This is an optimization exercise on Yosys and OpenROAD, whose aim is small area, a short achievable clock period and few clock cycles, not a production implementation.
At most, simulation tests tie the RTL to the original design; equivalence was not proved.
Some runs may be left out. An edit can pass the tests and still lose a function that they never use.
Function not checked in runs 2 and 4: the RTL went through the layout flow alone.

==> design/flow/design.v <==
module CHIP (	mem_read_D,
				mem_write_D,
				mem_addr_D,
				mem_rdata_D,
				mem_wdata_D,
				mem_ready_D,
				mem_read_I,
				mem_write_I,
				mem_addr_I,
				mem_rdata_I,
				mem_wdata_I,
				mem_ready_I,
				clk,
				rst_n,
				DCACHE_addr,
				DCACHE_wdata,
				DCACHE_wen
				);
output			mem_read_I;
output			mem_write_I;
output	[31:4]	mem_addr_I;
input	[127:0]	mem_rdata_I;
output	[127:0]	mem_wdata_I;
input			mem_ready_I;
output			mem_read_D;
output			mem_write_D;
output	[31:4]	mem_addr_D;
input	[127:0]	mem_rdata_D;
output	[127:0]	mem_wdata_D;
input			mem_ready_D;
input			clk, rst_n;
output	[29:0]	DCACHE_addr;
output	[31:0]	DCACHE_wdata;
output			DCACHE_wen;
wire [29:0] ICACHE_addr;
wire [31:0] ICACHE_rdata;
wire ICACHE_ren;
wire ICACHE_wen;
wire [31:0] ICACHE_wdata;
wire ICACHE_stall;
wire [29:0] DCACHE_addr;
wire [31:0] DCACHE_rdata;
wire DCACHE_ren;
wire DCACHE_wen_int;
wire [31:0] DCACHE_wdata;
wire DCACHE_stall;
	MIPS_Pipeline i_MIPS(
		clk, 
		rst_n,
		ICACHE_addr,
		ICACHE_rdata,
		ICACHE_ren,
		ICACHE_wen,
		ICACHE_wdata,
		ICACHE_stall,
		DCACHE_addr,
		DCACHE_rdata,
		DCACHE_ren,
		DCACHE_wen_int,
		DCACHE_wdata,
		DCACHE_stall
	);
	assign DCACHE_wen = DCACHE_wen_int & ~DCACHE_stall & ~ICACHE_stall;
	cache D_cache(
		clk,
		~rst_n,
		DCACHE_ren,
		DCACHE_wen_int,
		DCACHE_addr,
		DCACHE_rdata,
		DCACHE_wdata,
		DCACHE_stall,
		mem_read_D,
		mem_write_D,
		mem_addr_D,
		mem_rdata_D,
		mem_wdata_D,
		mem_ready_D
	);
	cache I_cache(
		clk,
		~rst_n,
		ICACHE_ren,
		ICACHE_wen,
		ICACHE_addr,
		ICACHE_rdata,
		ICACHE_wdata,
		ICACHE_stall,
		mem_read_I,
		mem_write_I,
		mem_addr_I,
		mem_rdata_I,
		mem_wdata_I,
		mem_ready_I
	);
endmodule
module MIPS_Pipeline(
        clk, 
        rst_n,
        ICACHE_addr,
        ICACHE_rdata,
        ICACHE_ren,
        ICACHE_wen,
        ICACHE_wdata,
        ICACHE_stall,
        DCACHE_addr,
        DCACHE_rdata,
        DCACHE_ren,
        DCACHE_wen,
        DCACHE_wdata,
        DCACHE_stall
    );
    input clk;
    input rst_n; 
    output [29:0] ICACHE_addr;
    input [31:0] ICACHE_rdata;
    output ICACHE_ren;
    output ICACHE_wen;
    output [31:0] ICACHE_wdata;
    input ICACHE_stall;
    output reg [29:0] DCACHE_addr;
    input [31:0] DCACHE_rdata;
    output reg DCACHE_ren;
    output reg DCACHE_wen;
    output reg [31:0] DCACHE_wdata;
    input DCACHE_stall;
    parameter R_TYPE = 6'b000000;
	integer i;
	wire j, jal, jr, branch_signal, branch;
	wire memtoreg;
	wire regwrite;
	wire memread;
	wire memwrite;
	wire ALUsrc;
	reg [3:0] ALUop;
	wire RegDst;
	wire memtoreg_b;
	wire regwrite_b;
	wire memread_b;
	wire memwrite_b;
	wire ALUsrc_b;
	wire [3:0] ALUop_b;
	wire RegDst_b;
	wire bubble;
	wire redo;
	wire nope;
	reg [4:0] MEM_WB_reg_rd;
	reg [4:0] EX_MEM_reg_rd;
	reg [1:0] ForwardA;
	reg [1:0] ForwardB;
	reg [31:0] PC_in;
	wire [31:0] PC_next;
	wire [31:0] PC_4;
	wire [31:0] PC_4_ID_w;
	reg [31:0] jump_addr;
	wire [31:0] jump_or_PC_add4;
	wire [31:0] jump_out;
	wire [31:0] branch_out;
	wire [31:0] instruction_next;
	reg [31:0] instruction;
	wire [31:0] instruction_w;
	reg [4:0] rtrd_prev;
	reg [4:0] rtrd;
	reg [3:0] ALUop_EX;
	reg [31:0] RegMemory[0:31];
	reg memtoreg_EX;
	reg regwrite_EX;
	reg jal_EX;
	reg jal_ex;
	reg memwrite_EX;
	reg memread_EX;
	reg memwrite_ex;
	reg memread_ex;
	reg ALUsrc_EX;
	reg ALUsrc_ex;
	reg [31:0] ReadData1_EX;
	reg [31:0] ReadData2_EX;
	reg [31:0] sign_ext_out_EX;
	wire [31:0] sign_ext_out;
	reg [31:0] PC_4_EX;
	reg [4:0] rs_EX;
	reg [4:0] rtrd_EX;
	reg [3:0]ALUop_ex;
	reg memtoreg_ex;
	reg regwrite_ex;
	reg [31:0] ReadData1_ex;
	reg [31:0] ReadData2_ex;
	reg [31:0] sign_ext_out_ex;
	reg [31:0] PC_4_ex;
	reg [4:0] rs_ex;
	reg [4:0] rtrd_ex;
  	reg memtoreg_MEM;
	reg regwrite_MEM;
	reg jal_MEM;
	reg memwrite_MEM;
	reg memread_MEM;
	reg [31:0] ALU_out_MEM;
	reg [31:0] Mem_writedata;
	reg [31:0] PC_4_MEM;
	reg memtoreg_MEM_w;
	reg regwrite_MEM_w;
	reg jal_MEM_w;
	reg memwrite_MEM_w;
	reg memread_MEM_w;
	reg [31:0] ALU_out_MEM_w;
	reg [31:0] Mem_writedata_w;
	reg [4:0] EX_MEM_reg_rd_w;
	reg [31:0] PC_4_MEM_w;
  	reg [4:0] EX_reg_rd;
	reg [31:0] ReadMem_MEM;
	reg [31:0] writedata_MEM;
	reg memtoreg_WB;
	reg regwrite_WB;
	reg jal_WB;
	reg [31:0] ReadMem_WB;	
	reg [31:0] ALU_out_WB;
	reg [4:0] MEM_WB_reg_rd_no_jal;
	reg [31:0] PC_4_WB;
	reg memtoreg_WB_w;
	reg regwrite_WB_w;
	reg jal_WB_w;
	reg [31:0] ReadMem_WB_w;
	reg [31:0] ALU_out_WB_w;
	reg [4:0] MEM_WB_reg_rd_w;
	reg [31:0] PC_4_WB_w;
  	reg [31:0] ALU_input1;
	reg [31:0] ALU_input2;
	reg [31:0] ALU_input2_no_ALUsrc;
	reg [31:0] write_data_1;
	reg [31:0] WriteData;
  	wire [5:0] op;
	wire [4:0] rs;
	wire [4:0] rt;
	wire [4:0] rd;
	wire [15:0] imm;
	wire [25:0] addr;
	wire [5:0] funct;
	reg [31:0] ReadData1;
	reg [31:0] ReadData2;
	reg [4:0] WriteReg;
	reg [31:0] ALU_out_EX;
	reg [31:0] PC_4_ID;
	reg zero;
	wire [27:0] shiftl_out_2;
	wire [31:0] shiftl_out;
	assign op = instruction[31:26];
	assign rs = instruction[25:21];
	assign rt = instruction[20:16];
	assign rd = instruction[15:11];
	assign imm = instruction[15:0];
	assign addr = instruction[25:0];
	assign funct = instruction[5:0];
	assign memtoreg = (op==6'b100011)? 1'b1: 1'b0;
	assign regwrite = (op==6'b000100 || op==6'b000010 || ((op==R_TYPE)&&(funct == 6'b001000))||(op==6'b101011) || instruction==0)? 1'b0:1'b1;
	assign memread = memtoreg;
	assign memwrite = (op==6'b101011)? 1'b1: 1'b0;
	assign ALUsrc = (op==R_TYPE || op==6'b000010 || op==6'b000011)?1'b0:1'b1;
	assign RegDst = (op==R_TYPE)?1'b1:1'b0;
	assign memtoreg_b = (bubble)? 0: memtoreg;
	assign regwrite_b = (bubble)? 0: regwrite;
	assign memread_b =  (bubble)? 0: memread;
  	assign memwrite_b = (bubble)? 0: memwrite;
	assign ALUop_b =    (bubble)? 0: ALUop;
	assign ALUsrc_b =   (bubble)? 0: ALUsrc;
	assign RegDst_b =   (bubble)? 0: RegDst;
	assign jr = (op == R_TYPE && (funct == 6'b001000 || funct == 6'b001001))? 1'b1:1'b0;
	assign jal = ((op == 6'b000011)||(op == R_TYPE && funct == 6'b001001))? 1'b1:1'b0;
	assign j = (op == 6'b000010)? 1'b1: 1'b0;
	assign branch_signal = (op == 6'b000100)? 1'b1: 1'b0;
	assign branch = branch_signal & zero;
	always@(*)begin
		case(op)
			R_TYPE:
				case(funct)
					6'b100000: ALUop = 0;
					6'b100010: ALUop = 1;
					6'b100100: ALUop = 2;
					6'b100101: ALUop = 3;
					6'b100110: ALUop = 4;
					6'b000000: ALUop = 5;
					6'b000011: ALUop = 6;
					6'b000010: ALUop = 7;
					6'b101010: ALUop = 8;
					6'b011011: ALUop = 9;
					default: ALUop = 0;
				endcase
			6'b001000: ALUop = 0;
			6'b001100: ALUop = 2;
			6'b001101: ALUop = 3;
			6'b001110: ALUop = 4;
			6'b001010: ALUop = 8;
			6'b000100: ALUop = 1;  
			default: ALUop = 0;
		endcase
	end
	assign redo = (DCACHE_stall || ICACHE_stall)? 1'b1: 1'b0;
	assign nope = (j || jr || branch || jal)?1'b1: 1'b0;
	assign bubble = (memread_EX && ((EX_reg_rd == rs)||(EX_reg_rd == rt)))? 1'b1: 1'b0;
	assign ICACHE_ren = 1'b1;
	assign ICACHE_wen = 1'b0;
	assign ICACHE_wdata = 0;
	assign PC_4 = PC_in + 3'b100;
	assign jump_or_PC_add4 = (j||jal||jr||branch)? jump_addr: PC_4;
    assign PC_next = (bubble || redo)? PC_in: jump_or_PC_add4;
	assign instruction_next = (bubble)?instruction:
							(nope)?32'b0:
							ICACHE_rdata;
	assign instruction_w = (redo)? instruction: instruction_next;
    assign ICACHE_addr = PC_in [31:2];
	assign  PC_4_ID_w = (redo || bubble)? PC_4_ID: PC_4;
	always @(posedge clk or negedge rst_n)
		begin 
          	if(~rst_n) begin
            	PC_in<=0;
              	instruction <= 0;
				PC_4_ID <= 0;
          	end
			else begin 
				PC_in <= PC_next;
				instruction <= instruction_w;
				PC_4_ID <= PC_4_ID_w;
			end
		end
always@(*) begin
	WriteReg = MEM_WB_reg_rd;
    WriteData = write_data_1;
end    
always@(*)begin
  case(ForwardA)
    2'b00: ReadData1 = RegMemory[rs];
    2'b01:	ReadData1 = ALU_out_EX;
    2'b10:	ReadData1 = writedata_MEM;
    2'b11:	ReadData1 = WriteData;
  endcase
  case(ForwardB)
    2'b00: ReadData2 = RegMemory[rt];
    2'b01:	ReadData2 = ALU_out_EX;
    2'b10:	ReadData2 = writedata_MEM;
    2'b11:	ReadData2 = WriteData;
  endcase
end  
assign  sign_ext_out = {{16{imm[15]}},imm[15:0]};  
assign  shiftl_out = sign_ext_out << 2;  
assign  branch_out = PC_4_ID + shiftl_out;  
assign  shiftl_out_2 = {addr,2'b00};  
assign  jump_out = {PC_4_ID[31:28],shiftl_out_2[27:0]}; 
always@(*)begin
    if(ReadData1==ReadData2)
        zero = 1;
    else 
        zero = 0;
    if(jr)
        jump_addr = ReadData1;
    else if (branch)
        jump_addr = branch_out;
    else
        jump_addr = jump_out;
end
always@(*)begin
	if(redo) begin
    memtoreg_ex = memtoreg_EX;
 	regwrite_ex = regwrite_EX;
	jal_ex = jal_EX;
    memread_ex = memread_EX;
    memwrite_ex = memwrite_EX;
    ALUsrc_ex = ALUsrc_EX;
    ALUop_ex = ALUop_EX;
    ReadData1_ex = ReadData1_EX;
    ReadData2_ex = ReadData2_EX;
    PC_4_ex = PC_4_EX;
    rs_ex = rs_EX;
    rtrd_ex = EX_reg_rd;
    sign_ext_out_ex = sign_ext_out_EX;
	end
	else begin
    memtoreg_ex = memtoreg_b;
 	regwrite_ex = regwrite_b;
	jal_ex = jal;
    memread_ex = memread_b;
    memwrite_ex = memwrite_b;
    ALUsrc_ex = ALUsrc_b;
    ALUop_ex = ALUop_b;
    ReadData1_ex = ReadData1;
    ReadData2_ex = ReadData2;
    PC_4_ex = PC_4_ID;
    rs_ex = rs;
    rtrd_ex = rtrd;
    sign_ext_out_ex = sign_ext_out;
	end
end 
always @(posedge clk or negedge rst_n)begin
    if (~rst_n)begin
        for(i=0;i<32;i=i+1)
            RegMemory[i] <= 0;
		memtoreg_EX <= 0;
		regwrite_EX <= 0;
		jal_EX <= 0;
		memread_EX <= 0;
		memwrite_EX <= 0;
		ALUsrc_EX <= 0;
		ALUop_EX <= 0;
		ReadData1_EX <= 0;
		ReadData2_EX <= 0;
		PC_4_EX <= 0;
		rs_EX <= 0;
		EX_reg_rd <= 0;
		sign_ext_out_EX <= 0;
    end
    else
    begin
        if (regwrite_WB)begin
			RegMemory[WriteReg] <= WriteData;
        end
		memtoreg_EX <= memtoreg_ex;
		regwrite_EX <= regwrite_ex;
		jal_EX <= jal_ex;
		memread_EX <= memread_ex;
		memwrite_EX <= memwrite_ex;
		ALUsrc_EX <= ALUsrc_ex;
		ALUop_EX <= ALUop_ex;
		ReadData1_EX <= ReadData1_ex;
		ReadData2_EX <= ReadData2_ex;
		PC_4_EX <= PC_4_ex;
		rs_EX <= rs_ex;
		EX_reg_rd <= rtrd_ex;
		sign_ext_out_EX <= sign_ext_out_ex;
    end 
end
  	always@(*)
        if (RegDst)
            rtrd_prev = rd;
		else
          	rtrd_prev = rt;
  	always@(*)
        if (jal)
            rtrd = 5'b11111;
		else
          	rtrd = rtrd_prev;    
always@(*)
begin
    if(regwrite_EX & (EX_reg_rd == rs))
        ForwardA = 2'd1;
    else if(regwrite_MEM & (EX_MEM_reg_rd == rs) )
        ForwardA = 2'd2;
    else if(regwrite_WB & (WriteReg == rs))
        ForwardA = 2'd3;
    else
        ForwardA = 2'd0;
end
always@(*)
begin
    if(regwrite_EX & (EX_reg_rd == rt))
        ForwardB = 2'd1;
    else if(regwrite_MEM & (EX_MEM_reg_rd == rt) )
        ForwardB = 2'd2;
    else if(regwrite_WB & (WriteReg == rt))
        ForwardB = 2'd3;
    else
        ForwardB = 2'd0;
end
always@(*)
begin
    ALU_input1 = ReadData1_EX;
	ALU_input2_no_ALUsrc = ReadData2_EX;
end
always@(*)
begin
    if(ALUsrc_EX)
        ALU_input2 = sign_ext_out_EX;
    else
        ALU_input2 = ALU_input2_no_ALUsrc;
end
always@(*)
begin
    case(ALUop_EX)
    4'd0:  ALU_out_EX = ALU_input1 + ALU_input2;
    4'd1:  ALU_out_EX = ALU_input1 - ALU_input2;
    4'd2:  ALU_out_EX = ALU_input1 & ALU_input2;
    4'd3:  ALU_out_EX = ALU_input1 | ALU_input2;
    4'd4:  ALU_out_EX = ALU_input1 ^ ALU_input2;
    4'd5:  ALU_out_EX = ALU_input1 << ALU_input2;
    4'd6:  ALU_out_EX = ALU_input1 >>> ALU_input2;
    4'd7:  ALU_out_EX = ALU_input1 >> ALU_input2;
    4'd8:	begin
      		if(ALU_input1 < ALU_input2)
            	ALU_out_EX = 1;
            else
                ALU_out_EX = 0;
    	end
    default: ALU_out_EX = ~(ALU_input1 | ALU_input2);
    endcase
end
always@(*)
begin
  	if(redo)
    begin
        memtoreg_MEM_w      = memtoreg_MEM;
        regwrite_MEM_w      = regwrite_MEM;
        jal_MEM_w           = jal_MEM;
        memwrite_MEM_w      = memwrite_MEM;
        memread_MEM_w       = memread_MEM;
        ALU_out_MEM_w       = ALU_out_MEM;
        Mem_writedata_w     = Mem_writedata;
        EX_MEM_reg_rd_w     = EX_MEM_reg_rd;
        PC_4_MEM_w          = PC_4_MEM;
    end
    else
    begin
        memtoreg_MEM_w      = memtoreg_EX;
        regwrite_MEM_w      = regwrite_EX;
        jal_MEM_w           = jal_EX;
        memwrite_MEM_w      = memwrite_EX;
        memread_MEM_w       = memread_EX;
        ALU_out_MEM_w       = ALU_out_EX;
        Mem_writedata_w     = ALU_input2_no_ALUsrc;
        EX_MEM_reg_rd_w     = EX_reg_rd;
        PC_4_MEM_w          = PC_4_EX;
    end
end
always@(posedge clk or negedge rst_n)
begin
	if(~rst_n) begin
		memtoreg_MEM    <= 0;
		regwrite_MEM    <= 0;
		jal_MEM         <= 0;
		memwrite_MEM    <= 0;
		memread_MEM     <= 0;
		ALU_out_MEM     <= 0;
		Mem_writedata   <= 0;
		EX_MEM_reg_rd   <= 0;
		PC_4_MEM        <= 0;
	end
	else begin
		memtoreg_MEM    <= memtoreg_MEM_w;
		regwrite_MEM    <= regwrite_MEM_w;
		jal_MEM         <= jal_MEM_w;
		memwrite_MEM    <= memwrite_MEM_w;
		memread_MEM     <= memread_MEM_w;
		ALU_out_MEM     <= ALU_out_MEM_w;
		Mem_writedata   <= Mem_writedata_w;
		EX_MEM_reg_rd   <= EX_MEM_reg_rd_w;
		PC_4_MEM        <= PC_4_MEM_w;
	end
end
always@(*)
begin
  	DCACHE_addr = ALU_out_MEM [31:2];
    ReadMem_MEM = DCACHE_rdata;
    DCACHE_ren = memread_MEM;
    DCACHE_wen = memwrite_MEM;
    DCACHE_wdata = Mem_writedata;
end
always@(*)
begin
	if(jal_MEM)
		writedata_MEM = PC_4_MEM;
	else if (memtoreg_MEM)
		writedata_MEM = ReadMem_MEM;
	else
		writedata_MEM = ALU_out_MEM;
end
always@(*)
begin
  	if(redo)
    begin
        memtoreg_WB_w               = memtoreg_WB;
        regwrite_WB_w               = regwrite_WB;
        jal_WB_w                    = jal_WB;
        ReadMem_WB_w                = write_data_1;
        ALU_out_WB_w                = ALU_out_WB;
        MEM_WB_reg_rd_w             = MEM_WB_reg_rd;
        PC_4_WB_w                   = PC_4_WB;
    end
    else
    begin
        memtoreg_WB_w               = memtoreg_MEM;
        regwrite_WB_w               = regwrite_MEM;
        jal_WB_w                    = jal_MEM;
        ReadMem_WB_w                = writedata_MEM;
        ALU_out_WB_w                = ALU_out_MEM;
        MEM_WB_reg_rd_w      = EX_MEM_reg_rd;
        PC_4_WB_w                   = PC_4_MEM;
    end
end
always@(posedge clk or negedge rst_n)
begin
	if(~rst_n)begin
		memtoreg_WB             <= 0;
		regwrite_WB             <= 0;
		jal_WB                  <= 0;
		ReadMem_WB              <= 0;
		ALU_out_WB              <= 0;
		MEM_WB_reg_rd           <= 0;
		PC_4_WB                 <= 0;
	end
	else begin
		memtoreg_WB             <= memtoreg_WB_w;
		regwrite_WB             <= regwrite_WB_w;
		jal_WB                  <= jal_WB_w;
		write_data_1              <= ReadMem_WB_w;
		ALU_out_WB              <= ALU_out_WB_w;
		MEM_WB_reg_rd           <= MEM_WB_reg_rd_w;
		PC_4_WB                 <= PC_4_WB_w;
	end
end
endmodule
module cache(
    clk,
    proc_reset,
    proc_read,
    proc_write,
    proc_addr,
    proc_rdata,
    proc_wdata,
    proc_stall,
    mem_read,
    mem_write,
    mem_addr,
    mem_rdata,
    mem_wdata,
    mem_ready
);
    input          clk;
    input          proc_reset;
    input          proc_read, proc_write;
    input   [29:0] proc_addr;
    input   [31:0] proc_wdata;
    output         proc_stall;
    output  [31:0] proc_rdata;
    input  [127:0] mem_rdata;
    input          mem_ready;
    output         mem_read, mem_write;
    output  [27:0] mem_addr;
    output [127:0] mem_wdata;
reg [127:0] mem_wdata;
reg [31:0] Cache_w [0:31];
reg [31:0] Cache_r [0:31];
reg [31:0] proc_rdata;
reg [27:0] mem_addr;
reg [24:0] tag_w[0:7], tag_r[0:7];
reg [1:0] current_state, next_state;
reg v_w[0:7], v_r[0:7], d_w[0:7], d_r[0:7], hit, dirty, proc_stall, mem_read, mem_write;
integer i, j, k;
always@(*)
begin
    case(current_state)
    2'b10:
    begin
        if(mem_ready)
            next_state = 2'b00;
        else
            next_state = 2'b10;
    end
    2'b11:
    begin
        if(mem_ready)
            next_state = 2'b10;
        else
            next_state = 2'b11;
    end
    default:
    begin
        if((~proc_read) & (~proc_write))
            next_state = 2'b00;
        else if(~hit)
        begin
            if(dirty)
                next_state = 2'b11;
            else
                next_state = 2'b10;
        end
        else
            next_state = 2'b00;
    end
    endcase
end
always@(*)
begin
    case(current_state)
    2'b00:
    if(proc_write)
    begin
        for(j = 0; j < 8; j = j + 1)
        begin
            v_w[j] = v_r[j];
            d_w[j] = d_r[j];
            tag_w[j] = tag_r[j];
        end
        for(j = 0; j < 32; j = j + 1)
            Cache_w[j] = Cache_r[j];
        if(hit)
        case(proc_addr[4:0])
        5'd0: begin
            Cache_w[0] = proc_wdata;
            d_w[0] = 1'b1;
            end
        5'd1: begin
            Cache_w[1] = proc_wdata;
            d_w[0] = 1'b1;
            end
        5'd2: begin
            Cache_w[2] = proc_wdata;
            d_w[0] = 1'b1;
            end
        5'd3: begin
            Cache_w[3] = proc_wdata;
            d_w[0] = 1'b1;
            end
        5'd4: begin
            Cache_w[4] = proc_wdata;
            d_w[1] = 1'b1;
            end
        5'd5: begin
            Cache_w[5] = proc_wdata;
            d_w[1] = 1'b1;
            end
        5'd6: begin
            Cache_w[6] = proc_wdata;
            d_w[1] = 1'b1;
            end
        5'd7: begin
            Cache_w[7] = proc_wdata;
            d_w[1] = 1'b1;
            end
        5'd8: begin
            Cache_w[8] = proc_wdata;
            d_w[2] = 1'b1;
            end
        5'd9: begin
            Cache_w[9] = proc_wdata;
            d_w[2] = 1'b1;
            end
        5'd10: begin
            Cache_w[10] = proc_wdata;
            d_w[2] = 1'b1;
            end
        5'd11: begin
            Cache_w[11] = proc_wdata;
            d_w[2] = 1'b1;
            end
        5'd12: begin
            Cache_w[12] = proc_wdata;
            d_w[3] = 1'b1;
            end
        5'd13: begin
            Cache_w[13] = proc_wdata;
            d_w[3] = 1'b1;
            end
        5'd14: begin
            Cache_w[14] = proc_wdata;
            d_w[3] = 1'b1;
            end
        5'd15: begin
            Cache_w[15] = proc_wdata;
            d_w[3] = 1'b1;
            end
        5'd16: begin
            Cache_w[16] = proc_wdata;
            d_w[4] = 1'b1;
            end
        5'd17: begin
            Cache_w[17] = proc_wdata;
            d_w[4] = 1'b1;
            end
        5'd18: begin
            Cache_w[18] = proc_wdata;
            d_w[4] = 1'b1;
            end
        5'd19: begin
            Cache_w[19] = proc_wdata;
            d_w[4] = 1'b1;
            end
        5'd20: begin
            Cache_w[20] = proc_wdata;
            d_w[5] = 1'b1;
            end
        5'd21: begin
            Cache_w[21] = proc_wdata;
            d_w[5] = 1'b1;
            end
        5'd22: begin
            Cache_w[22] = proc_wdata;
            d_w[5] = 1'b1;
            end
        5'd23: begin
            Cache_w[23] = proc_wdata;
            d_w[5] = 1'b1;
            end
        5'd24: begin
            Cache_w[24] = proc_wdata;
            d_w[6] = 1'b1;
            end
        5'd25: begin
            Cache_w[25] = proc_wdata;
            d_w[6] = 1'b1;
            end
        5'd26: begin
            Cache_w[26] = proc_wdata;
            d_w[6] = 1'b1;
            end
        5'd27: begin
            Cache_w[27] = proc_wdata;
            d_w[6] = 1'b1;
            end
        5'd28: begin
            Cache_w[28] = proc_wdata;
            d_w[7] = 1'b1;
            end
        5'd29: begin
            Cache_w[29] = proc_wdata;
            d_w[7] = 1'b1;
            end
        5'd30: begin
            Cache_w[30] = proc_wdata;
            d_w[7] = 1'b1;
            end
        default: begin
            Cache_w[31] = proc_wdata;
            d_w[7] = 1'b1;
            end
        endcase
    end
    else
    begin
        for(j = 0; j < 8; j = j + 1)
        begin
            v_w[j] = v_r[j];
            d_w[j] = d_r[j];            
            tag_w[j] = tag_r[j];
        end
        for(j = 0; j < 32; j = j + 1)
            Cache_w[j] = Cache_r[j];
    end
    2'b10:
    begin
        for(j = 0; j < 8; j = j + 1)
        begin
            v_w[j] = v_r[j];
            d_w[j] = d_r[j];            
            tag_w[j] = tag_r[j];
        end
        for(j = 0; j < 32; j = j + 1)
            Cache_w[j] = Cache_r[j];
        case(mem_addr[2:0])
        3'd0:begin
            {Cache_w[3], Cache_w[2], Cache_w[1], Cache_w[0]} = mem_rdata;
            tag_w[0] = mem_addr[27:3];
            v_w[0] = 1;
            d_w[0] = 0;
            end
        3'd1:begin
            {Cache_w[7], Cache_w[6], Cache_w[5], Cache_w[4]} = mem_rdata;
            tag_w[1] = mem_addr[27:3];
            v_w[1] = 1;
            d_w[1] = 0;
            end
        3'd2:begin
            {Cache_w[11], Cache_w[10], Cache_w[9], Cache_w[8]} = mem_rdata;
            tag_w[2] = mem_addr[27:3];
            v_w[2] = 1;
            d_w[2] = 0;
            end
        3'd3:begin
            {Cache_w[15], Cache_w[14], Cache_w[13], Cache_w[12]} = mem_rdata;
            tag_w[3] = mem_addr[27:3];
            v_w[3] = 1;
            d_w[3] = 0;
            end
        3'd4:begin
            {Cache_w[19], Cache_w[18], Cache_w[17], Cache_w[16]} = mem_rdata;
            tag_w[4] = mem_addr[27:3];
            v_w[4] = 1;
            d_w[4] = 0;
            end
        3'd5:begin
            {Cache_w[23], Cache_w[22], Cache_w[21], Cache_w[20]} = mem_rdata;
            tag_w[5] = mem_addr[27:3];
            v_w[5] = 1;
            d_w[5] = 0;
            end
        3'd6:begin
            {Cache_w[27], Cache_w[26], Cache_w[25], Cache_w[24]} = mem_rdata;
            tag_w[6] = mem_addr[27:3];
            v_w[6] = 1;
            d_w[6] = 0;
            end
        default:begin
            {Cache_w[31], Cache_w[30], Cache_w[29], Cache_w[28]} = mem_rdata;
            tag_w[7] = mem_addr[27:3];
            v_w[7] = 1;
            d_w[7] = 0;
            end
        endcase
    end
    default:
    begin
        for(j = 0; j < 8; j = j + 1)
        begin
            v_w[j] = v_r[j];
            d_w[j] = d_r[j];            
            tag_w[j] = tag_r[j];
        end
        for(j = 0; j < 32; j = j + 1)
            Cache_w[j] = Cache_r[j];
    end
    endcase
end
always@(*)
begin
    case(proc_addr[4:2])
    3'd0: begin
        hit = v_r[0] & (proc_addr[29:5] == tag_r[0]);
        dirty = d_r[0];
        end
    3'd1: begin
        hit = v_r[1] & (proc_addr[29:5] == tag_r[1]);
        dirty = d_r[1];
        end
    3'd2: begin
        hit = v_r[2] & (proc_addr[29:5] == tag_r[2]);
        dirty = d_r[2];
        end
    3'd3: begin
        hit = v_r[3] & (proc_addr[29:5] == tag_r[3]);
        dirty = d_r[3];
        end
    3'd4: begin
        hit = v_r[4] & (proc_addr[29:5] == tag_r[4]);
        dirty = d_r[4];
        end
    3'd5: begin
        hit = v_r[5] & (proc_addr[29:5] == tag_r[5]);
        dirty = d_r[5];
        end
    3'd6: begin
        hit = v_r[6] & (proc_addr[29:5] == tag_r[6]);
        dirty = d_r[6];
        end
    default: begin
        hit = v_r[7] & (proc_addr[29:5] == tag_r[7]);
        dirty = d_r[7];
        end
    endcase
end
always@(*)
begin
    if(~current_state[1])
        if((~proc_read) & (~proc_write))
            proc_stall = 1'b0;
        else if(hit)
            proc_stall = 1'b0;
        else
            proc_stall = 1'b1;
    else
        proc_stall = 1'b1;
    case(proc_addr[4:0])
    5'd0: proc_rdata = Cache_r[0];
    5'd1: proc_rdata = Cache_r[1];
    5'd2: proc_rdata = Cache_r[2];
    5'd3: proc_rdata = Cache_r[3];
    5'd4: proc_rdata = Cache_r[4];
    5'd5: proc_rdata = Cache_r[5];
    5'd6: proc_rdata = Cache_r[6];
    5'd7: proc_rdata = Cache_r[7];
    5'd8: proc_rdata = Cache_r[8];
    5'd9: proc_rdata = Cache_r[9];
    5'd10: proc_rdata = Cache_r[10];
    5'd11: proc_rdata = Cache_r[11];
    5'd12: proc_rdata = Cache_r[12];
    5'd13: proc_rdata = Cache_r[13];
    5'd14: proc_rdata = Cache_r[14];
    5'd15: proc_rdata = Cache_r[15];
    5'd16: proc_rdata = Cache_r[16];
    5'd17: proc_rdata = Cache_r[17];
    5'd18: proc_rdata = Cache_r[18];
    5'd19: proc_rdata = Cache_r[19];
    5'd20: proc_rdata = Cache_r[20];
    5'd21: proc_rdata = Cache_r[21];
    5'd22: proc_rdata = Cache_r[22];
    5'd23: proc_rdata = Cache_r[23];
    5'd24: proc_rdata = Cache_r[24];
    5'd25: proc_rdata = Cache_r[25];
    5'd26: proc_rdata = Cache_r[26];
    5'd27: proc_rdata = Cache_r[27];
    5'd28: proc_rdata = Cache_r[28];
    5'd29: proc_rdata = Cache_r[29];
    5'd30: proc_rdata = Cache_r[30];
    default: proc_rdata = Cache_r[31];
    endcase
    if(next_state == 2'b10)
        mem_read = 1'b1;
    else
        mem_read = 1'b0;
    if(next_state == 2'b11)
        mem_write = 1'b1;
    else
        mem_write = 1'b0;
    if(next_state == 2'b11)
        case(proc_addr[4:2])
        3'd0: mem_addr = {tag_r[0], 3'd0};
        3'd1: mem_addr = {tag_r[1], 3'd1};
        3'd2: mem_addr = {tag_r[2], 3'd2};
        3'd3: mem_addr = {tag_r[3], 3'd3};
        3'd4: mem_addr = {tag_r[4], 3'd4};
        3'd5: mem_addr = {tag_r[5], 3'd5};
        3'd6: mem_addr = {tag_r[6], 3'd6};
        default: mem_addr = {tag_r[7], 3'd7};
        endcase 
    else 
        mem_addr = proc_addr[29:2];
    case(proc_addr[4:2])
    3'd0: mem_wdata = {Cache_r[3], Cache_r[2], Cache_r[1], Cache_r[0]};
    3'd1: mem_wdata = {Cache_r[7], Cache_r[6], Cache_r[5], Cache_r[4]};
    3'd2: mem_wdata = {Cache_r[11], Cache_r[10], Cache_r[9], Cache_r[8]};
    3'd3: mem_wdata = {Cache_r[15], Cache_r[14], Cache_r[13], Cache_r[12]};
    3'd4: mem_wdata = {Cache_r[19], Cache_r[18], Cache_r[17], Cache_r[16]};
    3'd5: mem_wdata = {Cache_r[23], Cache_r[22], Cache_r[21], Cache_r[20]};
    3'd6: mem_wdata = {Cache_r[27], Cache_r[26], Cache_r[25], Cache_r[24]};
    default: mem_wdata = {Cache_r[31], Cache_r[30], Cache_r[29], Cache_r[28]};
    endcase
end
always@( posedge clk or posedge proc_reset ) begin
    if( proc_reset ) begin 
        current_state <= 2'b00;
        for(i = 0; i < 8; i = i + 1)
        begin
            v_r[i] <= 0;
            d_r[i] <= 0;
        end
    end
    else begin
        current_state <= next_state;
        for(i = 0; i < 8; i = i + 1)
        begin
            v_r[i] <= v_w[i];
            d_r[i] <= d_w[i];
        end
    end    
end
always@( posedge clk )
begin
    for(k = 0; k < 8; k = k + 1)
    begin
        tag_r[k] <= tag_w[k];
    end
    for(k = 0; k < 32; k = k + 1)
        Cache_r[k] <= Cache_w[k];
end
endmodule
==> design/flow/run.sh <==
#!/bin/bash
# synth_recipe.tcl (not shown) runs the flow's synth.tcl, then flattens the netlist and writes it again
# the make line also repeats each setting of config.mk as NAME=value (left out here)
make -C /OpenROAD-flow-scripts/flow DESIGN_CONFIG=/design/flow/config.mk WORK_HOME=/design/flow/orfs CLKGATE_MAP_FILE= SYNTH_SCRIPT=/design/flow/synth_recipe.tcl finish
==> design/flow/config.mk <==
export PLATFORM = sky130hd
export DESIGN_NAME = CHIP
export DESIGN_NICKNAME = CHIP
export VERILOG_FILES = /design/flow/design.v
export SDC_FILE = /design/flow/constraint.sdc
export NUM_CORES = 8
export LEC_CHECK = 0
export CAP_MARGIN = 20
export CORE_MARGIN = 2
export CORE_UTILIZATION = 40
export SLEW_MARGIN = 20
==> design/flow/constraint.sdc <==
create_clock -name core_clock -period 12.0 [get_ports {clk}]
set_input_delay 2.4000 -clock core_clock [delete_from_list [all_inputs] [get_ports {clk}]]
set_output_delay 2.4000 -clock core_clock [all_outputs]
set_load 0.01 [all_outputs]
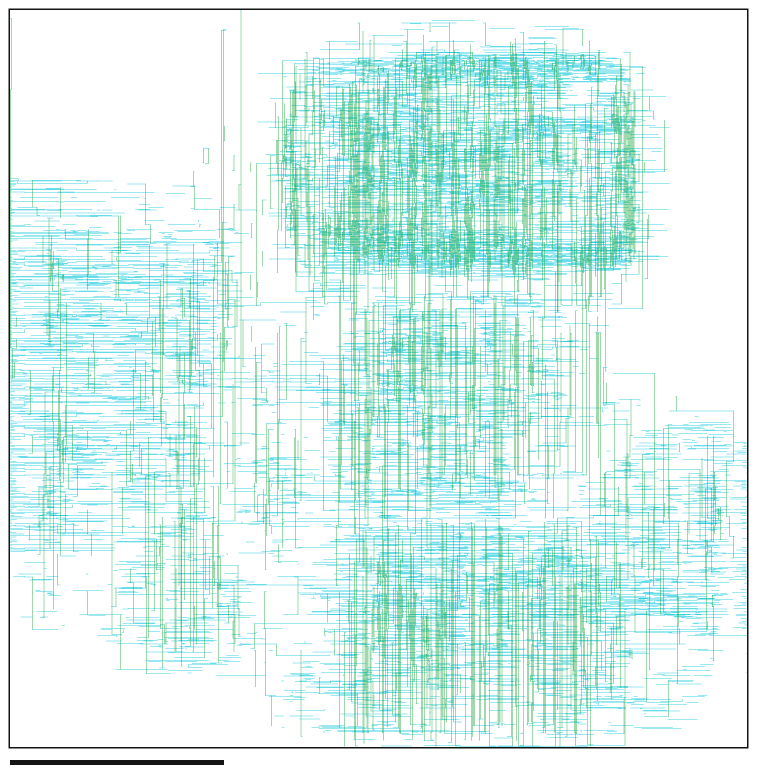
Fig. 1. Wiring by layer (run 1).
Bar = 200 um. Two of the layers only.
| color | layer | wire length |
|---|---|---|
| green | metal 4 | 76.1 mm |
| cyan | metal 3 | 130 mm |
Routed WL: 915000 um
GRT Total Usage: 0.374
per-cell routed wire length: 40.6 um
via count: 156000

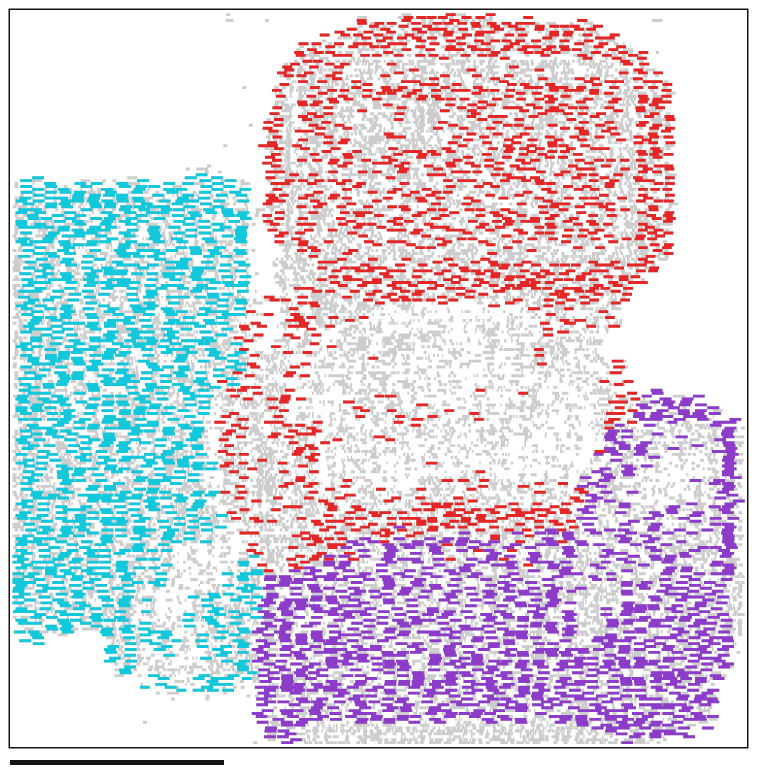
Fig. 2. Sequential cells colored by instance or generate block (run 1).
Bar = 200 um. Other cells in gray.
| color | scope | sequential cells |
|---|---|---|
| purple | D_cache | 1242 |
| cyan | I_cache | 1234 |
| red | i_MIPS | 1389 |
die area: 0.474 mm2
Layout Cells excl Fill: 22500
post-layout util: 0.463

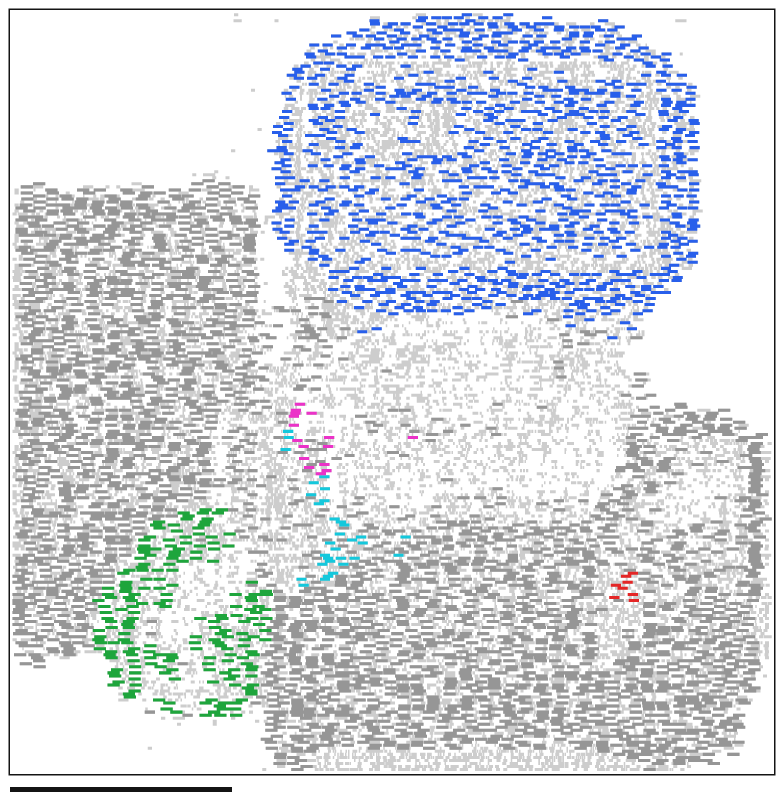
Fig. 3. Sequential cells colored by netlist name (run 1).
Bar = 200 um. Other sequential cells in the stronger gray, the rest of the logic in the fainter gray.
| color | netlist name | sequential cells |
|---|---|---|
| magenta | i_MIPS.sign_ext_out_EX | 16 |
| cyan | i_MIPS.PC_4_EX | 32 |
| red | D_cache.d_r | 8 |
| green | I_cache.tag_r | 200 |
| blue | i_MIPS.RegMemory | 1024 |
not colored: 2585
Reg area: 0.109 mm2
sequential portion of the cell area: 0.504

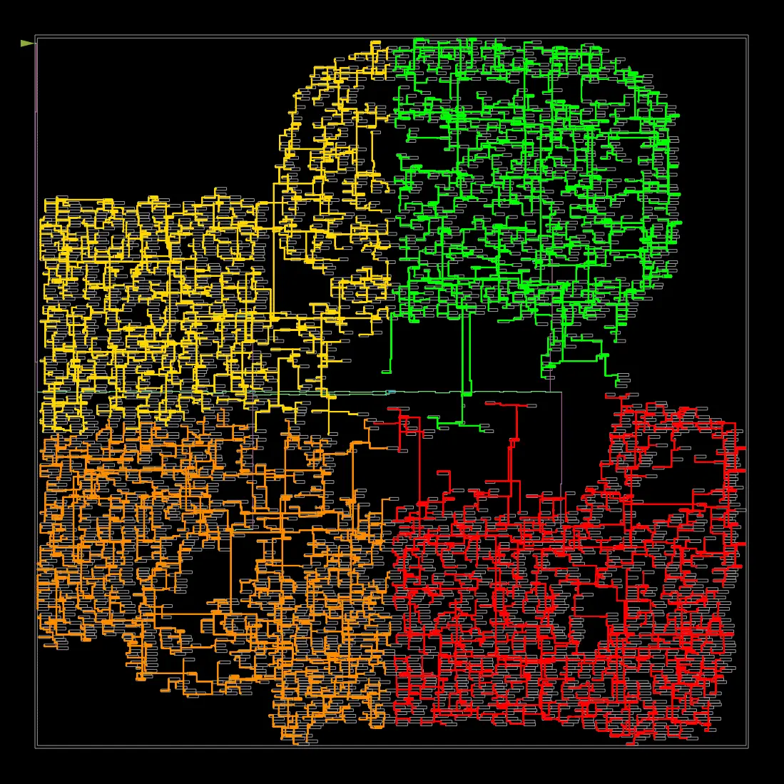
Fig. 4. Clock tree after CTS (run 1).
CTS H-tree lvls: 5
Seq Cell Count: 3865
TritonCTS Buffers: 415
root buffer cell: clkbuf_16
CTS Sinks: 3865

==> qor.csv, run 1 <==
metric;value;unit
multiInputGateArea;0.0739;mm2
reg2reg_from;i_MIPS.ALUsrc_EX$_DFFE_PN0N_;
hold_end;i_MIPS.PC_4_MEM[20]$_DFFE_PN0N_;
antenna_cells;74;
clock_latency;1.09;ns
cts_tree;done;
end_kind;output port;
setup-tns-final;0;ns
postCtsResizedCells;0;
nClkBuffers;554;
holdCritStartpoint;i_MIPS.PC_4_EX[20]$_DFFE_PN0N_;
r2r-end;i_MIPS.PC_in[0]$_DFFE_PN0P_;
worstSetupPathType;reg2out;
yosys.area.top_type_share;0.397;
yosys_warnings;11;
status;no timing/DRC/antenna violations;
crit_start;i_MIPS.ALU_out_MEM[5]$_DFFE_PN0N_;
cts_setup_buffers;0;
non_clock_buffer_count;1220;
start_util;0.401;
grt_max_degree;146;
overflow;0;
cp_max_fo;52;
antenna_found_initial;123;
drv_slew;0;
cp-start-kind;flip-flop;
multi_input_cells;10200;
bufAreaShareNonClock;0.0511;
slew_headroom;0.106;
area_growth;15.5;%
path_clk_slew;0.06;ns
synth.most_common_cell;edfxtp_1;
nNetsFinal;16300;
multi_input_area_share;0.341;
worst_ep_arrival_time;7.61;ns
viasPerCell;6.93;
cap_violations;0;
seq_area_frac_synth;0.582;
design_area;0.216;mm2
drt_iter0_markers;27500;
post-dp-hpwl;595000;um
ys_ff_latch;3865;
r2r_cells;20;
yosys.area.top_type;edfxtp_1;
n_all_inverters;199;
finClkSkew;0.0995;ns
cts_max_path_buffers;4;
grt_pass1_wl;1240000;um
clock_area_frac;0.0629;
worst_hold_path.num_cells;2;
fillers;42200;
crit_path_end;mem_addr_D[20];
nWellTaps;6198;
fp.dieH;688;um
ant_nets;0;
ys.flop_type;edfxtp_1;
worstHoldPathType;reg2reg;
synthCells;15600;
ios;639;
synth_cell_types;105;
critPathRequiredTime;9.60;ns
drt_drc_violations_left;0;
fin_crit;10.01;ns
synth.area.top_cells;edfxtp_1 (40%), dfrtp_1 (18%), mux2_2 (7.2%), a22oi_1 (3.6%), nand2_1 (3.3%);
largest_class;registers;
portBuffers;638;
min_period_over_period;0.834;
core_area;0.467;mm2
final-setup-viol-count;0;
layout-drive-gt1-share;0.181;
avgSynthCellArea;12.0;um2
reg2reg_slack;3.12;ns
rsz0062_at_grt;no;
synth.top_cells.by_count;edfxtp_1 (2480), nand2_1 (1636), dfrtp_1 (1385);
synthArstFlopShare;0.358;
fmax;99.9;MHz
tightest_slew;1.33;ns
synth_area;0.187;mm2
hold_viol;0;
synth_edf_count;2480;
place_congestion;1.06;
die_w;688;um
rows;251;
grt_pass1_vias;145000;
drtPass1Iterations;13;
dpl_cell_area;0.203;mm2
ctsHoldBuffers;0;
Testbench counts for the RTL of run 1, summed over its fixed seeds: cycles 110,076.
==> run 1: worst max-delay path, cell delays in order, from the launching register on <==
cell and delay (ns):
dfrtp_4 0.80, buf_4 0.74, and3b_2 0.32, nand4_1 0.15, nor4_1 0.12, nand4_1 0.12
nand4_1 0.09, nor2_1 0.54, a21boi_1 0.83, o211ai_1 0.32, o22ai_4 0.24, buf_4 0.57
nor2_1 0.08, a21oi_1 0.85, clkdlybuf4s50_1 0.70
==> run 1: stage by stage <==
step | hold WS (ns) | setup WS (ns) | instances
finish | 0.405 | 1.99 | 22500
global route | 0.454 | 1.90 | 22500
CTS | 0.405 | 2.27 | 22500
detailed placement | 0.453 | 3.31 | 21700
global placement | 0.451 | 3.41 | 21700
floorplan | 0.433 | 3.09 | 15600
==> run 1: cell usage in the layout (no fill, tap or decap), types with 419 or more instances in the layout <==
cell             synthesis  final
buf_4                   45    556
nand3_1                427    423
edfxtp_1              2480   2480
nor2_1                 824    691
o21ai_0                623    615
clkdlybuf4s50_1          0    637
dfrtp_1               1385   1361
clkbuf_16                0    419
nand2_1               1636   1621
a21oi_1                591    579
a22oi_1                889    889
mux2_2                1200   1200
==> run 1: kinds of logic (layout without fill, tap and decap cells) <==
family	after synthesis	after routing	synth area share
fa+ha+maj	134	134	0.00907
flops	3865	3865	0.582
compound gates	3781	3781	0.143
simple gates	4112	4112	0.102
xor+xnor	511	511	0.0239
other cells	0	74	0
mux	1683	1683	0.107
buf+inv	1487	2180	0.0321
==> run 1: per-layer routing <==
metal	global-route usage	vias up	routed length, um
met5	0.00367	-	898
met4	0.242	112	76100
met3	0.130	3430	130000
met2	0.529	13400	375000
met1	0.485	78800	332000
li1	-	60500	-
==> run 2: a larger rewrite; changed files in full <==
==> design/flow/design.v <==
module CHIP (	mem_read_D,
				mem_write_D,
				mem_addr_D,
				mem_rdata_D,
				mem_wdata_D,
				mem_ready_D,
				mem_read_I,
				mem_write_I,
				mem_addr_I,
				mem_rdata_I,
				mem_wdata_I,
				mem_ready_I,
				clk,
				rst_n,
				DCACHE_addr,
				DCACHE_wdata,
				DCACHE_wen
				);
output			mem_read_I;
output			mem_write_I;
output	[31:4]	mem_addr_I;
input	[127:0]	mem_rdata_I;
output	[127:0]	mem_wdata_I;
input			mem_ready_I;
output			mem_read_D;
output			mem_write_D;
output	[31:4]	mem_addr_D;
input	[127:0]	mem_rdata_D;
output	[127:0]	mem_wdata_D;
input			mem_ready_D;
input			clk, rst_n;
output	[29:0]	DCACHE_addr;
output	[31:0]	DCACHE_wdata;
output			DCACHE_wen;
localparam IL = 8;             
localparam IB = 3;             
localparam DS = 4;             
localparam DSB = 2;            
localparam ITW = 10 - IB;      
localparam DTW = 10 - DSB;
localparam PREFETCH = 1;       
localparam IFWD = 1;           
localparam DFWD = 0;           
reg  [13:0] pc;
reg         id_v;              
reg  [31:0] id_ins;
reg  [13:0] id_pc4;
reg         ex_wr, ex_ld, ex_st, ex_beq, ex_jr, ex_link, ex_imm;
reg  [3:0]  ex_op;
reg  [4:0]  ex_rd;
reg  [31:0] ex_a, ex_b;
reg  [15:0] ex_im;
reg  [13:0] ex_pc4;
reg  [13:0] ex_bt;
reg         ex_fa_m, ex_fa_w, ex_fb_m, ex_fb_w;
reg         m_wr, m_ld, m_st, m_first;
reg  [4:0]  m_rd;
reg  [31:0] m_res, m_sd;
reg         w_wr;
reg  [4:0]  w_rd;
reg  [31:0] w_d;
reg  [31:0] rf [0:31];
reg  [31:0] rf_ok;             
reg  [127:0] ic_data [0:IL-1];
reg  [ITW-1:0] ic_tag [0:IL-1];
reg  [IL-1:0] ic_val;
reg         ib_busy;
reg  [9:0]  ib_line;
wire [9:0]  pc_line = pc[13:4];
wire [IB-1:0] pc_idx = pc_line[IB-1:0];
wire [9:0]  nx_line = pc_line + 10'd1;
wire [IB-1:0] nx_idx = nx_line[IB-1:0];
wire        ic_hit = ic_val[pc_idx] & (ic_tag[pc_idx] == pc_line[9:IB]);
wire        ic_nhit = ic_val[nx_idx] & (ic_tag[nx_idx] == nx_line[9:IB]);
wire        ib_pc = ib_busy & (ib_line == pc_line);
wire        ib_nx = ib_busy & (ib_line == nx_line);
wire        ib_fill = ib_busy & mem_ready_I;
wire        if_fwd = (IFWD != 0) & ib_fill & ib_pc;
wire        if_hit = ic_hit | if_fwd;
wire        ib_can = ~ib_busy | mem_ready_I;
wire        ib_dem = ~ic_hit & ~ib_pc;
wire        ib_pf = (PREFETCH != 0) & ~ic_nhit & ~ib_nx;
assign mem_read_I = ib_can & (ib_dem | ib_pf);
wire [9:0]  ib_req = ib_dem ? pc_line : nx_line;
assign mem_addr_I = {18'd0, ib_req};
assign mem_write_I = 1'b0;
assign mem_wdata_I = 128'd0;
wire [127:0] if_line = if_fwd ? mem_rdata_I : ic_data[pc_idx];
reg  [31:0] if_ins;
always @(*) begin
	case (pc[3:2])
	2'd0: if_ins = if_line[31:0];
	2'd1: if_ins = if_line[63:32];
	2'd2: if_ins = if_line[95:64];
	default: if_ins = if_line[127:96];
	endcase
end
integer k;
always @(posedge clk or negedge rst_n) begin
	if (~rst_n) begin
		ic_val <= 0;
		ib_busy <= 1'b0;
	end else begin
		if (ib_fill)
			ic_val[ib_line[IB-1:0]] <= 1'b1;
		if (mem_read_I & ib_can)
			ib_busy <= 1'b1;
		else if (ib_fill)
			ib_busy <= 1'b0;
	end
end
always @(posedge clk) begin
	if (mem_read_I & ib_can)
		ib_line <= ib_req;
	if (ib_fill) begin
		ic_data[ib_line[IB-1:0]] <= mem_rdata_I;
		ic_tag[ib_line[IB-1:0]] <= ib_line[9:IB];
	end
end
reg  [31:0] dc_data [0:DS*8-1];    
reg  [DTW-1:0] dc_tag [0:DS*2-1];  
reg  [DS*2-1:0] dc_val, dc_dirty;
reg  [DS-1:0] dc_lru;              
reg  [1:0]  ds;                    
wire [9:0]  m_line = m_res[13:4];
wire [DSB-1:0] m_set = m_line[DSB-1:0];
wire [DTW-1:0] m_tag = m_line[9:DSB];
wire        m_mem = m_ld | m_st;
wire        dh0 = dc_val[{m_set,1'b0}] & (dc_tag[{m_set,1'b0}] == m_tag);
wire        dh1 = dc_val[{m_set,1'b1}] & (dc_tag[{m_set,1'b1}] == m_tag);
wire        dc_hit = dh0 | dh1;
wire        vway = ~dc_val[{m_set,1'b0}] ? 1'b0 : ~dc_val[{m_set,1'b1}] ? 1'b1 : dc_lru[m_set];
wire        dc_vdirty = dc_val[{m_set,vway}] & dc_dirty[{m_set,vway}];
wire        d_fill = (ds == 2'd2) & mem_ready_D;
wire        d_fwd = (DFWD != 0) & d_fill;
wire        d_ok = dc_hit | d_fwd;
wire        dstall = m_mem & ~d_ok;
wire        m_way = dc_hit ? dh1 : vway;
assign mem_write_D = (ds == 2'd0) & m_mem & ~dc_hit & dc_vdirty;
assign mem_read_D  = ((ds == 2'd0) & m_mem & ~dc_hit & ~dc_vdirty) |
                     ((ds == 2'd1) & mem_ready_D);
assign mem_addr_D  = {18'd0, mem_write_D ? {dc_tag[{m_set,vway}], m_set} : m_line};
assign mem_wdata_D = {dc_data[{m_set,vway,2'd3}], dc_data[{m_set,vway,2'd2}],
                      dc_data[{m_set,vway,2'd1}], dc_data[{m_set,vway,2'd0}]};
reg  [31:0] m_fw;
always @(*) begin
	case (m_res[3:2])
	2'd0: m_fw = mem_rdata_D[31:0];
	2'd1: m_fw = mem_rdata_D[63:32];
	2'd2: m_fw = mem_rdata_D[95:64];
	default: m_fw = mem_rdata_D[127:96];
	endcase
end
wire [31:0] m_ldw = d_fwd ? m_fw : dc_data[{m_set,dh1,m_res[3:2]}];
wire        m_stw = m_st & d_ok;
always @(posedge clk or negedge rst_n) begin
	if (~rst_n) begin
		ds <= 2'd0;
		dc_val <= 0;
		dc_dirty <= 0;
		dc_lru <= 0;
	end else begin
		case (ds)
		2'd0: if (mem_write_D) ds <= 2'd1; else if (mem_read_D) ds <= 2'd2;
		2'd1: if (mem_ready_D) ds <= 2'd2;
		default: if (mem_ready_D) ds <= 2'd0;
		endcase
		if (d_fill) begin
			dc_val[{m_set,vway}] <= 1'b1;
			dc_dirty[{m_set,vway}] <= m_stw;
		end else if (m_stw)
			dc_dirty[{m_set,m_way}] <= 1'b1;
		if (m_mem & d_ok)
			dc_lru[m_set] <= ~m_way;
	end
end
integer r, w;
always @(posedge clk) begin
	for (r = 0; r < DS*2; r = r + 1)
		for (w = 0; w < 4; w = w + 1)
			if ({m_set,m_way} == r) begin
				if (m_stw & (m_res[3:2] == w))
					dc_data[r*4+w] <= m_sd;
				else if (d_fill)
					dc_data[r*4+w] <= mem_rdata_D[32*w +: 32];
			end
	if (d_fill)
		dc_tag[{m_set,vway}] <= m_tag;
end
assign DCACHE_wen = m_st & m_first;
assign DCACHE_addr = m_res[31:2];
assign DCACHE_wdata = m_sd;
wire [5:0]  if_op = if_ins[31:26];
wire        if_j = if_hit & ((if_op == 6'h02) | (if_op == 6'h03));
wire [13:0] pc4 = pc + 14'd4;
wire [5:0]  op = id_ins[31:26];
wire [4:0]  rs = id_ins[25:21];
wire [4:0]  rt = id_ins[20:16];
wire [4:0]  rd = id_ins[15:11];
wire [5:0]  fn = id_ins[5:0];
wire        is_r = (op == 6'h00);
wire        is_nop = (id_ins == 32'd0);
wire        is_jr = is_r & ((fn == 6'h08) | (fn == 6'h09));
wire        is_jalr = is_r & (fn == 6'h09);
wire        is_jal = (op == 6'h03);
wire        is_j = (op == 6'h02);
wire        is_beq = (op == 6'h04);
wire        is_lw = (op == 6'h23);
wire        is_sw = (op == 6'h2B);
wire        d_wr = id_v & ~(is_beq | is_j | (is_r & (fn == 6'h08)) | is_sw | is_nop);
wire [4:0]  d_rd = (is_jal | is_jalr) ? 5'd31 : is_r ? rd : rt;
wire        use_rs = ~(is_j | is_jal);
wire        use_rt = is_r | is_beq | is_sw;
reg  [3:0]  d_op;
always @(*) begin
	case (op)
	6'h00:
		case (fn)
		6'h22: d_op = 4'd1;
		6'h24: d_op = 4'd2;
		6'h25: d_op = 4'd3;
		6'h26: d_op = 4'd4;
		6'h00: d_op = 4'd5;
		6'h03: d_op = 4'd7;
		6'h02: d_op = 4'd7;
		6'h2A: d_op = 4'd8;
		6'h1B: d_op = 4'd9;
		default: d_op = 4'd0;
		endcase
	6'h0C: d_op = 4'd2;
	6'h0D: d_op = 4'd3;
	6'h0E: d_op = 4'd4;
	6'h0A: d_op = 4'd8;
	default: d_op = 4'd0;
	endcase
end
wire [31:0] rf_a = (w_wr & (w_rd == rs)) ? w_d : (rf[rs] & {32{rf_ok[rs]}});
wire [31:0] rf_b = (w_wr & (w_rd == rt)) ? w_d : (rf[rt] & {32{rf_ok[rt]}});
wire        lu = id_v & ex_ld & ((use_rs & (ex_rd == rs)) | (use_rt & (ex_rd == rt)));
wire [31:0] fa = ex_fa_m ? m_res : ex_fa_w ? w_d : ex_a;
wire [31:0] fb = ex_fb_m ? m_res : ex_fb_w ? w_d : ex_b;
wire [31:0] sx = {{16{ex_im[15]}}, ex_im};
wire [31:0] o2 = ex_imm ? sx : fb;
reg  [31:0] alu;
always @(*) begin
	case (ex_op)
	4'd0: alu = fa + o2;
	4'd1: alu = fa - o2;
	4'd2: alu = fa & o2;
	4'd3: alu = fa | o2;
	4'd4: alu = fa ^ o2;
	4'd5: alu = fa << o2;
	4'd7: alu = fa >> o2;
	4'd8: alu = {31'd0, fa < o2};
	default: alu = ~(fa | o2);
	endcase
end
wire [31:0] ex_res = ex_link ? {18'd0, ex_pc4} : alu;
wire        ex_taken = (ex_beq & (fa == fb)) | ex_jr;
wire [13:0] ex_tgt = ex_jr ? fa[13:0] : ex_bt;
wire        redir = ex_taken & ~dstall;
wire        id_hold = dstall | lu;
always @(posedge clk or negedge rst_n) begin
	if (~rst_n) begin
		pc <= 14'd0;
		id_v <= 1'b0;
		ex_wr <= 1'b0; ex_ld <= 1'b0; ex_st <= 1'b0; ex_beq <= 1'b0; ex_jr <= 1'b0; ex_link <= 1'b0;
		m_wr <= 1'b0; m_ld <= 1'b0; m_st <= 1'b0; m_first <= 1'b0;
		w_wr <= 1'b0;
		rf_ok <= 32'd0;
	end else begin
		if (redir) begin
			pc <= ex_tgt;
			id_v <= 1'b0;
		end else if (~id_hold) begin
			if (if_hit) begin
				pc <= if_j ? {if_ins[11:0], 2'b00} : pc4;
				id_v <= 1'b1;
			end else
				id_v <= 1'b0;
		end
		if (~dstall) begin
			if (lu | redir) begin
				ex_wr <= 1'b0; ex_ld <= 1'b0; ex_st <= 1'b0; ex_beq <= 1'b0; ex_jr <= 1'b0; ex_link <= 1'b0;
			end else begin
				ex_wr <= d_wr;
				ex_ld <= id_v & is_lw;
				ex_st <= id_v & is_sw;
				ex_beq <= id_v & is_beq;
				ex_jr <= id_v & is_jr;
				ex_link <= is_jal | is_jalr;
			end
		end
		if (~dstall) begin
			m_wr <= ex_wr;
			m_ld <= ex_ld;
			m_st <= ex_st;
			m_first <= 1'b1;
		end else
			m_first <= 1'b0;
		if (~dstall) begin
			w_wr <= m_wr;
		end
		if (w_wr)
			rf_ok[w_rd] <= 1'b1;
	end
end
always @(posedge clk) begin
	if (~id_hold & ~redir & if_hit) begin
		id_ins <= if_ins;
		id_pc4 <= pc4;
	end
	if (~dstall) begin
		ex_op <= d_op;
		ex_imm <= ~is_r;
		ex_rd <= d_rd;
		ex_a <= rf_a;
		ex_b <= rf_b;
		ex_im <= id_ins[15:0];
		ex_pc4 <= id_pc4;
		ex_bt <= id_pc4 + {id_ins[11:0], 2'b00};
		ex_fa_m <= ex_wr & ~ex_ld & (ex_rd == rs);
		ex_fa_w <= m_wr & (m_rd == rs);
		ex_fb_m <= ex_wr & ~ex_ld & (ex_rd == rt);
		ex_fb_w <= m_wr & (m_rd == rt);
		m_rd <= ex_rd;
		m_res <= ex_res;
		m_sd <= fb;
		w_rd <= m_rd;
		w_d <= m_ld ? m_ldw : m_res;
	end
	if (w_wr)
		rf[w_rd] <= w_d;
end
endmodule
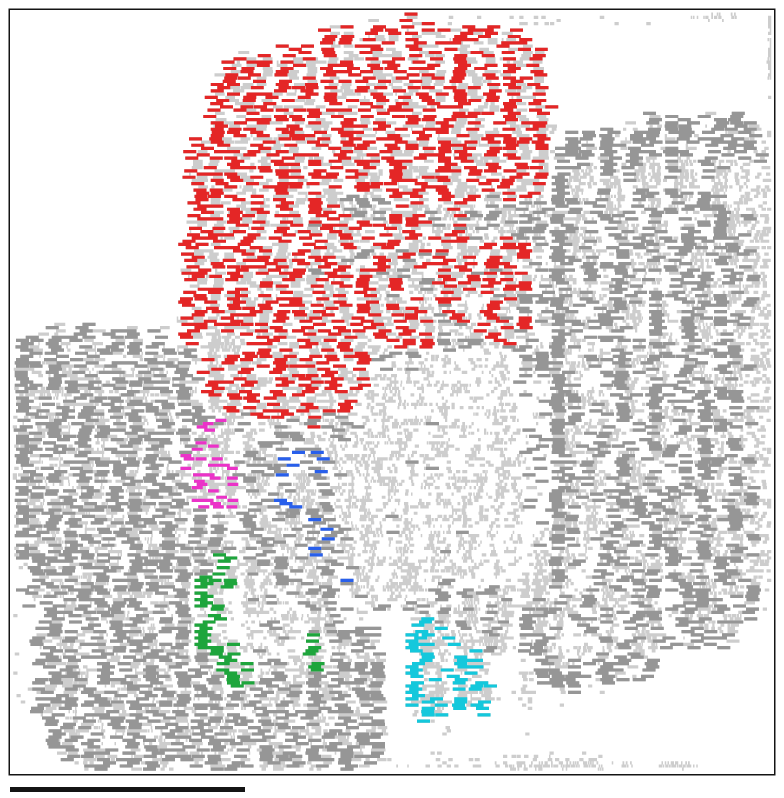
Fig. 5. Sequential cells colored by netlist name (run 2).
Bar = 200 um. Other sequential cells in the stronger gray, the rest of the logic in the fainter gray.
| color | netlist name | sequential cells |
|---|---|---|
| green | ic_tag | 56 |
| cyan | dc_tag | 64 |
| magenta | rf_ok | 32 |
| red | rf | 1024 |
| blue | ex_im | 16 |
not colored: 2383
Reg area: 0.107 mm2
post-layout util: 0.458
sequential portion of the cell area: 0.561

==> qor.csv, run 2 <==
metric;value;unit
yosys_warnings;2;
cts-buffers-inserted;380;
met3_wirelength;73200;um
grt_max_degree;131;
synthXorXnorAreaFrac;0.00911;
seq_area_frac_synth;0.641;
ctsHoldBuffers;0;
synth.top_cells.by_count;edfxtp_1 (3474), mux4_2 (978), nand2_1 (874);
synth.most_common_cell;edfxtp_1;
layout-drive-gt1-share;0.192;
place_congestion;0.973;
avgSynthCellArea;16.0;um2
drt_drc_violations_left;0;
fin_crit;10.52;ns
yosys.area_share.simple;0.0463;
cp-start-kind;flip-flop;
start_util;0.401;
tightest_slew;1.25;ns
drv_slew;0;
yosys.area.top_type_share;0.626;
synth-adder-area-share;0.0109;
die-area;0.422;mm2
vias;111000;
synth_edf_count;3474;
grt_pass1_wl;863000;um
path_clk_slew;0.06;ns
synth_cell_types;90;
reg2reg_slack;4.91;ns
area_growth;14.2;%
synth.area.top_cells;edfxtp_1 (63%), mux4_2 (13%), mux2i_1 (2.1%), nand2_1 (2.0%), a222oi_1 (1.9%);
nNetsFinal;11200;
portBuffers;473;
final_cell_mix;edfxtp_1 (3474), mux4_2 (978), nand2_1 (870), clkdlybuf4s50_1 (472), clkbuf_16 (383);
slew_headroom;0.166;
synth_area;0.167;mm2
hold_viol;0;
wl_met1;225000;um
min_period_over_period;0.877;
cts_sinks;3575;
fp.dieH;649;um
ios;639;
cts_tree;done;
worstHoldPathType;reg2reg;
ys.flop_type;edfxtp_1;
rsz0062_at_grt;no;
status;no timing/DRC/antenna violations;
htree_levels;5;
clockRootBuffer;clkbuf_16;
finalNonFillerCells;16700;
synth-compound-area-share;0.0931;
critPathRequiredTime;9.60;ns
finClkSkew;0.109;ns
postCtsResizedCells;0;
drtPass1Iterations;14;
final_common_cell;edfxtp_1;
post-dp-hpwl;377000;um
cts_setup_buffers;0;
dp_cells;15900;
ys_ff_latch;3575;
cap_violations;0;
fmax;95.1;MHz
end_kind;output port;
core_area;0.416;mm2
overflow;0;
grt_pass1_vias;109000;
die_w;649;um
synth_top_family_by_area;multiplexers;
cp_max_fo;48;
dr_wl_met2;286000;um
drt_iter0_markers;17700;
ant_nets;0;
setup-tns-final;0;ns
hold-worst-slack;0.439;ns
yosys.area.top_type;edfxtp_1;
worstSetupPathType;reg2out;
rows;237;
worst_ep_arrival_time;8.12;ns
postRouteWirelength;625000;um
cts_max_path_buffers;4;
synthMuxAreaShare;0.169;
final-setup-viol-count;0;
top_layer;met5;
synthArstFlopShare;0.0249;
synthCells;10400;
clock_latency;1.02;ns
antenna_found_initial;58;
viasPerCell;6.64;
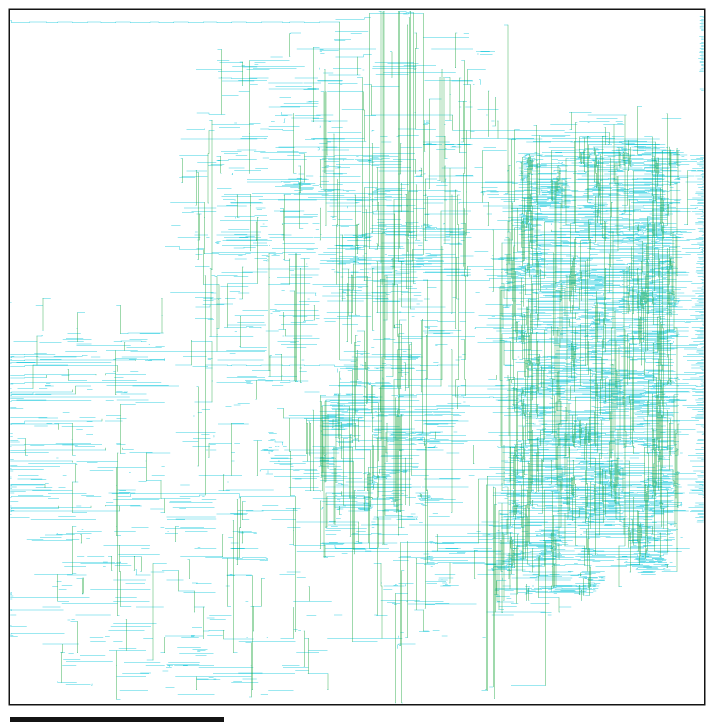
Fig. 6. Wiring by layer (run 2).
Bar = 200 um. Two of the layers only.
| color | layer | wire length |
|---|---|---|
| green | metal 4 | 41.0 mm |
| cyan | metal 3 | 73.2 mm |
per-cell routed wire length: 37.5 um
GRT Total Usage: 0.287

## run 2: changes by cell type after synthesis, moves of 259 or more
cell      previous run  this run
dfrtp_1           1385        89
mux2_2            1200        82
nand3_1            427       147
mux4_2             131       978
a22oi_1            889       253
a21oi_1            591       227
o21ai_0            623       332
nand2_1           1636       874
clkbuf_1           908       571
a222oi_1            52       311
edfxtp_1          2480      3474
nor2_1             824       342
## run 2: area by class of cell
cell class	count	area, um2
Clock inverter	228	2070
Fill cell	35600	225000
Clock buffer	458	9880
Inverter	180	692
Timing Repair Buffer	811	7570
Antenna cell	37	92.6
Tap cell	5497	6880
Sequential cell	3575	107000
Multi-Input combinational cell	5865	56300
## run 2: final timing paths
path	from	end	depth (start not counted)
setup / recovery	m_res[4]$_DFFE_PN_	mem_wdata_D[26]	14
hold / removal	id_pc4[1]$_DFFE_PP_	ex_bt[1]$_DFFE_PN_	0
setup reg to reg	ex_fb_w$_DFFE_PN_	m_res[30]$_SDFFCE_PP0N_	17
hold reg to reg	id_pc4[1]$_DFFE_PP_	ex_bt[1]$_DFFE_PN_	0
max in group asynchronous	rst_n	pc[5]$_DFFE_PN0P_	2
min in group asynchronous	rst_n	rf_ok[7]$_DFFE_PN0P_	1
## run 2: through the flow
stage | worst slack (ns) | utilization | area, um2
floorplan | -4.24 | - | 167000
global route | 1.68 | 0.458 | 190000
detailed placement | 2.95 | 0.428 | 178000
finish | 1.48 | 0.458 | 190000
global placement | 3.00 | 0.428 | 178000
CTS | 1.91 | 0.457 | 190000
## run 2: worst max-delay path, stage by stage, from the launching register on
cell             delay (ns)
edfxtp_1               0.59
buf_4                  0.74
mux4_2                 0.40
o21ai_2                0.29
buf_4                  0.33
inv_1                  0.25
ha_4                   0.67
inv_1                  0.28
nor2_4                 0.77
buf_4                  0.70
a22oi_1                0.15
nand3_1                0.14
mux2i_1                0.08
o21ai_0                0.88
clkdlybuf4s50_1        0.73
## run 2: layer usage
layer  GRT usage  up-vias
met5           0        -
met4       0.159       40
met3      0.0757     2010
met2       0.448     8260
met1       0.364    56800
li1            -    43500
Fig. 7: run 2, clock tree after CTS
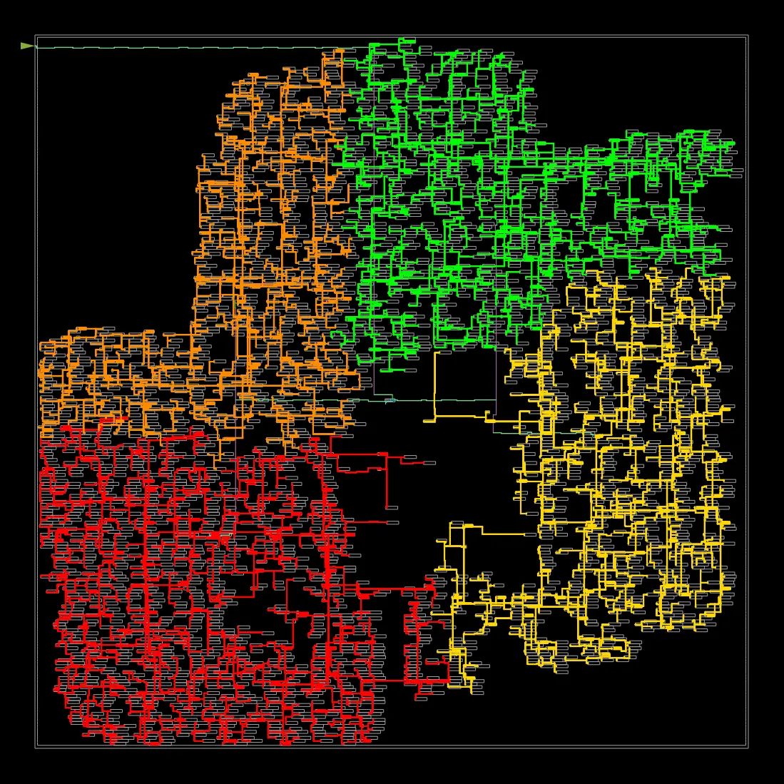

==> run 3: a larger rewrite; changed files in full <==
==> design/flow/design.v <==
module CHIP (	mem_read_D,
				mem_write_D,
				mem_addr_D,
				mem_rdata_D,
				mem_wdata_D,
				mem_ready_D,
				mem_read_I,
				mem_write_I,
				mem_addr_I,
				mem_rdata_I,
				mem_wdata_I,
				mem_ready_I,
				clk,
				rst_n,
				DCACHE_addr,
				DCACHE_wdata,
				DCACHE_wen
				);
output			mem_read_I;
output			mem_write_I;
output	[31:4]	mem_addr_I;
input	[127:0]	mem_rdata_I;
output	[127:0]	mem_wdata_I;
input			mem_ready_I;
output			mem_read_D;
output			mem_write_D;
output	[31:4]	mem_addr_D;
input	[127:0]	mem_rdata_D;
output	[127:0]	mem_wdata_D;
input			mem_ready_D;
input			clk, rst_n;
output	[29:0]	DCACHE_addr;
output	[31:0]	DCACHE_wdata;
output			DCACHE_wen;
localparam IS = 2;             
localparam ISB = 1;            
localparam IW = 3;             
localparam IWB = 2;            
localparam INB = 3;            
localparam DS = 1;             
localparam DSB = 0;            
localparam DW = 2;             
localparam DWB = 1;            
localparam DNB = 1;            
localparam ITW = 10 - ISB;     
localparam DTW = 10 - DSB;
localparam PREFETCH = 1;       
localparam IFWD = 1;           
localparam DFWD = 1;           
reg  [13:0] pc;
reg         id_v;              
reg  [31:0] id_ins;
reg  [13:0] id_pc4;
reg         ex_wr, ex_ld, ex_st, ex_beq, ex_jr, ex_imm;
reg  [3:0]  ex_op;
reg  [4:0]  ex_rd;
reg  [31:0] ex_a, ex_b;
reg  [15:0] ex_im;
reg  [13:0] ex_pc4;
reg  [13:0] ex_bt;
reg  [13:0] ex_addr;           
reg         ex_fa, ex_fb;      
reg         w_wr;
reg  [4:0]  w_rd;
reg  [31:0] w_d;               
reg  [13:2] w_addr;            
reg         st_q;              
reg  [31:0] rf [0:31];
reg  [31:0] rf_ok;             
localparam IN = IS * IW;           
reg  [127:0] ic_data [0:IN-1];     
reg  [ITW-1:0] ic_tag [0:IN-1];
reg  [IN-1:0] ic_val;
reg  [IWB-1:0] ic_age [0:IN-1];    
reg         iq_v;                  
reg  [9:0]  iq_line;
reg         ib_busy;               
reg  [9:0]  ib_line;
wire [9:0]  pc_line = pc[13:4];
wire [9:0]  nx_line = pc_line + 10'd1;
integer r, w;
reg  [IN-1:0] ih, inh;             
reg  [INB-1:0] ih_idx;
reg  [INB-1:0] iv_idx;             
always @(*) begin
	ih_idx = 0;
	iv_idx = 0;
	for (r = 0; r < IN; r = r + 1) begin
		ih[r] = ((r / IW) == (pc_line % IS)) & ic_val[r] & (ic_tag[r] == pc_line[9:ISB]);
		inh[r] = ((r / IW) == (nx_line % IS)) & ic_val[r] & (ic_tag[r] == nx_line[9:ISB]);
		if (ih[r])
			ih_idx = ih_idx | r;
	end
	for (r = IN - 1; r >= 0; r = r - 1)
		if (((r / IW) == (ib_line % IS)) & (ic_age[r] == IW - 1))
			iv_idx = r;
	for (r = IN - 1; r >= 0; r = r - 1)
		if (((r / IW) == (ib_line % IS)) & ~ic_val[r])
			iv_idx = r;
end
wire        ic_hit = |ih;
wire        ic_nhit = |inh;
wire        ib_fill = ib_busy & mem_ready_I;
wire        i_acc = iq_v & (~ib_busy | mem_ready_I);
wire        ib_busy_n = i_acc | (ib_busy & ~mem_ready_I);
wire [9:0]  ib_line_n = i_acc ? iq_line : ib_line;
wire        if_fwd = (IFWD != 0) & ib_fill & (ib_line == pc_line);
wire        if_hit = ic_hit | if_fwd;
wire        i_have_pc = ic_hit | (ib_fill & (ib_line == pc_line)) | (ib_busy_n & (ib_line_n == pc_line));
wire        i_have_nx = ic_nhit | (ib_fill & (ib_line == nx_line)) | (ib_busy_n & (ib_line_n == nx_line));
assign mem_read_I = iq_v;
assign mem_addr_I = {18'd0, iq_line};
assign mem_write_I = 1'b0;
assign mem_wdata_I = 128'd0;
wire [127:0] if_line = if_fwd ? mem_rdata_I : ic_data[ih_idx];
reg  [31:0] if_ins;
always @(*) begin
	case (pc[3:2])
	2'd0: if_ins = if_line[31:0];
	2'd1: if_ins = if_line[63:32];
	2'd2: if_ins = if_line[95:64];
	default: if_ins = if_line[127:96];
	endcase
end
wire        iage_upd = ib_fill | ic_hit;
wire [INB-1:0] iage_idx = ib_fill ? iv_idx : ih_idx;
always @(posedge clk or negedge rst_n) begin
	if (~rst_n) begin
		ic_val <= 0;
		for (r = 0; r < IN; r = r + 1)
			ic_age[r] <= r % IW;
		ib_busy <= 1'b0;
		iq_v <= 1'b0;
	end else begin
		if (ib_fill)
			ic_val[iv_idx] <= 1'b1;
		if (iage_upd & (IW > 1))
			for (r = 0; r < IN; r = r + 1)
				if ((r / IW) == (iage_idx / IW)) begin
					if (r == iage_idx)
						ic_age[r] <= 0;
					else if (ic_age[r] < ic_age[iage_idx])
						ic_age[r] <= ic_age[r] + 1'b1;
				end
		ib_busy <= ib_busy_n;
		iq_v <= ~i_have_pc | ((PREFETCH != 0) & ~i_have_nx);
	end
end
always @(posedge clk) begin
	iq_line <= ~i_have_pc ? pc_line : nx_line;
	if (i_acc)
		ib_line <= iq_line;
	if (ib_fill) begin
		ic_data[iv_idx] <= mem_rdata_I;
		ic_tag[iv_idx] <= ib_line[9:ISB];
	end
end
localparam DN = DS * DW;           
reg  [31:0] dc_data [0:DN*4-1];    
reg  [DTW-1:0] dc_tag [0:DN-1];
reg  [DN-1:0] dc_val, dc_dirty;
reg  [DWB-1:0] dc_age [0:DN-1];    
reg         dq_rd, dq_wr;          
reg  [9:0]  dq_line;
reg  [127:0] dq_wdata;
reg         wb_pend;               
reg  [9:0]  wb_line;
reg         db_busy;               
reg         db_rd;                 
reg         f_pend;                
reg  [9:0]  f_line;
reg  [DNB-1:0] f_idx;              
reg         f_st;                  
reg  [1:0]  f_word;
reg  [31:0] f_data;
wire [9:0]  m_line = ex_addr[13:4];
wire [DTW-1:0] m_tag = m_line[9:DSB];
wire        m_ld = ex_ld;
wire        m_st = ex_st;
wire        m_mem = m_ld | m_st;
wire [31:0] m_sd = fb;
reg  [DN-1:0] dh;                  
reg  [DN-1:0] d_inset;             
reg  [DNB-1:0] h_idx;              
reg  [DNB-1:0] v_idx;              
reg         v_found;
always @(*) begin
	h_idx = 0;
	v_idx = 0;
	v_found = 1'b0;
	for (r = 0; r < DN; r = r + 1) begin
		d_inset[r] = ((r / DW) == (m_line % DS));
		dh[r] = d_inset[r] & dc_val[r] & (dc_tag[r] == m_tag);
		if (dh[r])
			h_idx = h_idx | r;
	end
	for (r = DN - 1; r >= 0; r = r - 1)
		if (d_inset[r] & (dc_age[r] == DW - 1)) begin
			v_idx = r;
			v_found = 1'b1;
		end
	for (r = DN - 1; r >= 0; r = r - 1)
		if (d_inset[r] & ~dc_val[r])
			v_idx = r;
end
wire        dc_hit = |dh;
wire        dc_vdirty = dc_val[v_idx] & dc_dirty[v_idx];
wire        d_acc = (dq_rd | dq_wr) & (~db_busy | mem_ready_D);
wire        d_fill = db_busy & db_rd & mem_ready_D;
wire        d_conf = (f_pend & (h_idx == f_idx)) | (d_fill & m_st);
wire        d_hitok = dc_hit & ~d_conf;
wire        d_fwd = (DFWD != 0) & d_fill & ~f_st & m_ld & (m_line == f_line);
wire        d_free = ~f_pend & ~dq_rd & ~dq_wr;
wire        d_issue = d_free & m_mem & ~dc_hit;
wire        d_ok = d_hitok | d_fwd | (d_issue & m_st);
wire        dstall = m_mem & ~d_ok;
assign mem_read_D  = dq_rd;
assign mem_write_D = dq_wr;
assign mem_addr_D  = {18'd0, dq_line};
assign mem_wdata_D = dq_wdata;
reg  [31:0] m_fw;
always @(*) begin
	case (ex_addr[3:2])
	2'd0: m_fw = mem_rdata_D[31:0];
	2'd1: m_fw = mem_rdata_D[63:32];
	2'd2: m_fw = mem_rdata_D[95:64];
	default: m_fw = mem_rdata_D[127:96];
	endcase
end
wire [31:0] m_ldw = d_fwd ? m_fw : dc_data[{h_idx,ex_addr[3:2]}];
wire        m_stw = m_st & d_hitok;
wire        dw_fst = d_fill & f_st;
wire [31:0] dw_sd = dw_fst ? f_data : m_sd;
reg  [3:0]  dw_st;                 
reg  [DN*4-1:0] dw_en;
always @(*) begin
	for (w = 0; w < 4; w = w + 1)
		dw_st[w] = (m_stw & (ex_addr[3:2] == w)) | (dw_fst & (f_word == w));
	for (r = 0; r < DN; r = r + 1)
		for (w = 0; w < 4; w = w + 1)
			dw_en[r*4+w] = (m_stw & dh[r] & (ex_addr[3:2] == w)) |
			               (d_fill & (f_idx == r));
end
wire        age_upd = d_fill | (m_mem & d_hitok);
wire [DNB-1:0] age_idx = d_fill ? f_idx : h_idx;
always @(posedge clk or negedge rst_n) begin
	if (~rst_n) begin
		dc_val <= 0;
		dc_dirty <= 0;
		for (r = 0; r < DN; r = r + 1)
			dc_age[r] <= r % DW;
		dq_rd <= 1'b0;
		dq_wr <= 1'b0;
		wb_pend <= 1'b0;
		db_busy <= 1'b0;
		f_pend <= 1'b0;
	end else begin
		if (d_issue) begin
			dq_rd <= 1'b1;
			wb_pend <= dc_vdirty;
			f_pend <= 1'b1;
		end else if (d_acc) begin
			dq_rd <= 1'b0;
			dq_wr <= dq_rd & wb_pend;
			wb_pend <= 1'b0;
		end
		if (d_acc)
			db_busy <= 1'b1;
		else if (mem_ready_D)
			db_busy <= 1'b0;
		if (d_fill) begin
			dc_val[f_idx] <= 1'b1;
			dc_dirty[f_idx] <= f_st;
			f_pend <= 1'b0;
		end
		if (m_stw)
			dc_dirty[h_idx] <= 1'b1;
		if (age_upd & (DW > 1))
			for (r = 0; r < DN; r = r + 1)
				if ((r / DW) == (age_idx / DW)) begin
					if (r == age_idx)
						dc_age[r] <= 0;
					else if (dc_age[r] < dc_age[age_idx])
						dc_age[r] <= dc_age[r] + 1'b1;
				end
	end
end
always @(posedge clk) begin
	if (d_acc)
		db_rd <= dq_rd;
	if (d_issue) begin
		dq_line <= m_line;
		dq_wdata <= {dc_data[{v_idx,2'd3}], dc_data[{v_idx,2'd2}],
		             dc_data[{v_idx,2'd1}], dc_data[{v_idx,2'd0}]};
		wb_line <= (dc_tag[v_idx] << DSB) | (m_line % DS);
		f_line <= m_line;
		f_idx <= v_idx;
		f_st <= m_st;
		f_word <= ex_addr[3:2];
		f_data <= m_sd;
	end else if (d_acc)
		dq_line <= wb_line;
	for (r = 0; r < DN; r = r + 1)
		for (w = 0; w < 4; w = w + 1)
			if (dw_en[r*4+w])
				dc_data[r*4+w] <= dw_st[w] ? dw_sd : mem_rdata_D[32*w +: 32];
	if (d_fill)
		dc_tag[f_idx] <= f_line[9:DSB];
end
assign DCACHE_wen = st_q;
assign DCACHE_addr = {18'd0, w_addr};
assign DCACHE_wdata = w_d;
wire [5:0]  if_op = if_ins[31:26];
wire        if_j = (if_op == 6'h02) | (if_op == 6'h03);
wire [13:0] pc4 = pc + 14'd4;
wire [5:0]  op = id_ins[31:26];
wire [4:0]  rs = id_ins[25:21];
wire [4:0]  rt = id_ins[20:16];
wire [4:0]  rd = id_ins[15:11];
wire [5:0]  fn = id_ins[5:0];
wire        is_r = (op == 6'h00);
wire        is_nop = (id_ins == 32'd0);
wire        is_jr = is_r & ((fn == 6'h08) | (fn == 6'h09));
wire        is_jalr = is_r & (fn == 6'h09);
wire        is_jal = (op == 6'h03);
wire        is_j = (op == 6'h02);
wire        is_beq = (op == 6'h04);
wire        is_lw = (op == 6'h23);
wire        is_sw = (op == 6'h2B);
wire        d_wr = id_v & ~(is_beq | is_j | (is_r & (fn == 6'h08)) | is_sw | is_nop);
wire [4:0]  d_rd = (is_jal | is_jalr) ? 5'd31 : is_r ? rd : rt;
wire        use_rs = ~(is_j | is_jal);
wire        use_rt = is_r | is_beq | is_sw;
reg  [3:0]  d_op;
always @(*) begin
	case (op)
	6'h00:
		case (fn)
		6'h22: d_op = 4'd1;
		6'h24: d_op = 4'd2;
		6'h25: d_op = 4'd3;
		6'h26: d_op = 4'd4;
		6'h00: d_op = 4'd5;
		6'h03: d_op = 4'd7;
		6'h02: d_op = 4'd7;
		6'h2A: d_op = 4'd8;
		6'h1B: d_op = 4'd9;
		default: d_op = 4'd0;
		endcase
	6'h0C: d_op = 4'd2;
	6'h0D: d_op = 4'd3;
	6'h0E: d_op = 4'd4;
	6'h0A: d_op = 4'd8;
	6'h2B: d_op = 4'd6;
	6'h03: d_op = 4'd10;
	default: d_op = 4'd0;
	endcase
	if (is_jalr)
		d_op = 4'd10;
end
wire [31:0] rf_a = (w_wr & (w_rd == rs)) ? w_d : (rf[rs] & {32{rf_ok[rs]}});
wire [31:0] rf_b = (w_wr & (w_rd == rt)) ? w_d : (rf[rt] & {32{rf_ok[rt]}});
wire        lu = id_v & (is_lw | is_sw) & ex_wr & (ex_rd == rs);
wire [13:0] id_addr = rf_a[13:0] + id_ins[13:0];
wire [31:0] fa = ex_fa ? w_d : ex_a;
wire [31:0] fb = ex_fb ? w_d : ex_b;
wire [31:0] sx = {{16{ex_im[15]}}, ex_im};
wire [31:0] o2 = ex_imm ? sx : fb;
reg  [31:0] alu;
always @(*) begin
	case (ex_op)
	4'd0: alu = fa + o2;
	4'd1: alu = fa - o2;
	4'd2: alu = fa & o2;
	4'd3: alu = fa | o2;
	4'd4: alu = fa ^ o2;
	4'd5: alu = fa << o2;
	4'd6: alu = o2;
	4'd7: alu = fa >> o2;
	4'd8: alu = {31'd0, fa < o2};
	4'd10: alu = {18'd0, ex_pc4};
	default: alu = ~(fa | o2);
	endcase
end
wire [31:0] ex_res = ex_ld ? m_ldw : alu;
wire        ex_taken = (ex_beq & (fa == fb)) | ex_jr;
wire [13:0] ex_tgt = ex_jr ? fa[13:0] : ex_bt;
wire        redir = ex_taken & ~dstall;
wire        id_hold = dstall | lu;
always @(posedge clk or negedge rst_n) begin
	if (~rst_n) begin
		pc <= 14'd0;
		id_v <= 1'b0;
		ex_wr <= 1'b0; ex_ld <= 1'b0; ex_st <= 1'b0; ex_beq <= 1'b0; ex_jr <= 1'b0;
		w_wr <= 1'b0;
		st_q <= 1'b0;
		rf_ok <= 32'd0;
	end else begin
		if (redir) begin
			pc <= ex_tgt;
			id_v <= 1'b0;
		end else if (~id_hold) begin
			if (if_hit) begin
				pc <= if_j ? {if_ins[11:0], 2'b00} : pc4;
				id_v <= 1'b1;
			end else
				id_v <= 1'b0;
		end
		if (~dstall) begin
			if (lu | redir) begin
				ex_wr <= 1'b0; ex_ld <= 1'b0; ex_st <= 1'b0; ex_beq <= 1'b0; ex_jr <= 1'b0;
			end else begin
				ex_wr <= d_wr;
				ex_ld <= id_v & is_lw;
				ex_st <= id_v & is_sw;
				ex_beq <= id_v & is_beq;
				ex_jr <= id_v & is_jr;
			end
		end
		if (~dstall)
			w_wr <= ex_wr;
		st_q <= ~dstall & ex_st;
		if (w_wr)
			rf_ok[w_rd] <= 1'b1;
	end
end
always @(posedge clk) begin
	if (~id_hold & ~redir & if_hit) begin
		id_ins <= if_ins;
		id_pc4 <= pc4;
	end
	if (~dstall) begin
		ex_op <= d_op;
		ex_imm <= ~is_r & ~is_sw;
		ex_rd <= d_rd;
		ex_a <= rf_a;
		ex_b <= rf_b;
		ex_im <= id_ins[15:0];
		ex_pc4 <= id_pc4;
		ex_bt <= id_pc4 + {id_ins[11:0], 2'b00};
		ex_addr <= id_addr;
		ex_fa <= ex_wr & (ex_rd == rs);
		ex_fb <= ex_wr & (ex_rd == rt);
		w_rd <= ex_rd;
		w_d <= ex_res;
		w_addr <= ex_addr[13:2];
	end
	if (w_wr)
		rf[w_rd] <= w_d;
end
endmodule
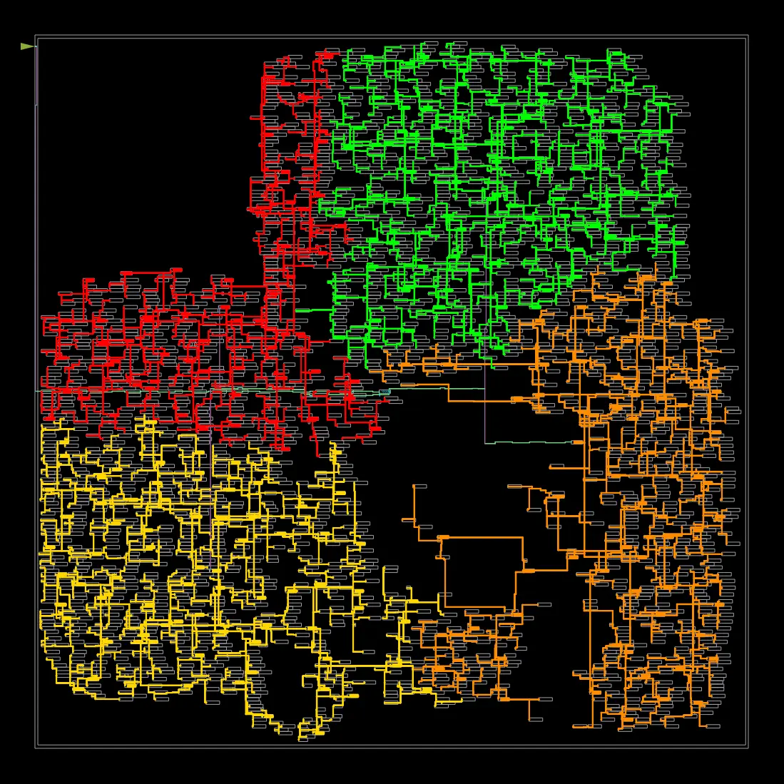
Fig. 8. Clock tree after CTS (run 3).
Seq Cell Count: 2657
TritonCTS Buffers: 297
CTS Sinks: 2657

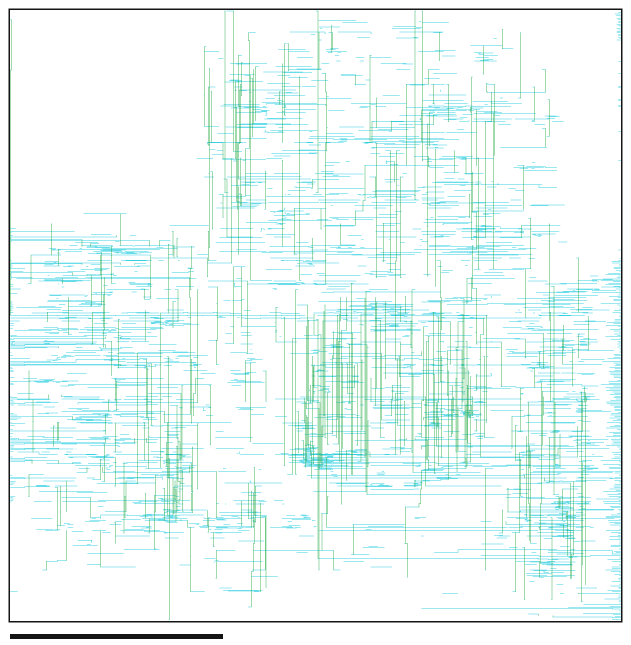
Fig. 9. Wiring by layer (run 3).
Bar = 200 um. Two of the layers only.
| color | layer | wire length |
|---|---|---|
| green | metal 4 | 21.9 mm |
| cyan | metal 3 | 41.9 mm |
via count: 85800
GRT Total Usage: 0.268
per-cell routed wire length: 32.7 um
Routed WL: 454000 um

==> qor.csv, run 3 <==
metric;value;unit
avgSynthCellArea;14.7;um2
portBuffers;455;
place_congestion;0.984;
nNetsFinal;9691;
ctsHoldBuffers;0;
synth_edf_count;2542;
ant_nets;0;
r2r-end;w_d[0]$_DFFE_PN_;
path_clk_slew;0.08;ns
viasPerCell;6.19;
final_common_cell;edfxtp_1;
synth_area;0.130;mm2
drt_iter0_markers;11800;
post-dp-hpwl;286000;um
start_util;0.401;
holdCritStartpoint;id_pc4[10]$_DFFE_PP_;
yosys.area.top_type;edfxtp_1;
worstHoldPathType;reg2reg;
final_cell_mix;edfxtp_1 (2542), nand2_1 (746), mux4_2 (718), o21ai_0 (505), clkdlybuf4s50_1 (454);
ios;639;
cts_max_path_buffers;4;
yosys_warnings;4;
crit_path_top_delay_cell;a2111oi_1;
ys_ff_latch;2657;
seqCellArea;0.0791;mm2
synth_cell_types;101;
worst_ep_arrival_time;7.35;ns
min_period_over_period;0.549;
postCtsResizedCells;0;
synthArstFlopShare;0.0320;
synth.most_common_cell;edfxtp_1;
synthCells;8866;
synth.area.top_cells;edfxtp_1 (59%), mux4_2 (12%), mux2i_1 (3.2%), nand2_1 (2.2%), mux2_2 (2.1%);
fmax;152;MHz
path_buf_inv;4;
grt_pass1_wl;639000;um
r2r_cells;18;
reg2reg_from;ex_fb$_DFFE_PN_;
end_kind;flip-flop;
setup-tns-final;0;ns
antenna_found_initial;55;
clockRootBuffer;clkbuf_16;
drv_slew;0;
fp.dieH;574;um
status;no timing/DRC/antenna violations;
clock_latency;0.94;ns
core_area;0.324;mm2
cp_max_fo;52;
ys.flop_type;edfxtp_1;
critPathRequiredTime;12.75;ns
critPathMaxStageDelay;0.70;ns
die-area;0.329;mm2
rsz0062_at_grt;no;
final-setup-viol-count;0;
path_delay_family;compound AO/OA/AOI/OAI gates;
die_w;574;um
drt_drc_violations_left;0;
tightest_slew;1.29;ns
crit_start;ex_fb$_DFFE_PN_;
cts_tree;done;
cp_common_cell;buf_4;
Testbench counts for the RTL of run 3, summed over its fixed seeds: cycles 87,857.
==> run 3: how the worst max path moves through the flow <==
stage / to / slack (ns) / cells after the start
2_1_floorplan: ex_a[0]$_DFFE_PN_ / 2.36 / 9
3_3_place_gp: flip-flop / 5.22 / 12
3_5_place_dp: flip-flop / 5.16 / 12
4_1_cts: ex_addr[12]$_DFFE_PN_ / 5.45 / 15
5_1_grt: ex_addr[13]$_DFFE_PN_ / 5.12 / 15
6_report: w_d[0]$_DFFE_PN_ / 5.41 / 18
==> run 3: per-layer routing <==
metal,part of all wire,wire [um],track usage,vias to the layer above
li1,-,-,-,35700
met1,0.39,179000,0.359,44200
met2,0.46,211000,0.424,4860
met3,0.092,41900,0.0554,974
met4,0.048,21900,0.113,66
met5,0.00093,422,0,-
==> run 3: through the flow <==
step                      instance area (um2)  instances  worst slack [ns]  hold WS [ns]  utilization
after CTS                              149000      13800              5.45         0.443        0.461
after global routing                   149000      13900              5.12         0.457        0.461
final                                  149000      13900              5.41         0.448        0.461
after floorplan                        131000       9048              2.36         0.400            -
after detailed placement               140000      13300              5.16         0.439        0.431
after global placement                 140000      13300              5.22         0.446        0.431
==> run 3: final cells by class <==
| type | instances | area share |
|---|---|---|
| sequential | 2657 | 0.530 |
| multi-input combinational | 5398 | 0.319 |
| clock buffer | 348 | 0.0521 |
| timing repair buffer | 732 | 0.0452 |
| tap | 4325 | 0.0362 |
| clock inverter | 186 | 0.0127 |
| inverter | 200 | 0.00513 |
| antenna | 18 | 0.000302 |
==> run 3: logic make-up after synthesis <==
| group | Yosys count | share of synthesized area |
|---|---|---|
| AND/OR/NAND/NOR | 1755 | 0.0619 |
| flip-flops | 2657 | 0.609 |
| adder cells (fa/ha/maj) | 146 | 0.0142 |
| XOR/XNOR | 269 | 0.0184 |
| multiplexers | 1376 | 0.178 |
| buffers and inverters | 993 | 0.0356 |
| other | 1 | 0.0000289 |
| AO/OA/AOI/OAI | 1669 | 0.0838 |
Fig. 10: run 3, sequential cells colored by netlist name
Bar = 200 um. Other sequential cells in the stronger gray, the rest of the logic in the fainter gray.
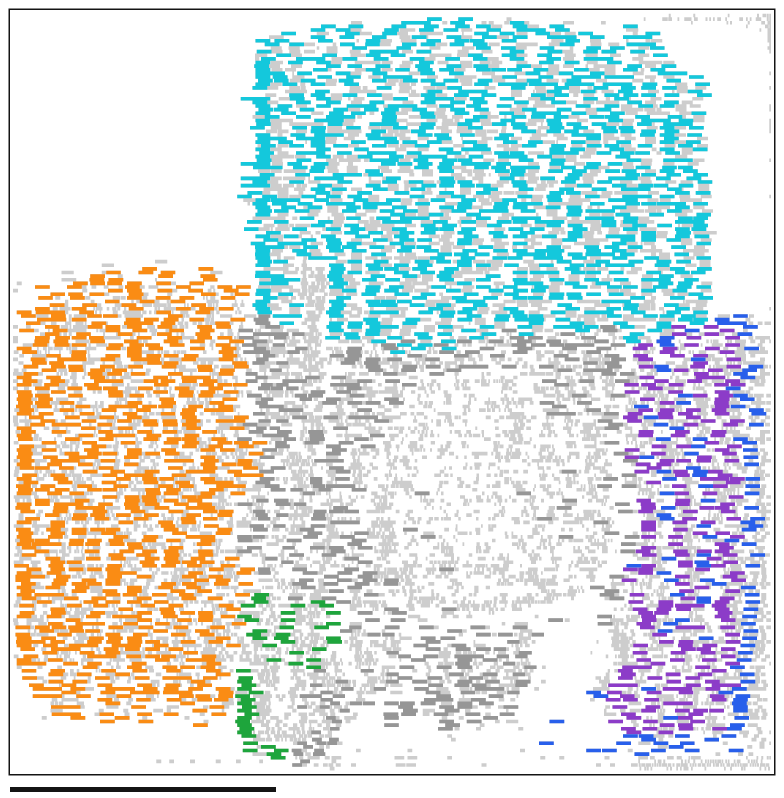

## Run 4: large edit since run 3, in outline
design/flow/design.v: 451 -> 419 lines; modules unchanged: 0
  CHIP: edited, 451 -> 419 lines
==> design/flow/flow/run.sh (new file) <==
#!/bin/bash
# Layout flow: the standard ORFS flow (standard.sh, standard synthesis
# unchanged), with three layout settings changed:
#  - timing repair aims for 7.5 ns of setup slack, so it keeps sizing and
#    buffering the critical paths well below the 12 ns clock period;
#  - cell sizing may swap cells of any footprint (the platform default only
#    allows swaps between cells of the same footprint);
#  - the port buffers are sky130_fd_sc_hd__buf_4 instead of delay buffers.
# make's full output goes to flow_make.log; every ORFS step also keeps its own
# log under orfs/logs/.
set -euo pipefail
cd "$(dirname "$0")/.."
bash standard.sh \
  SETUP_SLACK_MARGIN=7.5 \
  MATCH_CELL_FOOTPRINT=0 \
  "BUFFER_PORTS_ARGS=-buffer_cell sky130_fd_sc_hd__buf_4" \
  finish > flow_make.log 2>&1
==> design/flow/standard.sh (new file) <==
#!/bin/bash
# synth_recipe.tcl (not shown) runs the flow's synth.tcl, then flattens the netlist and writes it again
# the make line also repeats each setting of config.mk as NAME=value (left out here)
make -C /OpenROAD-flow-scripts/flow DESIGN_CONFIG=/design/flow/config.mk WORK_HOME=/design/flow/orfs CLKGATE_MAP_FILE= SYNTH_SCRIPT=/design/flow/synth_recipe.tcl "${@:-finish}"
removed: design/flow/run.sh
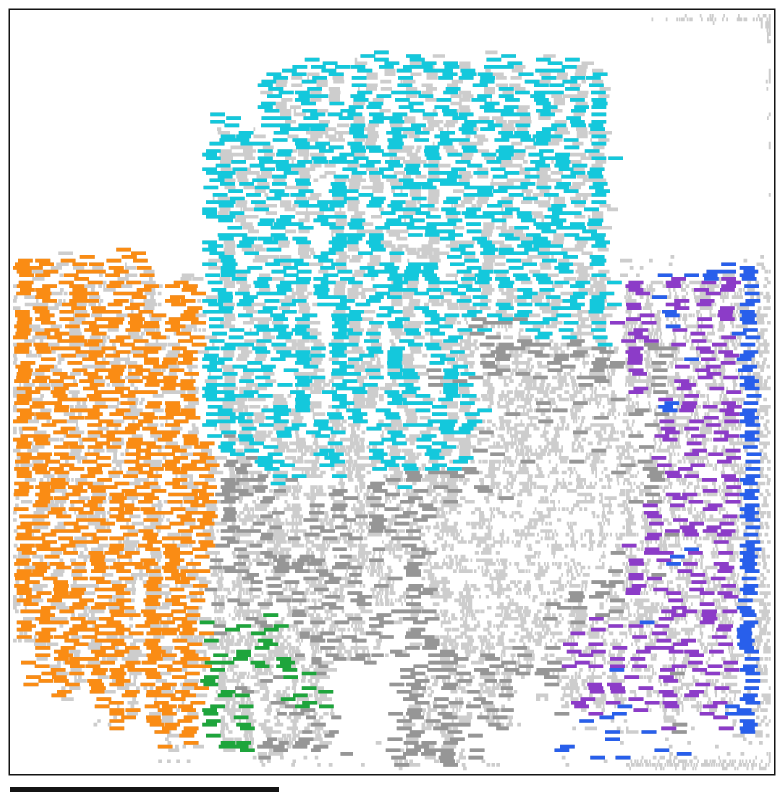
Fig. 11. Sequential cells colored by netlist name (run 4).
Bar = 200 um. Other sequential cells in the stronger gray, the rest of the logic in the fainter gray.
| color | netlist name | sequential cells |
|---|---|---|
| orange | ic_data | 768 |
| purple | dc_data | 256 |
| cyan | rf | 1024 |
| green | ic_tag | 54 |
| blue | dq_wdata | 128 |
not colored: 475
post-layout util: 0.464
sequential portion of the cell area: 0.547
Reg area: 0.0805 mm2

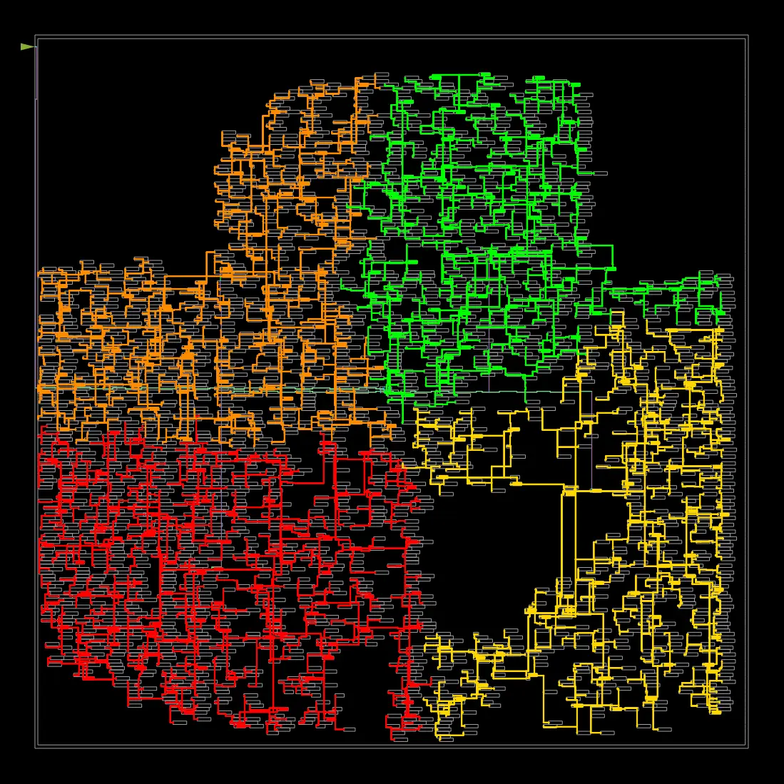
Fig. 12. Clock tree after CTS (run 4).
CTS Sinks: 2705
Seq Cell Count: 2705

==> qor.csv, run 4 <==
metric;value;unit
yosys.area.top_type_share;0.610;
tightest_slew;1.20;ns
worstHoldPathType;reg2reg;
cts-buffers-inserted;297;
critPathMaxStageDelay;0.49;ns
grt_pass1_vias;78600;
cap_violations;0;
synth-compound-area-share;0.0592;
area_growth;15.5;%
finalNonFillerCells;13100;
hold_viol;0;
synth.area.top_cells;edfxtp_1 (61%), mux4_2 (16%), nand2_1 (3.2%), mux2i_1 (2.2%), o21ai_0 (2.2%);
dp_cells;12500;
viasPerCell;6.06;
min_period_over_period;0.377;
ios;639;
end_kind;flip-flop;
portBuffers;455;
cts_tree;done;
core_area;0.318;mm2
grt_max_degree;139;
start_util;0.402;
synthArstFlopShare;0.0314;
postRouteWirelength;420000;um
largest_reg_flops;1024;
synthMuxAreaShare;0.183;
rsz0062_at_grt;yes;
seq_area_frac_synth;0.631;
vias;79700;
slew_headroom;0.187;
post-place-ws;5.77;ns
top_register;rf;
worst_ep_arrival_time;5.16;ns
antenna_found_initial;53;
fp.dieH;569;um
layout-drive-gt1-share;0.257;
wl_per_cell;31.9;um
cts_max_path_buffers;4;
postCtsResizedCells;132;
setup-tns-final;0;ns
place_congestion;0.960;
path_cells;buf_4 > buf_12 > buf_12 > mux2i_2 > inv_1 > o21ai_1 > xnor2_1 > ha_1 > nand2b_1 > o2111ai_1 > a21oi_1 > o21ai_0 > nor3_1 > a21oi_1;
synth.most_common_cell;edfxtp_1;
worstSetupPathType;reg2reg;
synthCells;8219;
crit_path_top_delay_cell;mux2i_2;
path_clk_slew;0.07;ns
synth_edf_count;2590;
multiInputGateArea;0.0449;mm2
setup_ws;7.48;ns
clock_latency;0.94;ns
ant_nets;0;
die-area;0.323;mm2
synthXorXnorAreaFrac;0.0218;
rows;207;
critPathRequiredTime;12.64;ns
drt_drc_violations_left;0;
die_w;569;um
synth_top_family_by_area;multiplexers;
yosys.area.top_type;edfxtp_1;
post-dp-hpwl;265000;um
overflow;0;
synth-adder-area-share;0.0144;
cts_setup_buffers;28;
synth.top_cells.by_count;edfxtp_1 (2590), nand2_1 (1082), mux4_2 (883);
final_common_cell;edfxtp_1;
avgSynthCellArea;15.5;um2
fmax;221;MHz
grtUsageTotal;0.252;
final-setup-viol-count;0;
yosys.area_share.simple;0.0583;
grt_pass1_wl;588000;um
synth_cell_types;93;
cp_max_fo;10;
cp-start-kind;flip-flop;
ys_ff_latch;2705;
fin_crit;4.52;ns
drtPass1Iterations;7;
yosys_warnings;6;
design_area;0.147;mm2
fillers;27200;
final_cell_mix;edfxtp_1 (2590), nand2_1 (1075), mux4_2 (883), buf_4 (649), o21ai_0 (531);
ctsHoldBuffers;0;
synth_area;0.128;mm2
ys.flop_type;edfxtp_1;
drt_iter0_markers;10400;
htree_levels;5;
dpl_cell_area;0.136;mm2
nNetsFinal;9116;
finClkSkew;0.0879;ns
drv_slew;0;
clockRootBuffer;clkbuf_16;
hold-worst-slack;0.442;ns
status;no timing/DRC/antenna violations;
run 4: cell count changes after synthesis, moves of 67 or more:
cell      previous run  this run
nand2_1            748      1082
mux2_2             237        44
mux4_2             718       883
mux2i_1            418       281
a21oi_1            273       161
a211oi_1           120        17
a22oi_1             35       133
nor2_1             363       276
nand3_1            184       107
o211ai_1            91        23
xnor2_1            170       237
run 4: logic make-up after synthesis:
| group | count (synthesis) |
|---|---|
| buffers and inverters | 869 |
| muxes | 1221 |
| DFF | 2705 |
| adders and majority gates | 146 |
| and+or+nand+nor | 1736 |
| xor gates and xnor gates | 317 |
| AOI/OAI and AO/OA | 1224 |
| other | 1 |
run 4: final timing paths:
| check | startpoint | end | slack (ns) | depth (start not counted) |
|---|---|---|---|---|
| max in group asynchronous | rst_n | pc[2]$_DFFE_PN0P_ | 9.50 | 2 |
| setup / recovery | ex_fb$_DFFE_PN_ | w_d[0]$_DFFE_PN_ | 7.48 | 14 |
| setup reg to reg | ex_fb$_DFFE_PN_ | w_d[0]$_DFFE_PN_ | 7.48 | 14 |
| hold / removal | id_pc4[0]$_DFFE_PP_ | ex_bt[0]$_DFFE_PN_ | 0.44 | 0 |
| hold reg to reg | id_pc4[0]$_DFFE_PP_ | ex_bt[0]$_DFFE_PN_ | 0.44 | 0 |
| min in group asynchronous | rst_n | st_q$_DFF_PN0_ | 1.34 | 1 |
run 4: final cells by class:
class                      count  share of cell area
antenna                       10            0.000170
tap                         4180              0.0355
multi-input combinational   4828               0.305
clock inverter               179              0.0129
clock buffer                 362              0.0536
timing repair inverter         1           0.0000340
sequential                  2705               0.547
inverter                     157             0.00411
timing repair buffer         720              0.0422
run 4: routing by layer:
metal / vias up / part of all wire / track usage
li1: 33000 / - / -
met1: 41100 / 0.38 / 0.333
met2: 4592 / 0.47 / 0.401
met3: 959 / 0.11 / 0.0613
met4: 80 / 0.046 / 0.0999
met5: - / 0.0012 / 0
run 4: critical path, delay by kind of cell (launching register included):
kind / cells / cell delay (ns)
simple gates: 2 / 0.75
mux: 1 / 0.49
compound gates: 5 / 1.27
fa+ha+maj: 1 / 0.29
buf+inv: 4 / 0.80
xor+xnor: 1 / 0.18
flops: 1 / 0.41
Fig. 13: run 4, wiring by layer
Bar = 200 um. Two of the layers only.
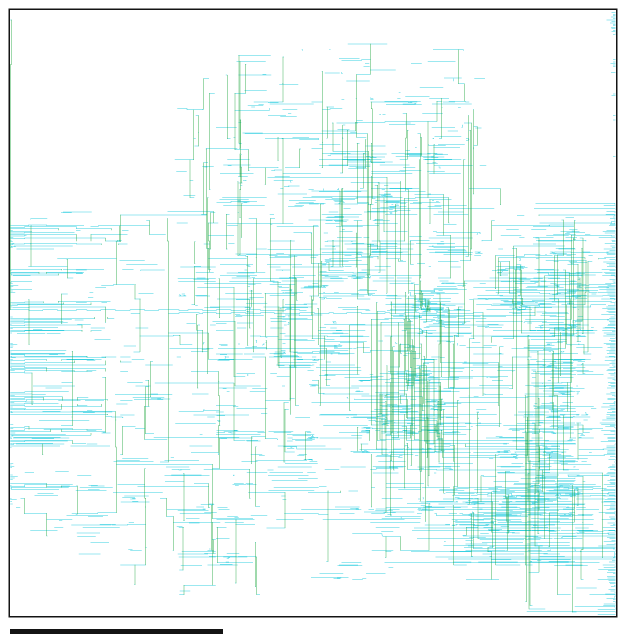

==> run 5, diff against run 4 <==
--- a/design/flow/design.v
+++ b/design/flow/design.v
@@ -74,2 +74,3 @@
 reg  [5:0]  iv;                    
+reg  [5:0]  iv_q;                  
 reg  [5:0]  iv_old;
@@ -80,6 +81,6 @@
 		inh[i] = ((i / 3) == nx_line[0]) & ic_val[i] & (ic_tag[i] == nx_line[9:1]);
-		iv_old[i] = ((i / 3) == ib_line[0]) & (ic_age[i] == 2'd2);
+		iv_old[i] = ((i / 3) == iq_line[0]) & (ic_age[i] == 2'd2);
 	end
 	iv = 6'd0;
-	if (ib_line[0]) begin
+	if (iq_line[0]) begin
 		if (~ic_val[3]) iv[3] = 1'b1;
@@ -113,3 +114,3 @@
 always @(*) begin
-	iu = ih;
+	iu = i_acc ? iv : ih;
 	iu_age = 2'd0;
@@ -119,3 +120,3 @@
 end
-wire        iu_set = pc_line[0];
+wire        iu_set = i_acc ? iq_line[0] : pc_line[0];
 always @(posedge clk or negedge rst_n) begin
@@ -128,4 +129,3 @@
 	end else begin
-		if (ib_fill)
-			ic_val <= ic_val | iv;
+		ic_val <= (ic_val | ({6{ib_fill}} & iv_q)) & ~({6{i_acc}} & iv);
 		if (|iu)
@@ -148,14 +148,21 @@
 	nx_line <= pc_line + 10'd1;
-	if (i_acc)
+	if (i_acc) begin
 		ib_line <= iq_line;
-	for (i = 0; i < 6; i = i + 1)
-		if (ib_fill & iv[i]) begin
+		iv_q <= iv;
+	end
+	for (i = 0; i < 6; i = i + 1) begin
+		if (i_acc & iv[i])
+			ic_tag[i] <= iq_line[9:1];
+		if (ib_busy & iv_q[i])
 			ic_data[i] <= mem_rdata_I;
-			ic_tag[i] <= ib_line[9:1];
-		end
+	end
 end
-reg  [31:0] dc_data [0:7];         
-reg  [9:0]  dc_tag [0:1];
-reg  [1:0]  dc_val, dc_dirty;
-reg         dc_lru;                
+localparam DN = 2;                 
+localparam DNB = 1;                
+localparam PF = 1;                 
+localparam PFW = 3;                
+reg  [31:0] dc_data [0:DN*4-1];    
+reg  [9:0]  dc_tag [0:DN-1];
+reg  [DN-1:0] dc_val, dc_dirty;
+reg  [DNB-1:0] dc_age [0:DN-1];    
 reg         dq_rd, dq_wr;          
@@ -169,3 +176,3 @@
 reg  [9:0]  f_line;
-reg         f_idx;                 
+reg  [DN-1:0] f_oh;                
 reg         f_st;                  
@@ -177,8 +184,37 @@
 wire [1:0]  m_word = ex_addr[3:2];
+wire [9:0]  ex_nline = m_line + 10'd1;  
 wire        m_mem = ex_ld | ex_st;
-wire        dh0 = dc_val[0] & (dc_tag[0] == m_line);
-wire        dh1 = dc_val[1] & (dc_tag[1] == m_line);
-wire        dc_hit = dh0 | dh1;
-wire        v_idx = ~dc_val[0] ? 1'b0 : ~dc_val[1] ? 1'b1 : dc_lru;
-wire        dc_vdirty = dc_val[v_idx] & dc_dirty[v_idx];
+reg  [DN-1:0] dh, dnh, v_oh;
+reg  [DNB-1:0] h_age;
+reg  [31:0] m_cw;
+reg  [127:0] v_line;
+reg  [9:0]  v_tag;
+reg         v_found;
+always @(*) begin
+	h_age = 0;
+	m_cw = 32'd0;
+	for (i = 0; i < DN; i = i + 1) begin
+		dh[i] = dc_val[i] & (dc_tag[i] == m_line);
+		dnh[i] = dc_val[i] & (dc_tag[i] == ex_nline);
+		if (dh[i]) h_age = h_age | dc_age[i];
+		m_cw = m_cw | ({32{dh[i]}} & dc_data[i*4 + m_word]);
+	end
+	v_oh = 0;
+	v_found = 1'b0;
+	for (i = 0; i < DN; i = i + 1)
+		if (~v_found & ~dc_val[i]) begin v_oh[i] = 1'b1; v_found = 1'b1; end
+	for (i = 0; i < DN; i = i + 1)
+		if (~v_found & (dc_age[i] == DN - 1) & ~dh[i]) begin v_oh[i] = 1'b1; v_found = 1'b1; end
+	for (i = 0; i < DN; i = i + 1)
+		if (~v_found & (dc_age[i] == DN - 2)) begin v_oh[i] = 1'b1; v_found = 1'b1; end
+	v_line = 128'd0;
+	v_tag = 10'd0;
+	for (i = 0; i < DN; i = i + 1) begin
+		v_line = v_line | ({128{v_oh[i]}} & {dc_data[i*4+3], dc_data[i*4+2], dc_data[i*4+1], dc_data[i*4]});
+		v_tag = v_tag | ({10{v_oh[i]}} & dc_tag[i]);
+	end
+end
+wire        dc_hit_w = |dh;
+wire        dc_hit = dc_hit_w;
+wire        dc_vdirty = |(v_oh & dc_val & dc_dirty);
 wire        d_acc = (dq_rd | dq_wr) & (~db_busy | mem_ready_D);
@@ -186,3 +222,3 @@
 wire        d_fill = d_rdy & mem_ready_D;
-wire        d_conf = f_pend & (dh1 == f_idx);
+wire        d_conf = f_pend & |(dh & f_oh);
 wire        d_hitok = dc_hit & ~d_conf;
@@ -190,2 +226,4 @@
 wire        d_issue = d_free & m_mem & ~dc_hit;
+wire        d_pf = (PF != 0) & d_free & ex_ld & d_hitok & (m_word >= PFW) & ~(|dnh);
+wire        d_req = d_issue | d_pf;
 wire        d_fwd = f_ld & d_rdy & mem_ready_D;
@@ -199,13 +237,12 @@
 wire [31:0] m_fw = mem_rdata_D[32*m_word +: 32];
-wire [31:0] m_cw = dc_data[{dh1, m_word}];
 wire        m_stw = ex_st & d_hitok;
-reg  [31:0] dw_sd [0:1];           
-reg  [7:0]  dw_st;                 
-reg  [7:0]  dw_en;
+reg  [31:0] dw_sd [0:DN-1];        
+reg  [DN*4-1:0] dw_st;             
+reg  [DN*4-1:0] dw_en;
 always @(*) begin
-	for (i = 0; i < 2; i = i + 1) begin
-		dw_sd[i] = (f_pend & (f_idx == i)) ? f_data : fb;
+	for (i = 0; i < DN; i = i + 1) begin
+		dw_sd[i] = (f_pend & f_oh[i]) ? f_data : fb;
 		for (j = 0; j < 4; j = j + 1) begin
-			dw_st[i*4+j] = (f_pend & (f_idx == i)) ? (f_st & (f_word == j)) : (m_word == j);
-			dw_en[i*4+j] = (m_stw & (dh1 == i) & (m_word == j)) | (d_fill & (f_idx == i));
+			dw_st[i*4+j] = (f_pend & f_oh[i]) ? (f_st & (f_word == j)) : (m_word == j);
+			dw_en[i*4+j] = (m_stw & dh[i] & (m_word == j)) | (d_rdy & f_oh[i]);
 		end
@@ -213,7 +250,17 @@
 end
+wire        dage_upd = d_fill | (m_mem & d_hitok);
+reg  [DN-1:0] du;
+reg  [DNB-1:0] du_age;
+always @(*) begin
+	du = d_fill ? f_oh : dh;
+	du_age = 0;
+	for (i = 0; i < DN; i = i + 1)
+		if (du[i]) du_age = du_age | dc_age[i];
+end
 always @(posedge clk or negedge rst_n) begin
 	if (~rst_n) begin
-		dc_val <= 2'd0;
-		dc_dirty <= 2'd0;
-		dc_lru <= 1'b0;
+		dc_val <= 0;
+		dc_dirty <= 0;
+		for (i = 0; i < DN; i = i + 1)
+			dc_age[i] <= i;
 		dq_rd <= 1'b0;
@@ -225,3 +272,3 @@
 	end else begin
-		if (d_issue) begin
+		if (d_req) begin
 			dq_rd <= 1'b1;
@@ -229,3 +276,3 @@
 			f_pend <= 1'b1;
-			f_ld <= ex_ld;
+			f_ld <= d_issue & ex_ld;
 		end else if (d_acc) begin
@@ -240,13 +287,15 @@
 		if (d_fill) begin
-			dc_val[f_idx] <= 1'b1;
-			dc_dirty[f_idx] <= f_st;
+			dc_val <= dc_val | f_oh;
+			dc_dirty <= (dc_dirty & ~f_oh) | ({DN{f_st}} & f_oh) | ({DN{m_stw}} & dh);
 			f_pend <= 1'b0;
 			f_ld <= 1'b0;
-		end
-		if (m_stw)
-			dc_dirty[dh1] <= 1'b1;
-		if (d_fill)
-			dc_lru <= ~f_idx;
-		else if (m_mem & d_hitok)
-			dc_lru <= ~dh1;
+		end else if (m_stw)
+			dc_dirty <= dc_dirty | dh;
+		if (dage_upd)
+			for (i = 0; i < DN; i = i + 1) begin
+				if (du[i])
+					dc_age[i] <= 0;
+				else if (dc_age[i] < du_age)
+					dc_age[i] <= dc_age[i] + 1'b1;
+			end
 	end
@@ -256,10 +305,9 @@
 		db_rd <= dq_rd;
-	if (d_issue) begin
-		dq_line <= m_line;
-		dq_wdata <= {dc_data[{v_idx,2'd3}], dc_data[{v_idx,2'd2}],
-		             dc_data[{v_idx,2'd1}], dc_data[{v_idx,2'd0}]};
-		wb_line <= dc_tag[v_idx];
-		f_line <= m_line;
-		f_idx <= v_idx;
-		f_st <= ex_st;
+	if (d_req) begin
+		dq_line <= d_issue ? m_line : ex_nline;
+		dq_wdata <= v_line;
+		wb_line <= v_tag;
+		f_line <= d_issue ? m_line : ex_nline;
+		f_oh <= v_oh;
+		f_st <= d_issue & ex_st;
 		f_word <= m_word;
@@ -268,7 +316,8 @@
 		dq_line <= wb_line;
-	for (i = 0; i < 8; i = i + 1)
+	for (i = 0; i < DN*4; i = i + 1)
 		if (dw_en[i])
 			dc_data[i] <= dw_st[i] ? dw_sd[i / 4] : mem_rdata_D[32*(i % 4) +: 32];
-	if (d_fill)
-		dc_tag[f_idx] <= f_line;
+	for (i = 0; i < DN; i = i + 1)
+		if (d_fill & f_oh[i])
+			dc_tag[i] <= f_line;
 end
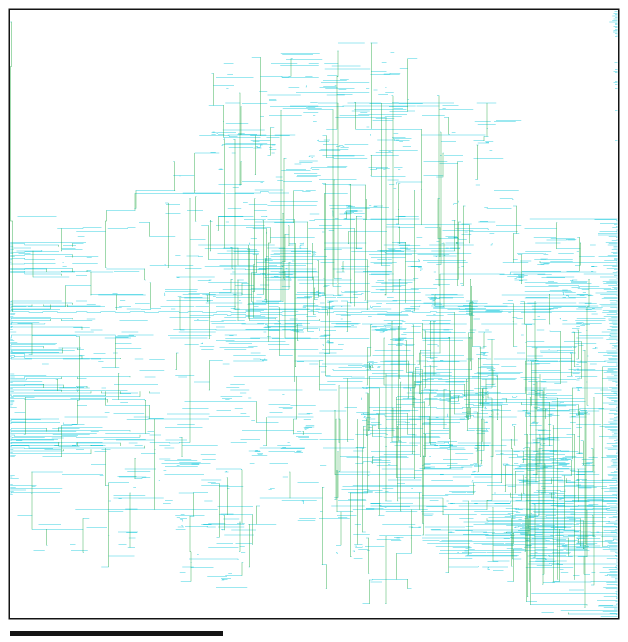
Fig. 14. Wiring by layer (run 5).
Bar = 200 um. Two of the layers only.
| color | layer | wire length |
|---|---|---|
| green | metal 4 | 17000 um |
| cyan | metal 3 | 41.8 mm |
via count: 79200
GRT Total Usage: 0.248
Routed WL: 416000 um
per-cell routed wire length: 32.4 um

==> qor.csv, run 5 <==
metric;value;unit
rows;207;
design_area;0.148;mm2
cp-start-kind;flip-flop;
drv_slew;0;
clockRootBuffer;clkbuf_16;
rsz0062_at_grt;yes;
hold_viol;0;
nNetsFinal;8825;
critPathRequiredTime;12.65;ns
post-place-ws;5.80;ns
path_clk_slew;0.07;ns
portBuffers;455;
place_congestion;0.946;
top_register;rf;
grt_pass1_vias;77500;
cts_tree;done;
drt_drc_violations_left;0;
worstSetupPathType;reg2reg;
hold-worst-slack;0.428;ns
setup-tns-final;0;ns
yosys.area.top_type;edfxtp_1;
cap_violations;0;
dpl_cell_area;0.136;mm2
synth_cell_types;99;
dp_cells;12200;
synth.most_common_cell;edfxtp_1;
fillers;27100;
grt_pass1_wl;581000;um
seq_area_frac_synth;0.629;
area_growth;15.4;%
die-area;0.325;mm2
antenna_found_initial;69;
synthArstFlopShare;0.0317;
synthCells;7908;
cp_max_fo;6;
die_w;570;um
ctsHoldBuffers;0;
min_period_over_period;0.372;
largest_reg_flops;1024;
synth.area.top_cells;edfxtp_1 (61%), mux4_2 (17%), o21ai_0 (2.1%), mux2i_1 (1.8%), nand2_1 (1.8%);
status;no timing/DRC/antenna violations;
fp.dieH;570;um
drtPass1Iterations;9;
ant_nets;0;
synth_area;0.128;mm2
setup_ws;7.53;ns
final-setup-viol-count;0;
cts-buffers-inserted;296;
overflow;0;
fmax;224;MHz
layout-drive-gt1-share;0.273;
drt_iter0_markers;10700;
ys_ff_latch;2713;
final_common_cell;edfxtp_1;
finalNonFillerCells;12900;
htree_levels;5;
fin_crit;4.47;ns
ios;639;
worst_ep_arrival_time;5.11;ns
clock_latency;0.95;ns
avgSynthCellArea;16.2;um2
grt_max_degree;157;
synth.top_cells.by_count;edfxtp_1 (2597), mux4_2 (941), nand2_1 (629);
tightest_slew;1.23;ns
yosys_warnings;8;
finClkSkew;0.0951;ns
synth_edf_count;2597;
worstHoldPathType;reg2reg;
end_kind;flip-flop;
yosys.area.top_type_share;0.608;
final_cell_mix;edfxtp_1 (2597), mux4_2 (941), buf_4 (672), nand2_1 (624), o21ai_0 (498);
slew_headroom;0.173;
cts_sinks;2713;
viasPerCell;6.16;
ys.flop_type;edfxtp_1;
cts_max_path_buffers;4;
post-dp-hpwl;260000;um
Testbench counts for the RTL of run 5, summed over its fixed seeds: cycles 81,464.
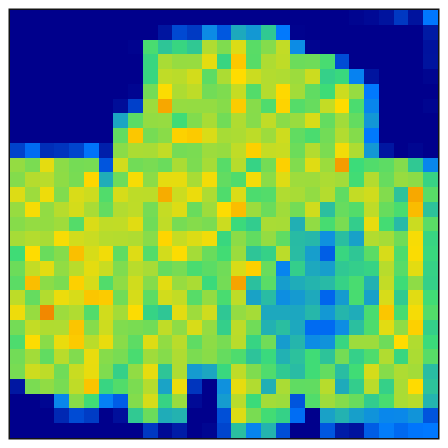
Fig. 15. Cell density map (run 5).
The die is cut into 29 by 29 equal tiles; dark blue is low, red is high, 0 to 100% covered.
emptiest ninth of the die: north-west
nearly empty tiles: 19%
fullest tile: 85%
mean over tiles: 44%
Core ar.: 0.319 mm2
Initial Util: 0.403
post-layout util: 0.465

==> run 5: worst paths after layout <==
check | start | to | slack (ns) | depth (start not counted)
worst max-delay path | flip-flop | ex_addr[13]$_DFFE_PN_ | 7.53 | 17
worst min-delay path | f_line[9]$_DFFE_PN_ | dc_tag[0][9]$_DFFE_PP_ | 0.43 | 0
worst max register to register | flip-flop | ex_addr[13]$_DFFE_PN_ | 7.53 | 17
worst min register to register | f_line[9]$_DFFE_PN_ | dc_tag[0][9]$_DFFE_PP_ | 0.43 | 0
max in group asynchronous | rst_n | pc[3]$_DFFE_PN0P_ | 9.22 | 2
min in group asynchronous | rst_n | ic_age[2][0]$_DFFE_PN0P_ | 1.38 | 1
==> run 5: cell families after synthesis <==
family                     count (synthesis)  synth area share
muxes                                   1231             0.189
DFF                                     2713             0.629
buffers and inverters                    876            0.0326
other                                      1         0.0000292
and+or+nand+nor                         1260            0.0437
AOI/OAI and AO/OA                       1329            0.0674
xor gates and xnor gates                 357            0.0244
adders and majority gates                141            0.0139
==> run 5: layout make-up <==
type	instances	area, um2	area share
clock buffer	365	7760	0.0524
timing repair inverter	1	5.00	0.0000338
inverter	161	616	0.00415
antenna	19	47.5	0.000321
tap	4180	5230	0.0353
timing repair buffer	747	6530	0.0441
clock inverter	160	1860	0.0126
sequential	2713	80800	0.545
multi-input combinational	4504	45300	0.306
==> run 5: worst max-delay path: stages (launching register included) <==
cell      delay [ns]
dfxtp_4         0.36
buf_12          0.16
buf_16          0.15
mux4_2          0.51
mux4_2          0.51
mux2i_4         0.37
o21ai_4         0.12
ha_4            0.26
a21o_1          0.15
a21o_1          0.15
a21o_1          0.16
a21o_1          0.17
a21o_1          0.20
a221oi_4        0.38
o21ai_2         0.11
o21a_1          0.22
nor2_2          0.12
xnor2_1         0.07
==> run 5: repair_timing <==
item                                    4_1_cts  5_1_grt
endpoints found under the setup margin      339      104
setup buffers                                35       37
gates cloned                                 12       10
gates resized for setup                     120       94
pin swaps                                     6       26
==> run 5: routing by layer <==
metal	part of all wire	wire, um	track usage	vias to the layer above
li1	-	-	-	32500
met1	0.39	164000	0.339	41400
met2	0.46	193000	0.392	4409
met3	0.10	41800	0.0531	865
met4	0.041	17000	0.0906	98
met5	0.0016	653	0	-

==> screenshots <==
Cell density map.
image #1
The die is cut into 28 by 28 equal tiles; dark blue is low, red is high, 0 to 100% covered.
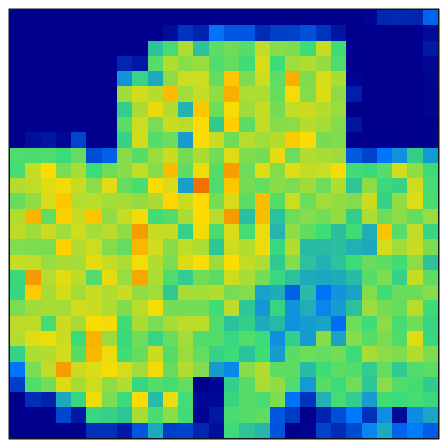
image #2
The die is cut into 29 by 29 equal tiles; dark blue is low, red is high, 0 to 100% covered.
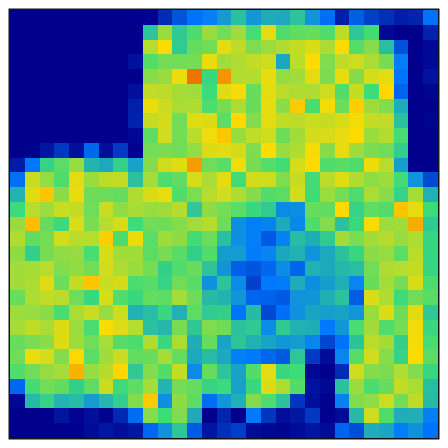
image #3
The die is cut into 32 by 32 equal tiles; dark blue is low, red is high, 0 to 100% covered.
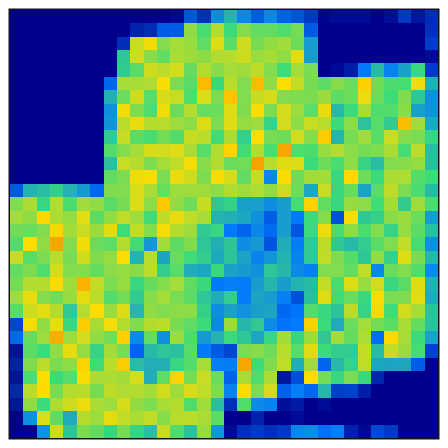
- image #3 = run 2
- image #1 = run 4
- image #2 = run 3

[what the ideal ports hide]
No port has a modelled driver above. Below, the same layouts with a new extraction and two added sets of constraints. Step 1 sets driving cells, clkbuf_16 on the clock port and buf_2 on the other inputs (assumed; they add their load-dependent delay and slew). Step 2 adds t to the input delays and takes it off the output delays; t is the mean of the earliest and latest rising clock arrival at the registers after step 1. Input paths then give back, and output paths get back, about the clock's delay inside the block. Slacks: ideal / step 1 / step 2; pairs: ideal / step 1.
run	t, ns	setup slack, ns	clock arrival spread, ns
run 1	1.172	1.994 / 1.866 / 3.038	0.101 / 0.102
run 2	1.078	1.482 / 1.362 / 2.440	0.116 / 0.116
run 3	1.003	5.406 / 5.406 / 4.955	0.090 / 0.090
run 4	1.001	7.478 / 7.478 / 6.639	0.088 / 0.088
run 5	1.014	7.534 / 7.534 / 6.625	0.117 / 0.117
After both steps every run listed still meets setup and hold. For run 5, which loses most, drivers alone change the setup slack by 0.000 ns; drivers and shift together by -0.909 ns.
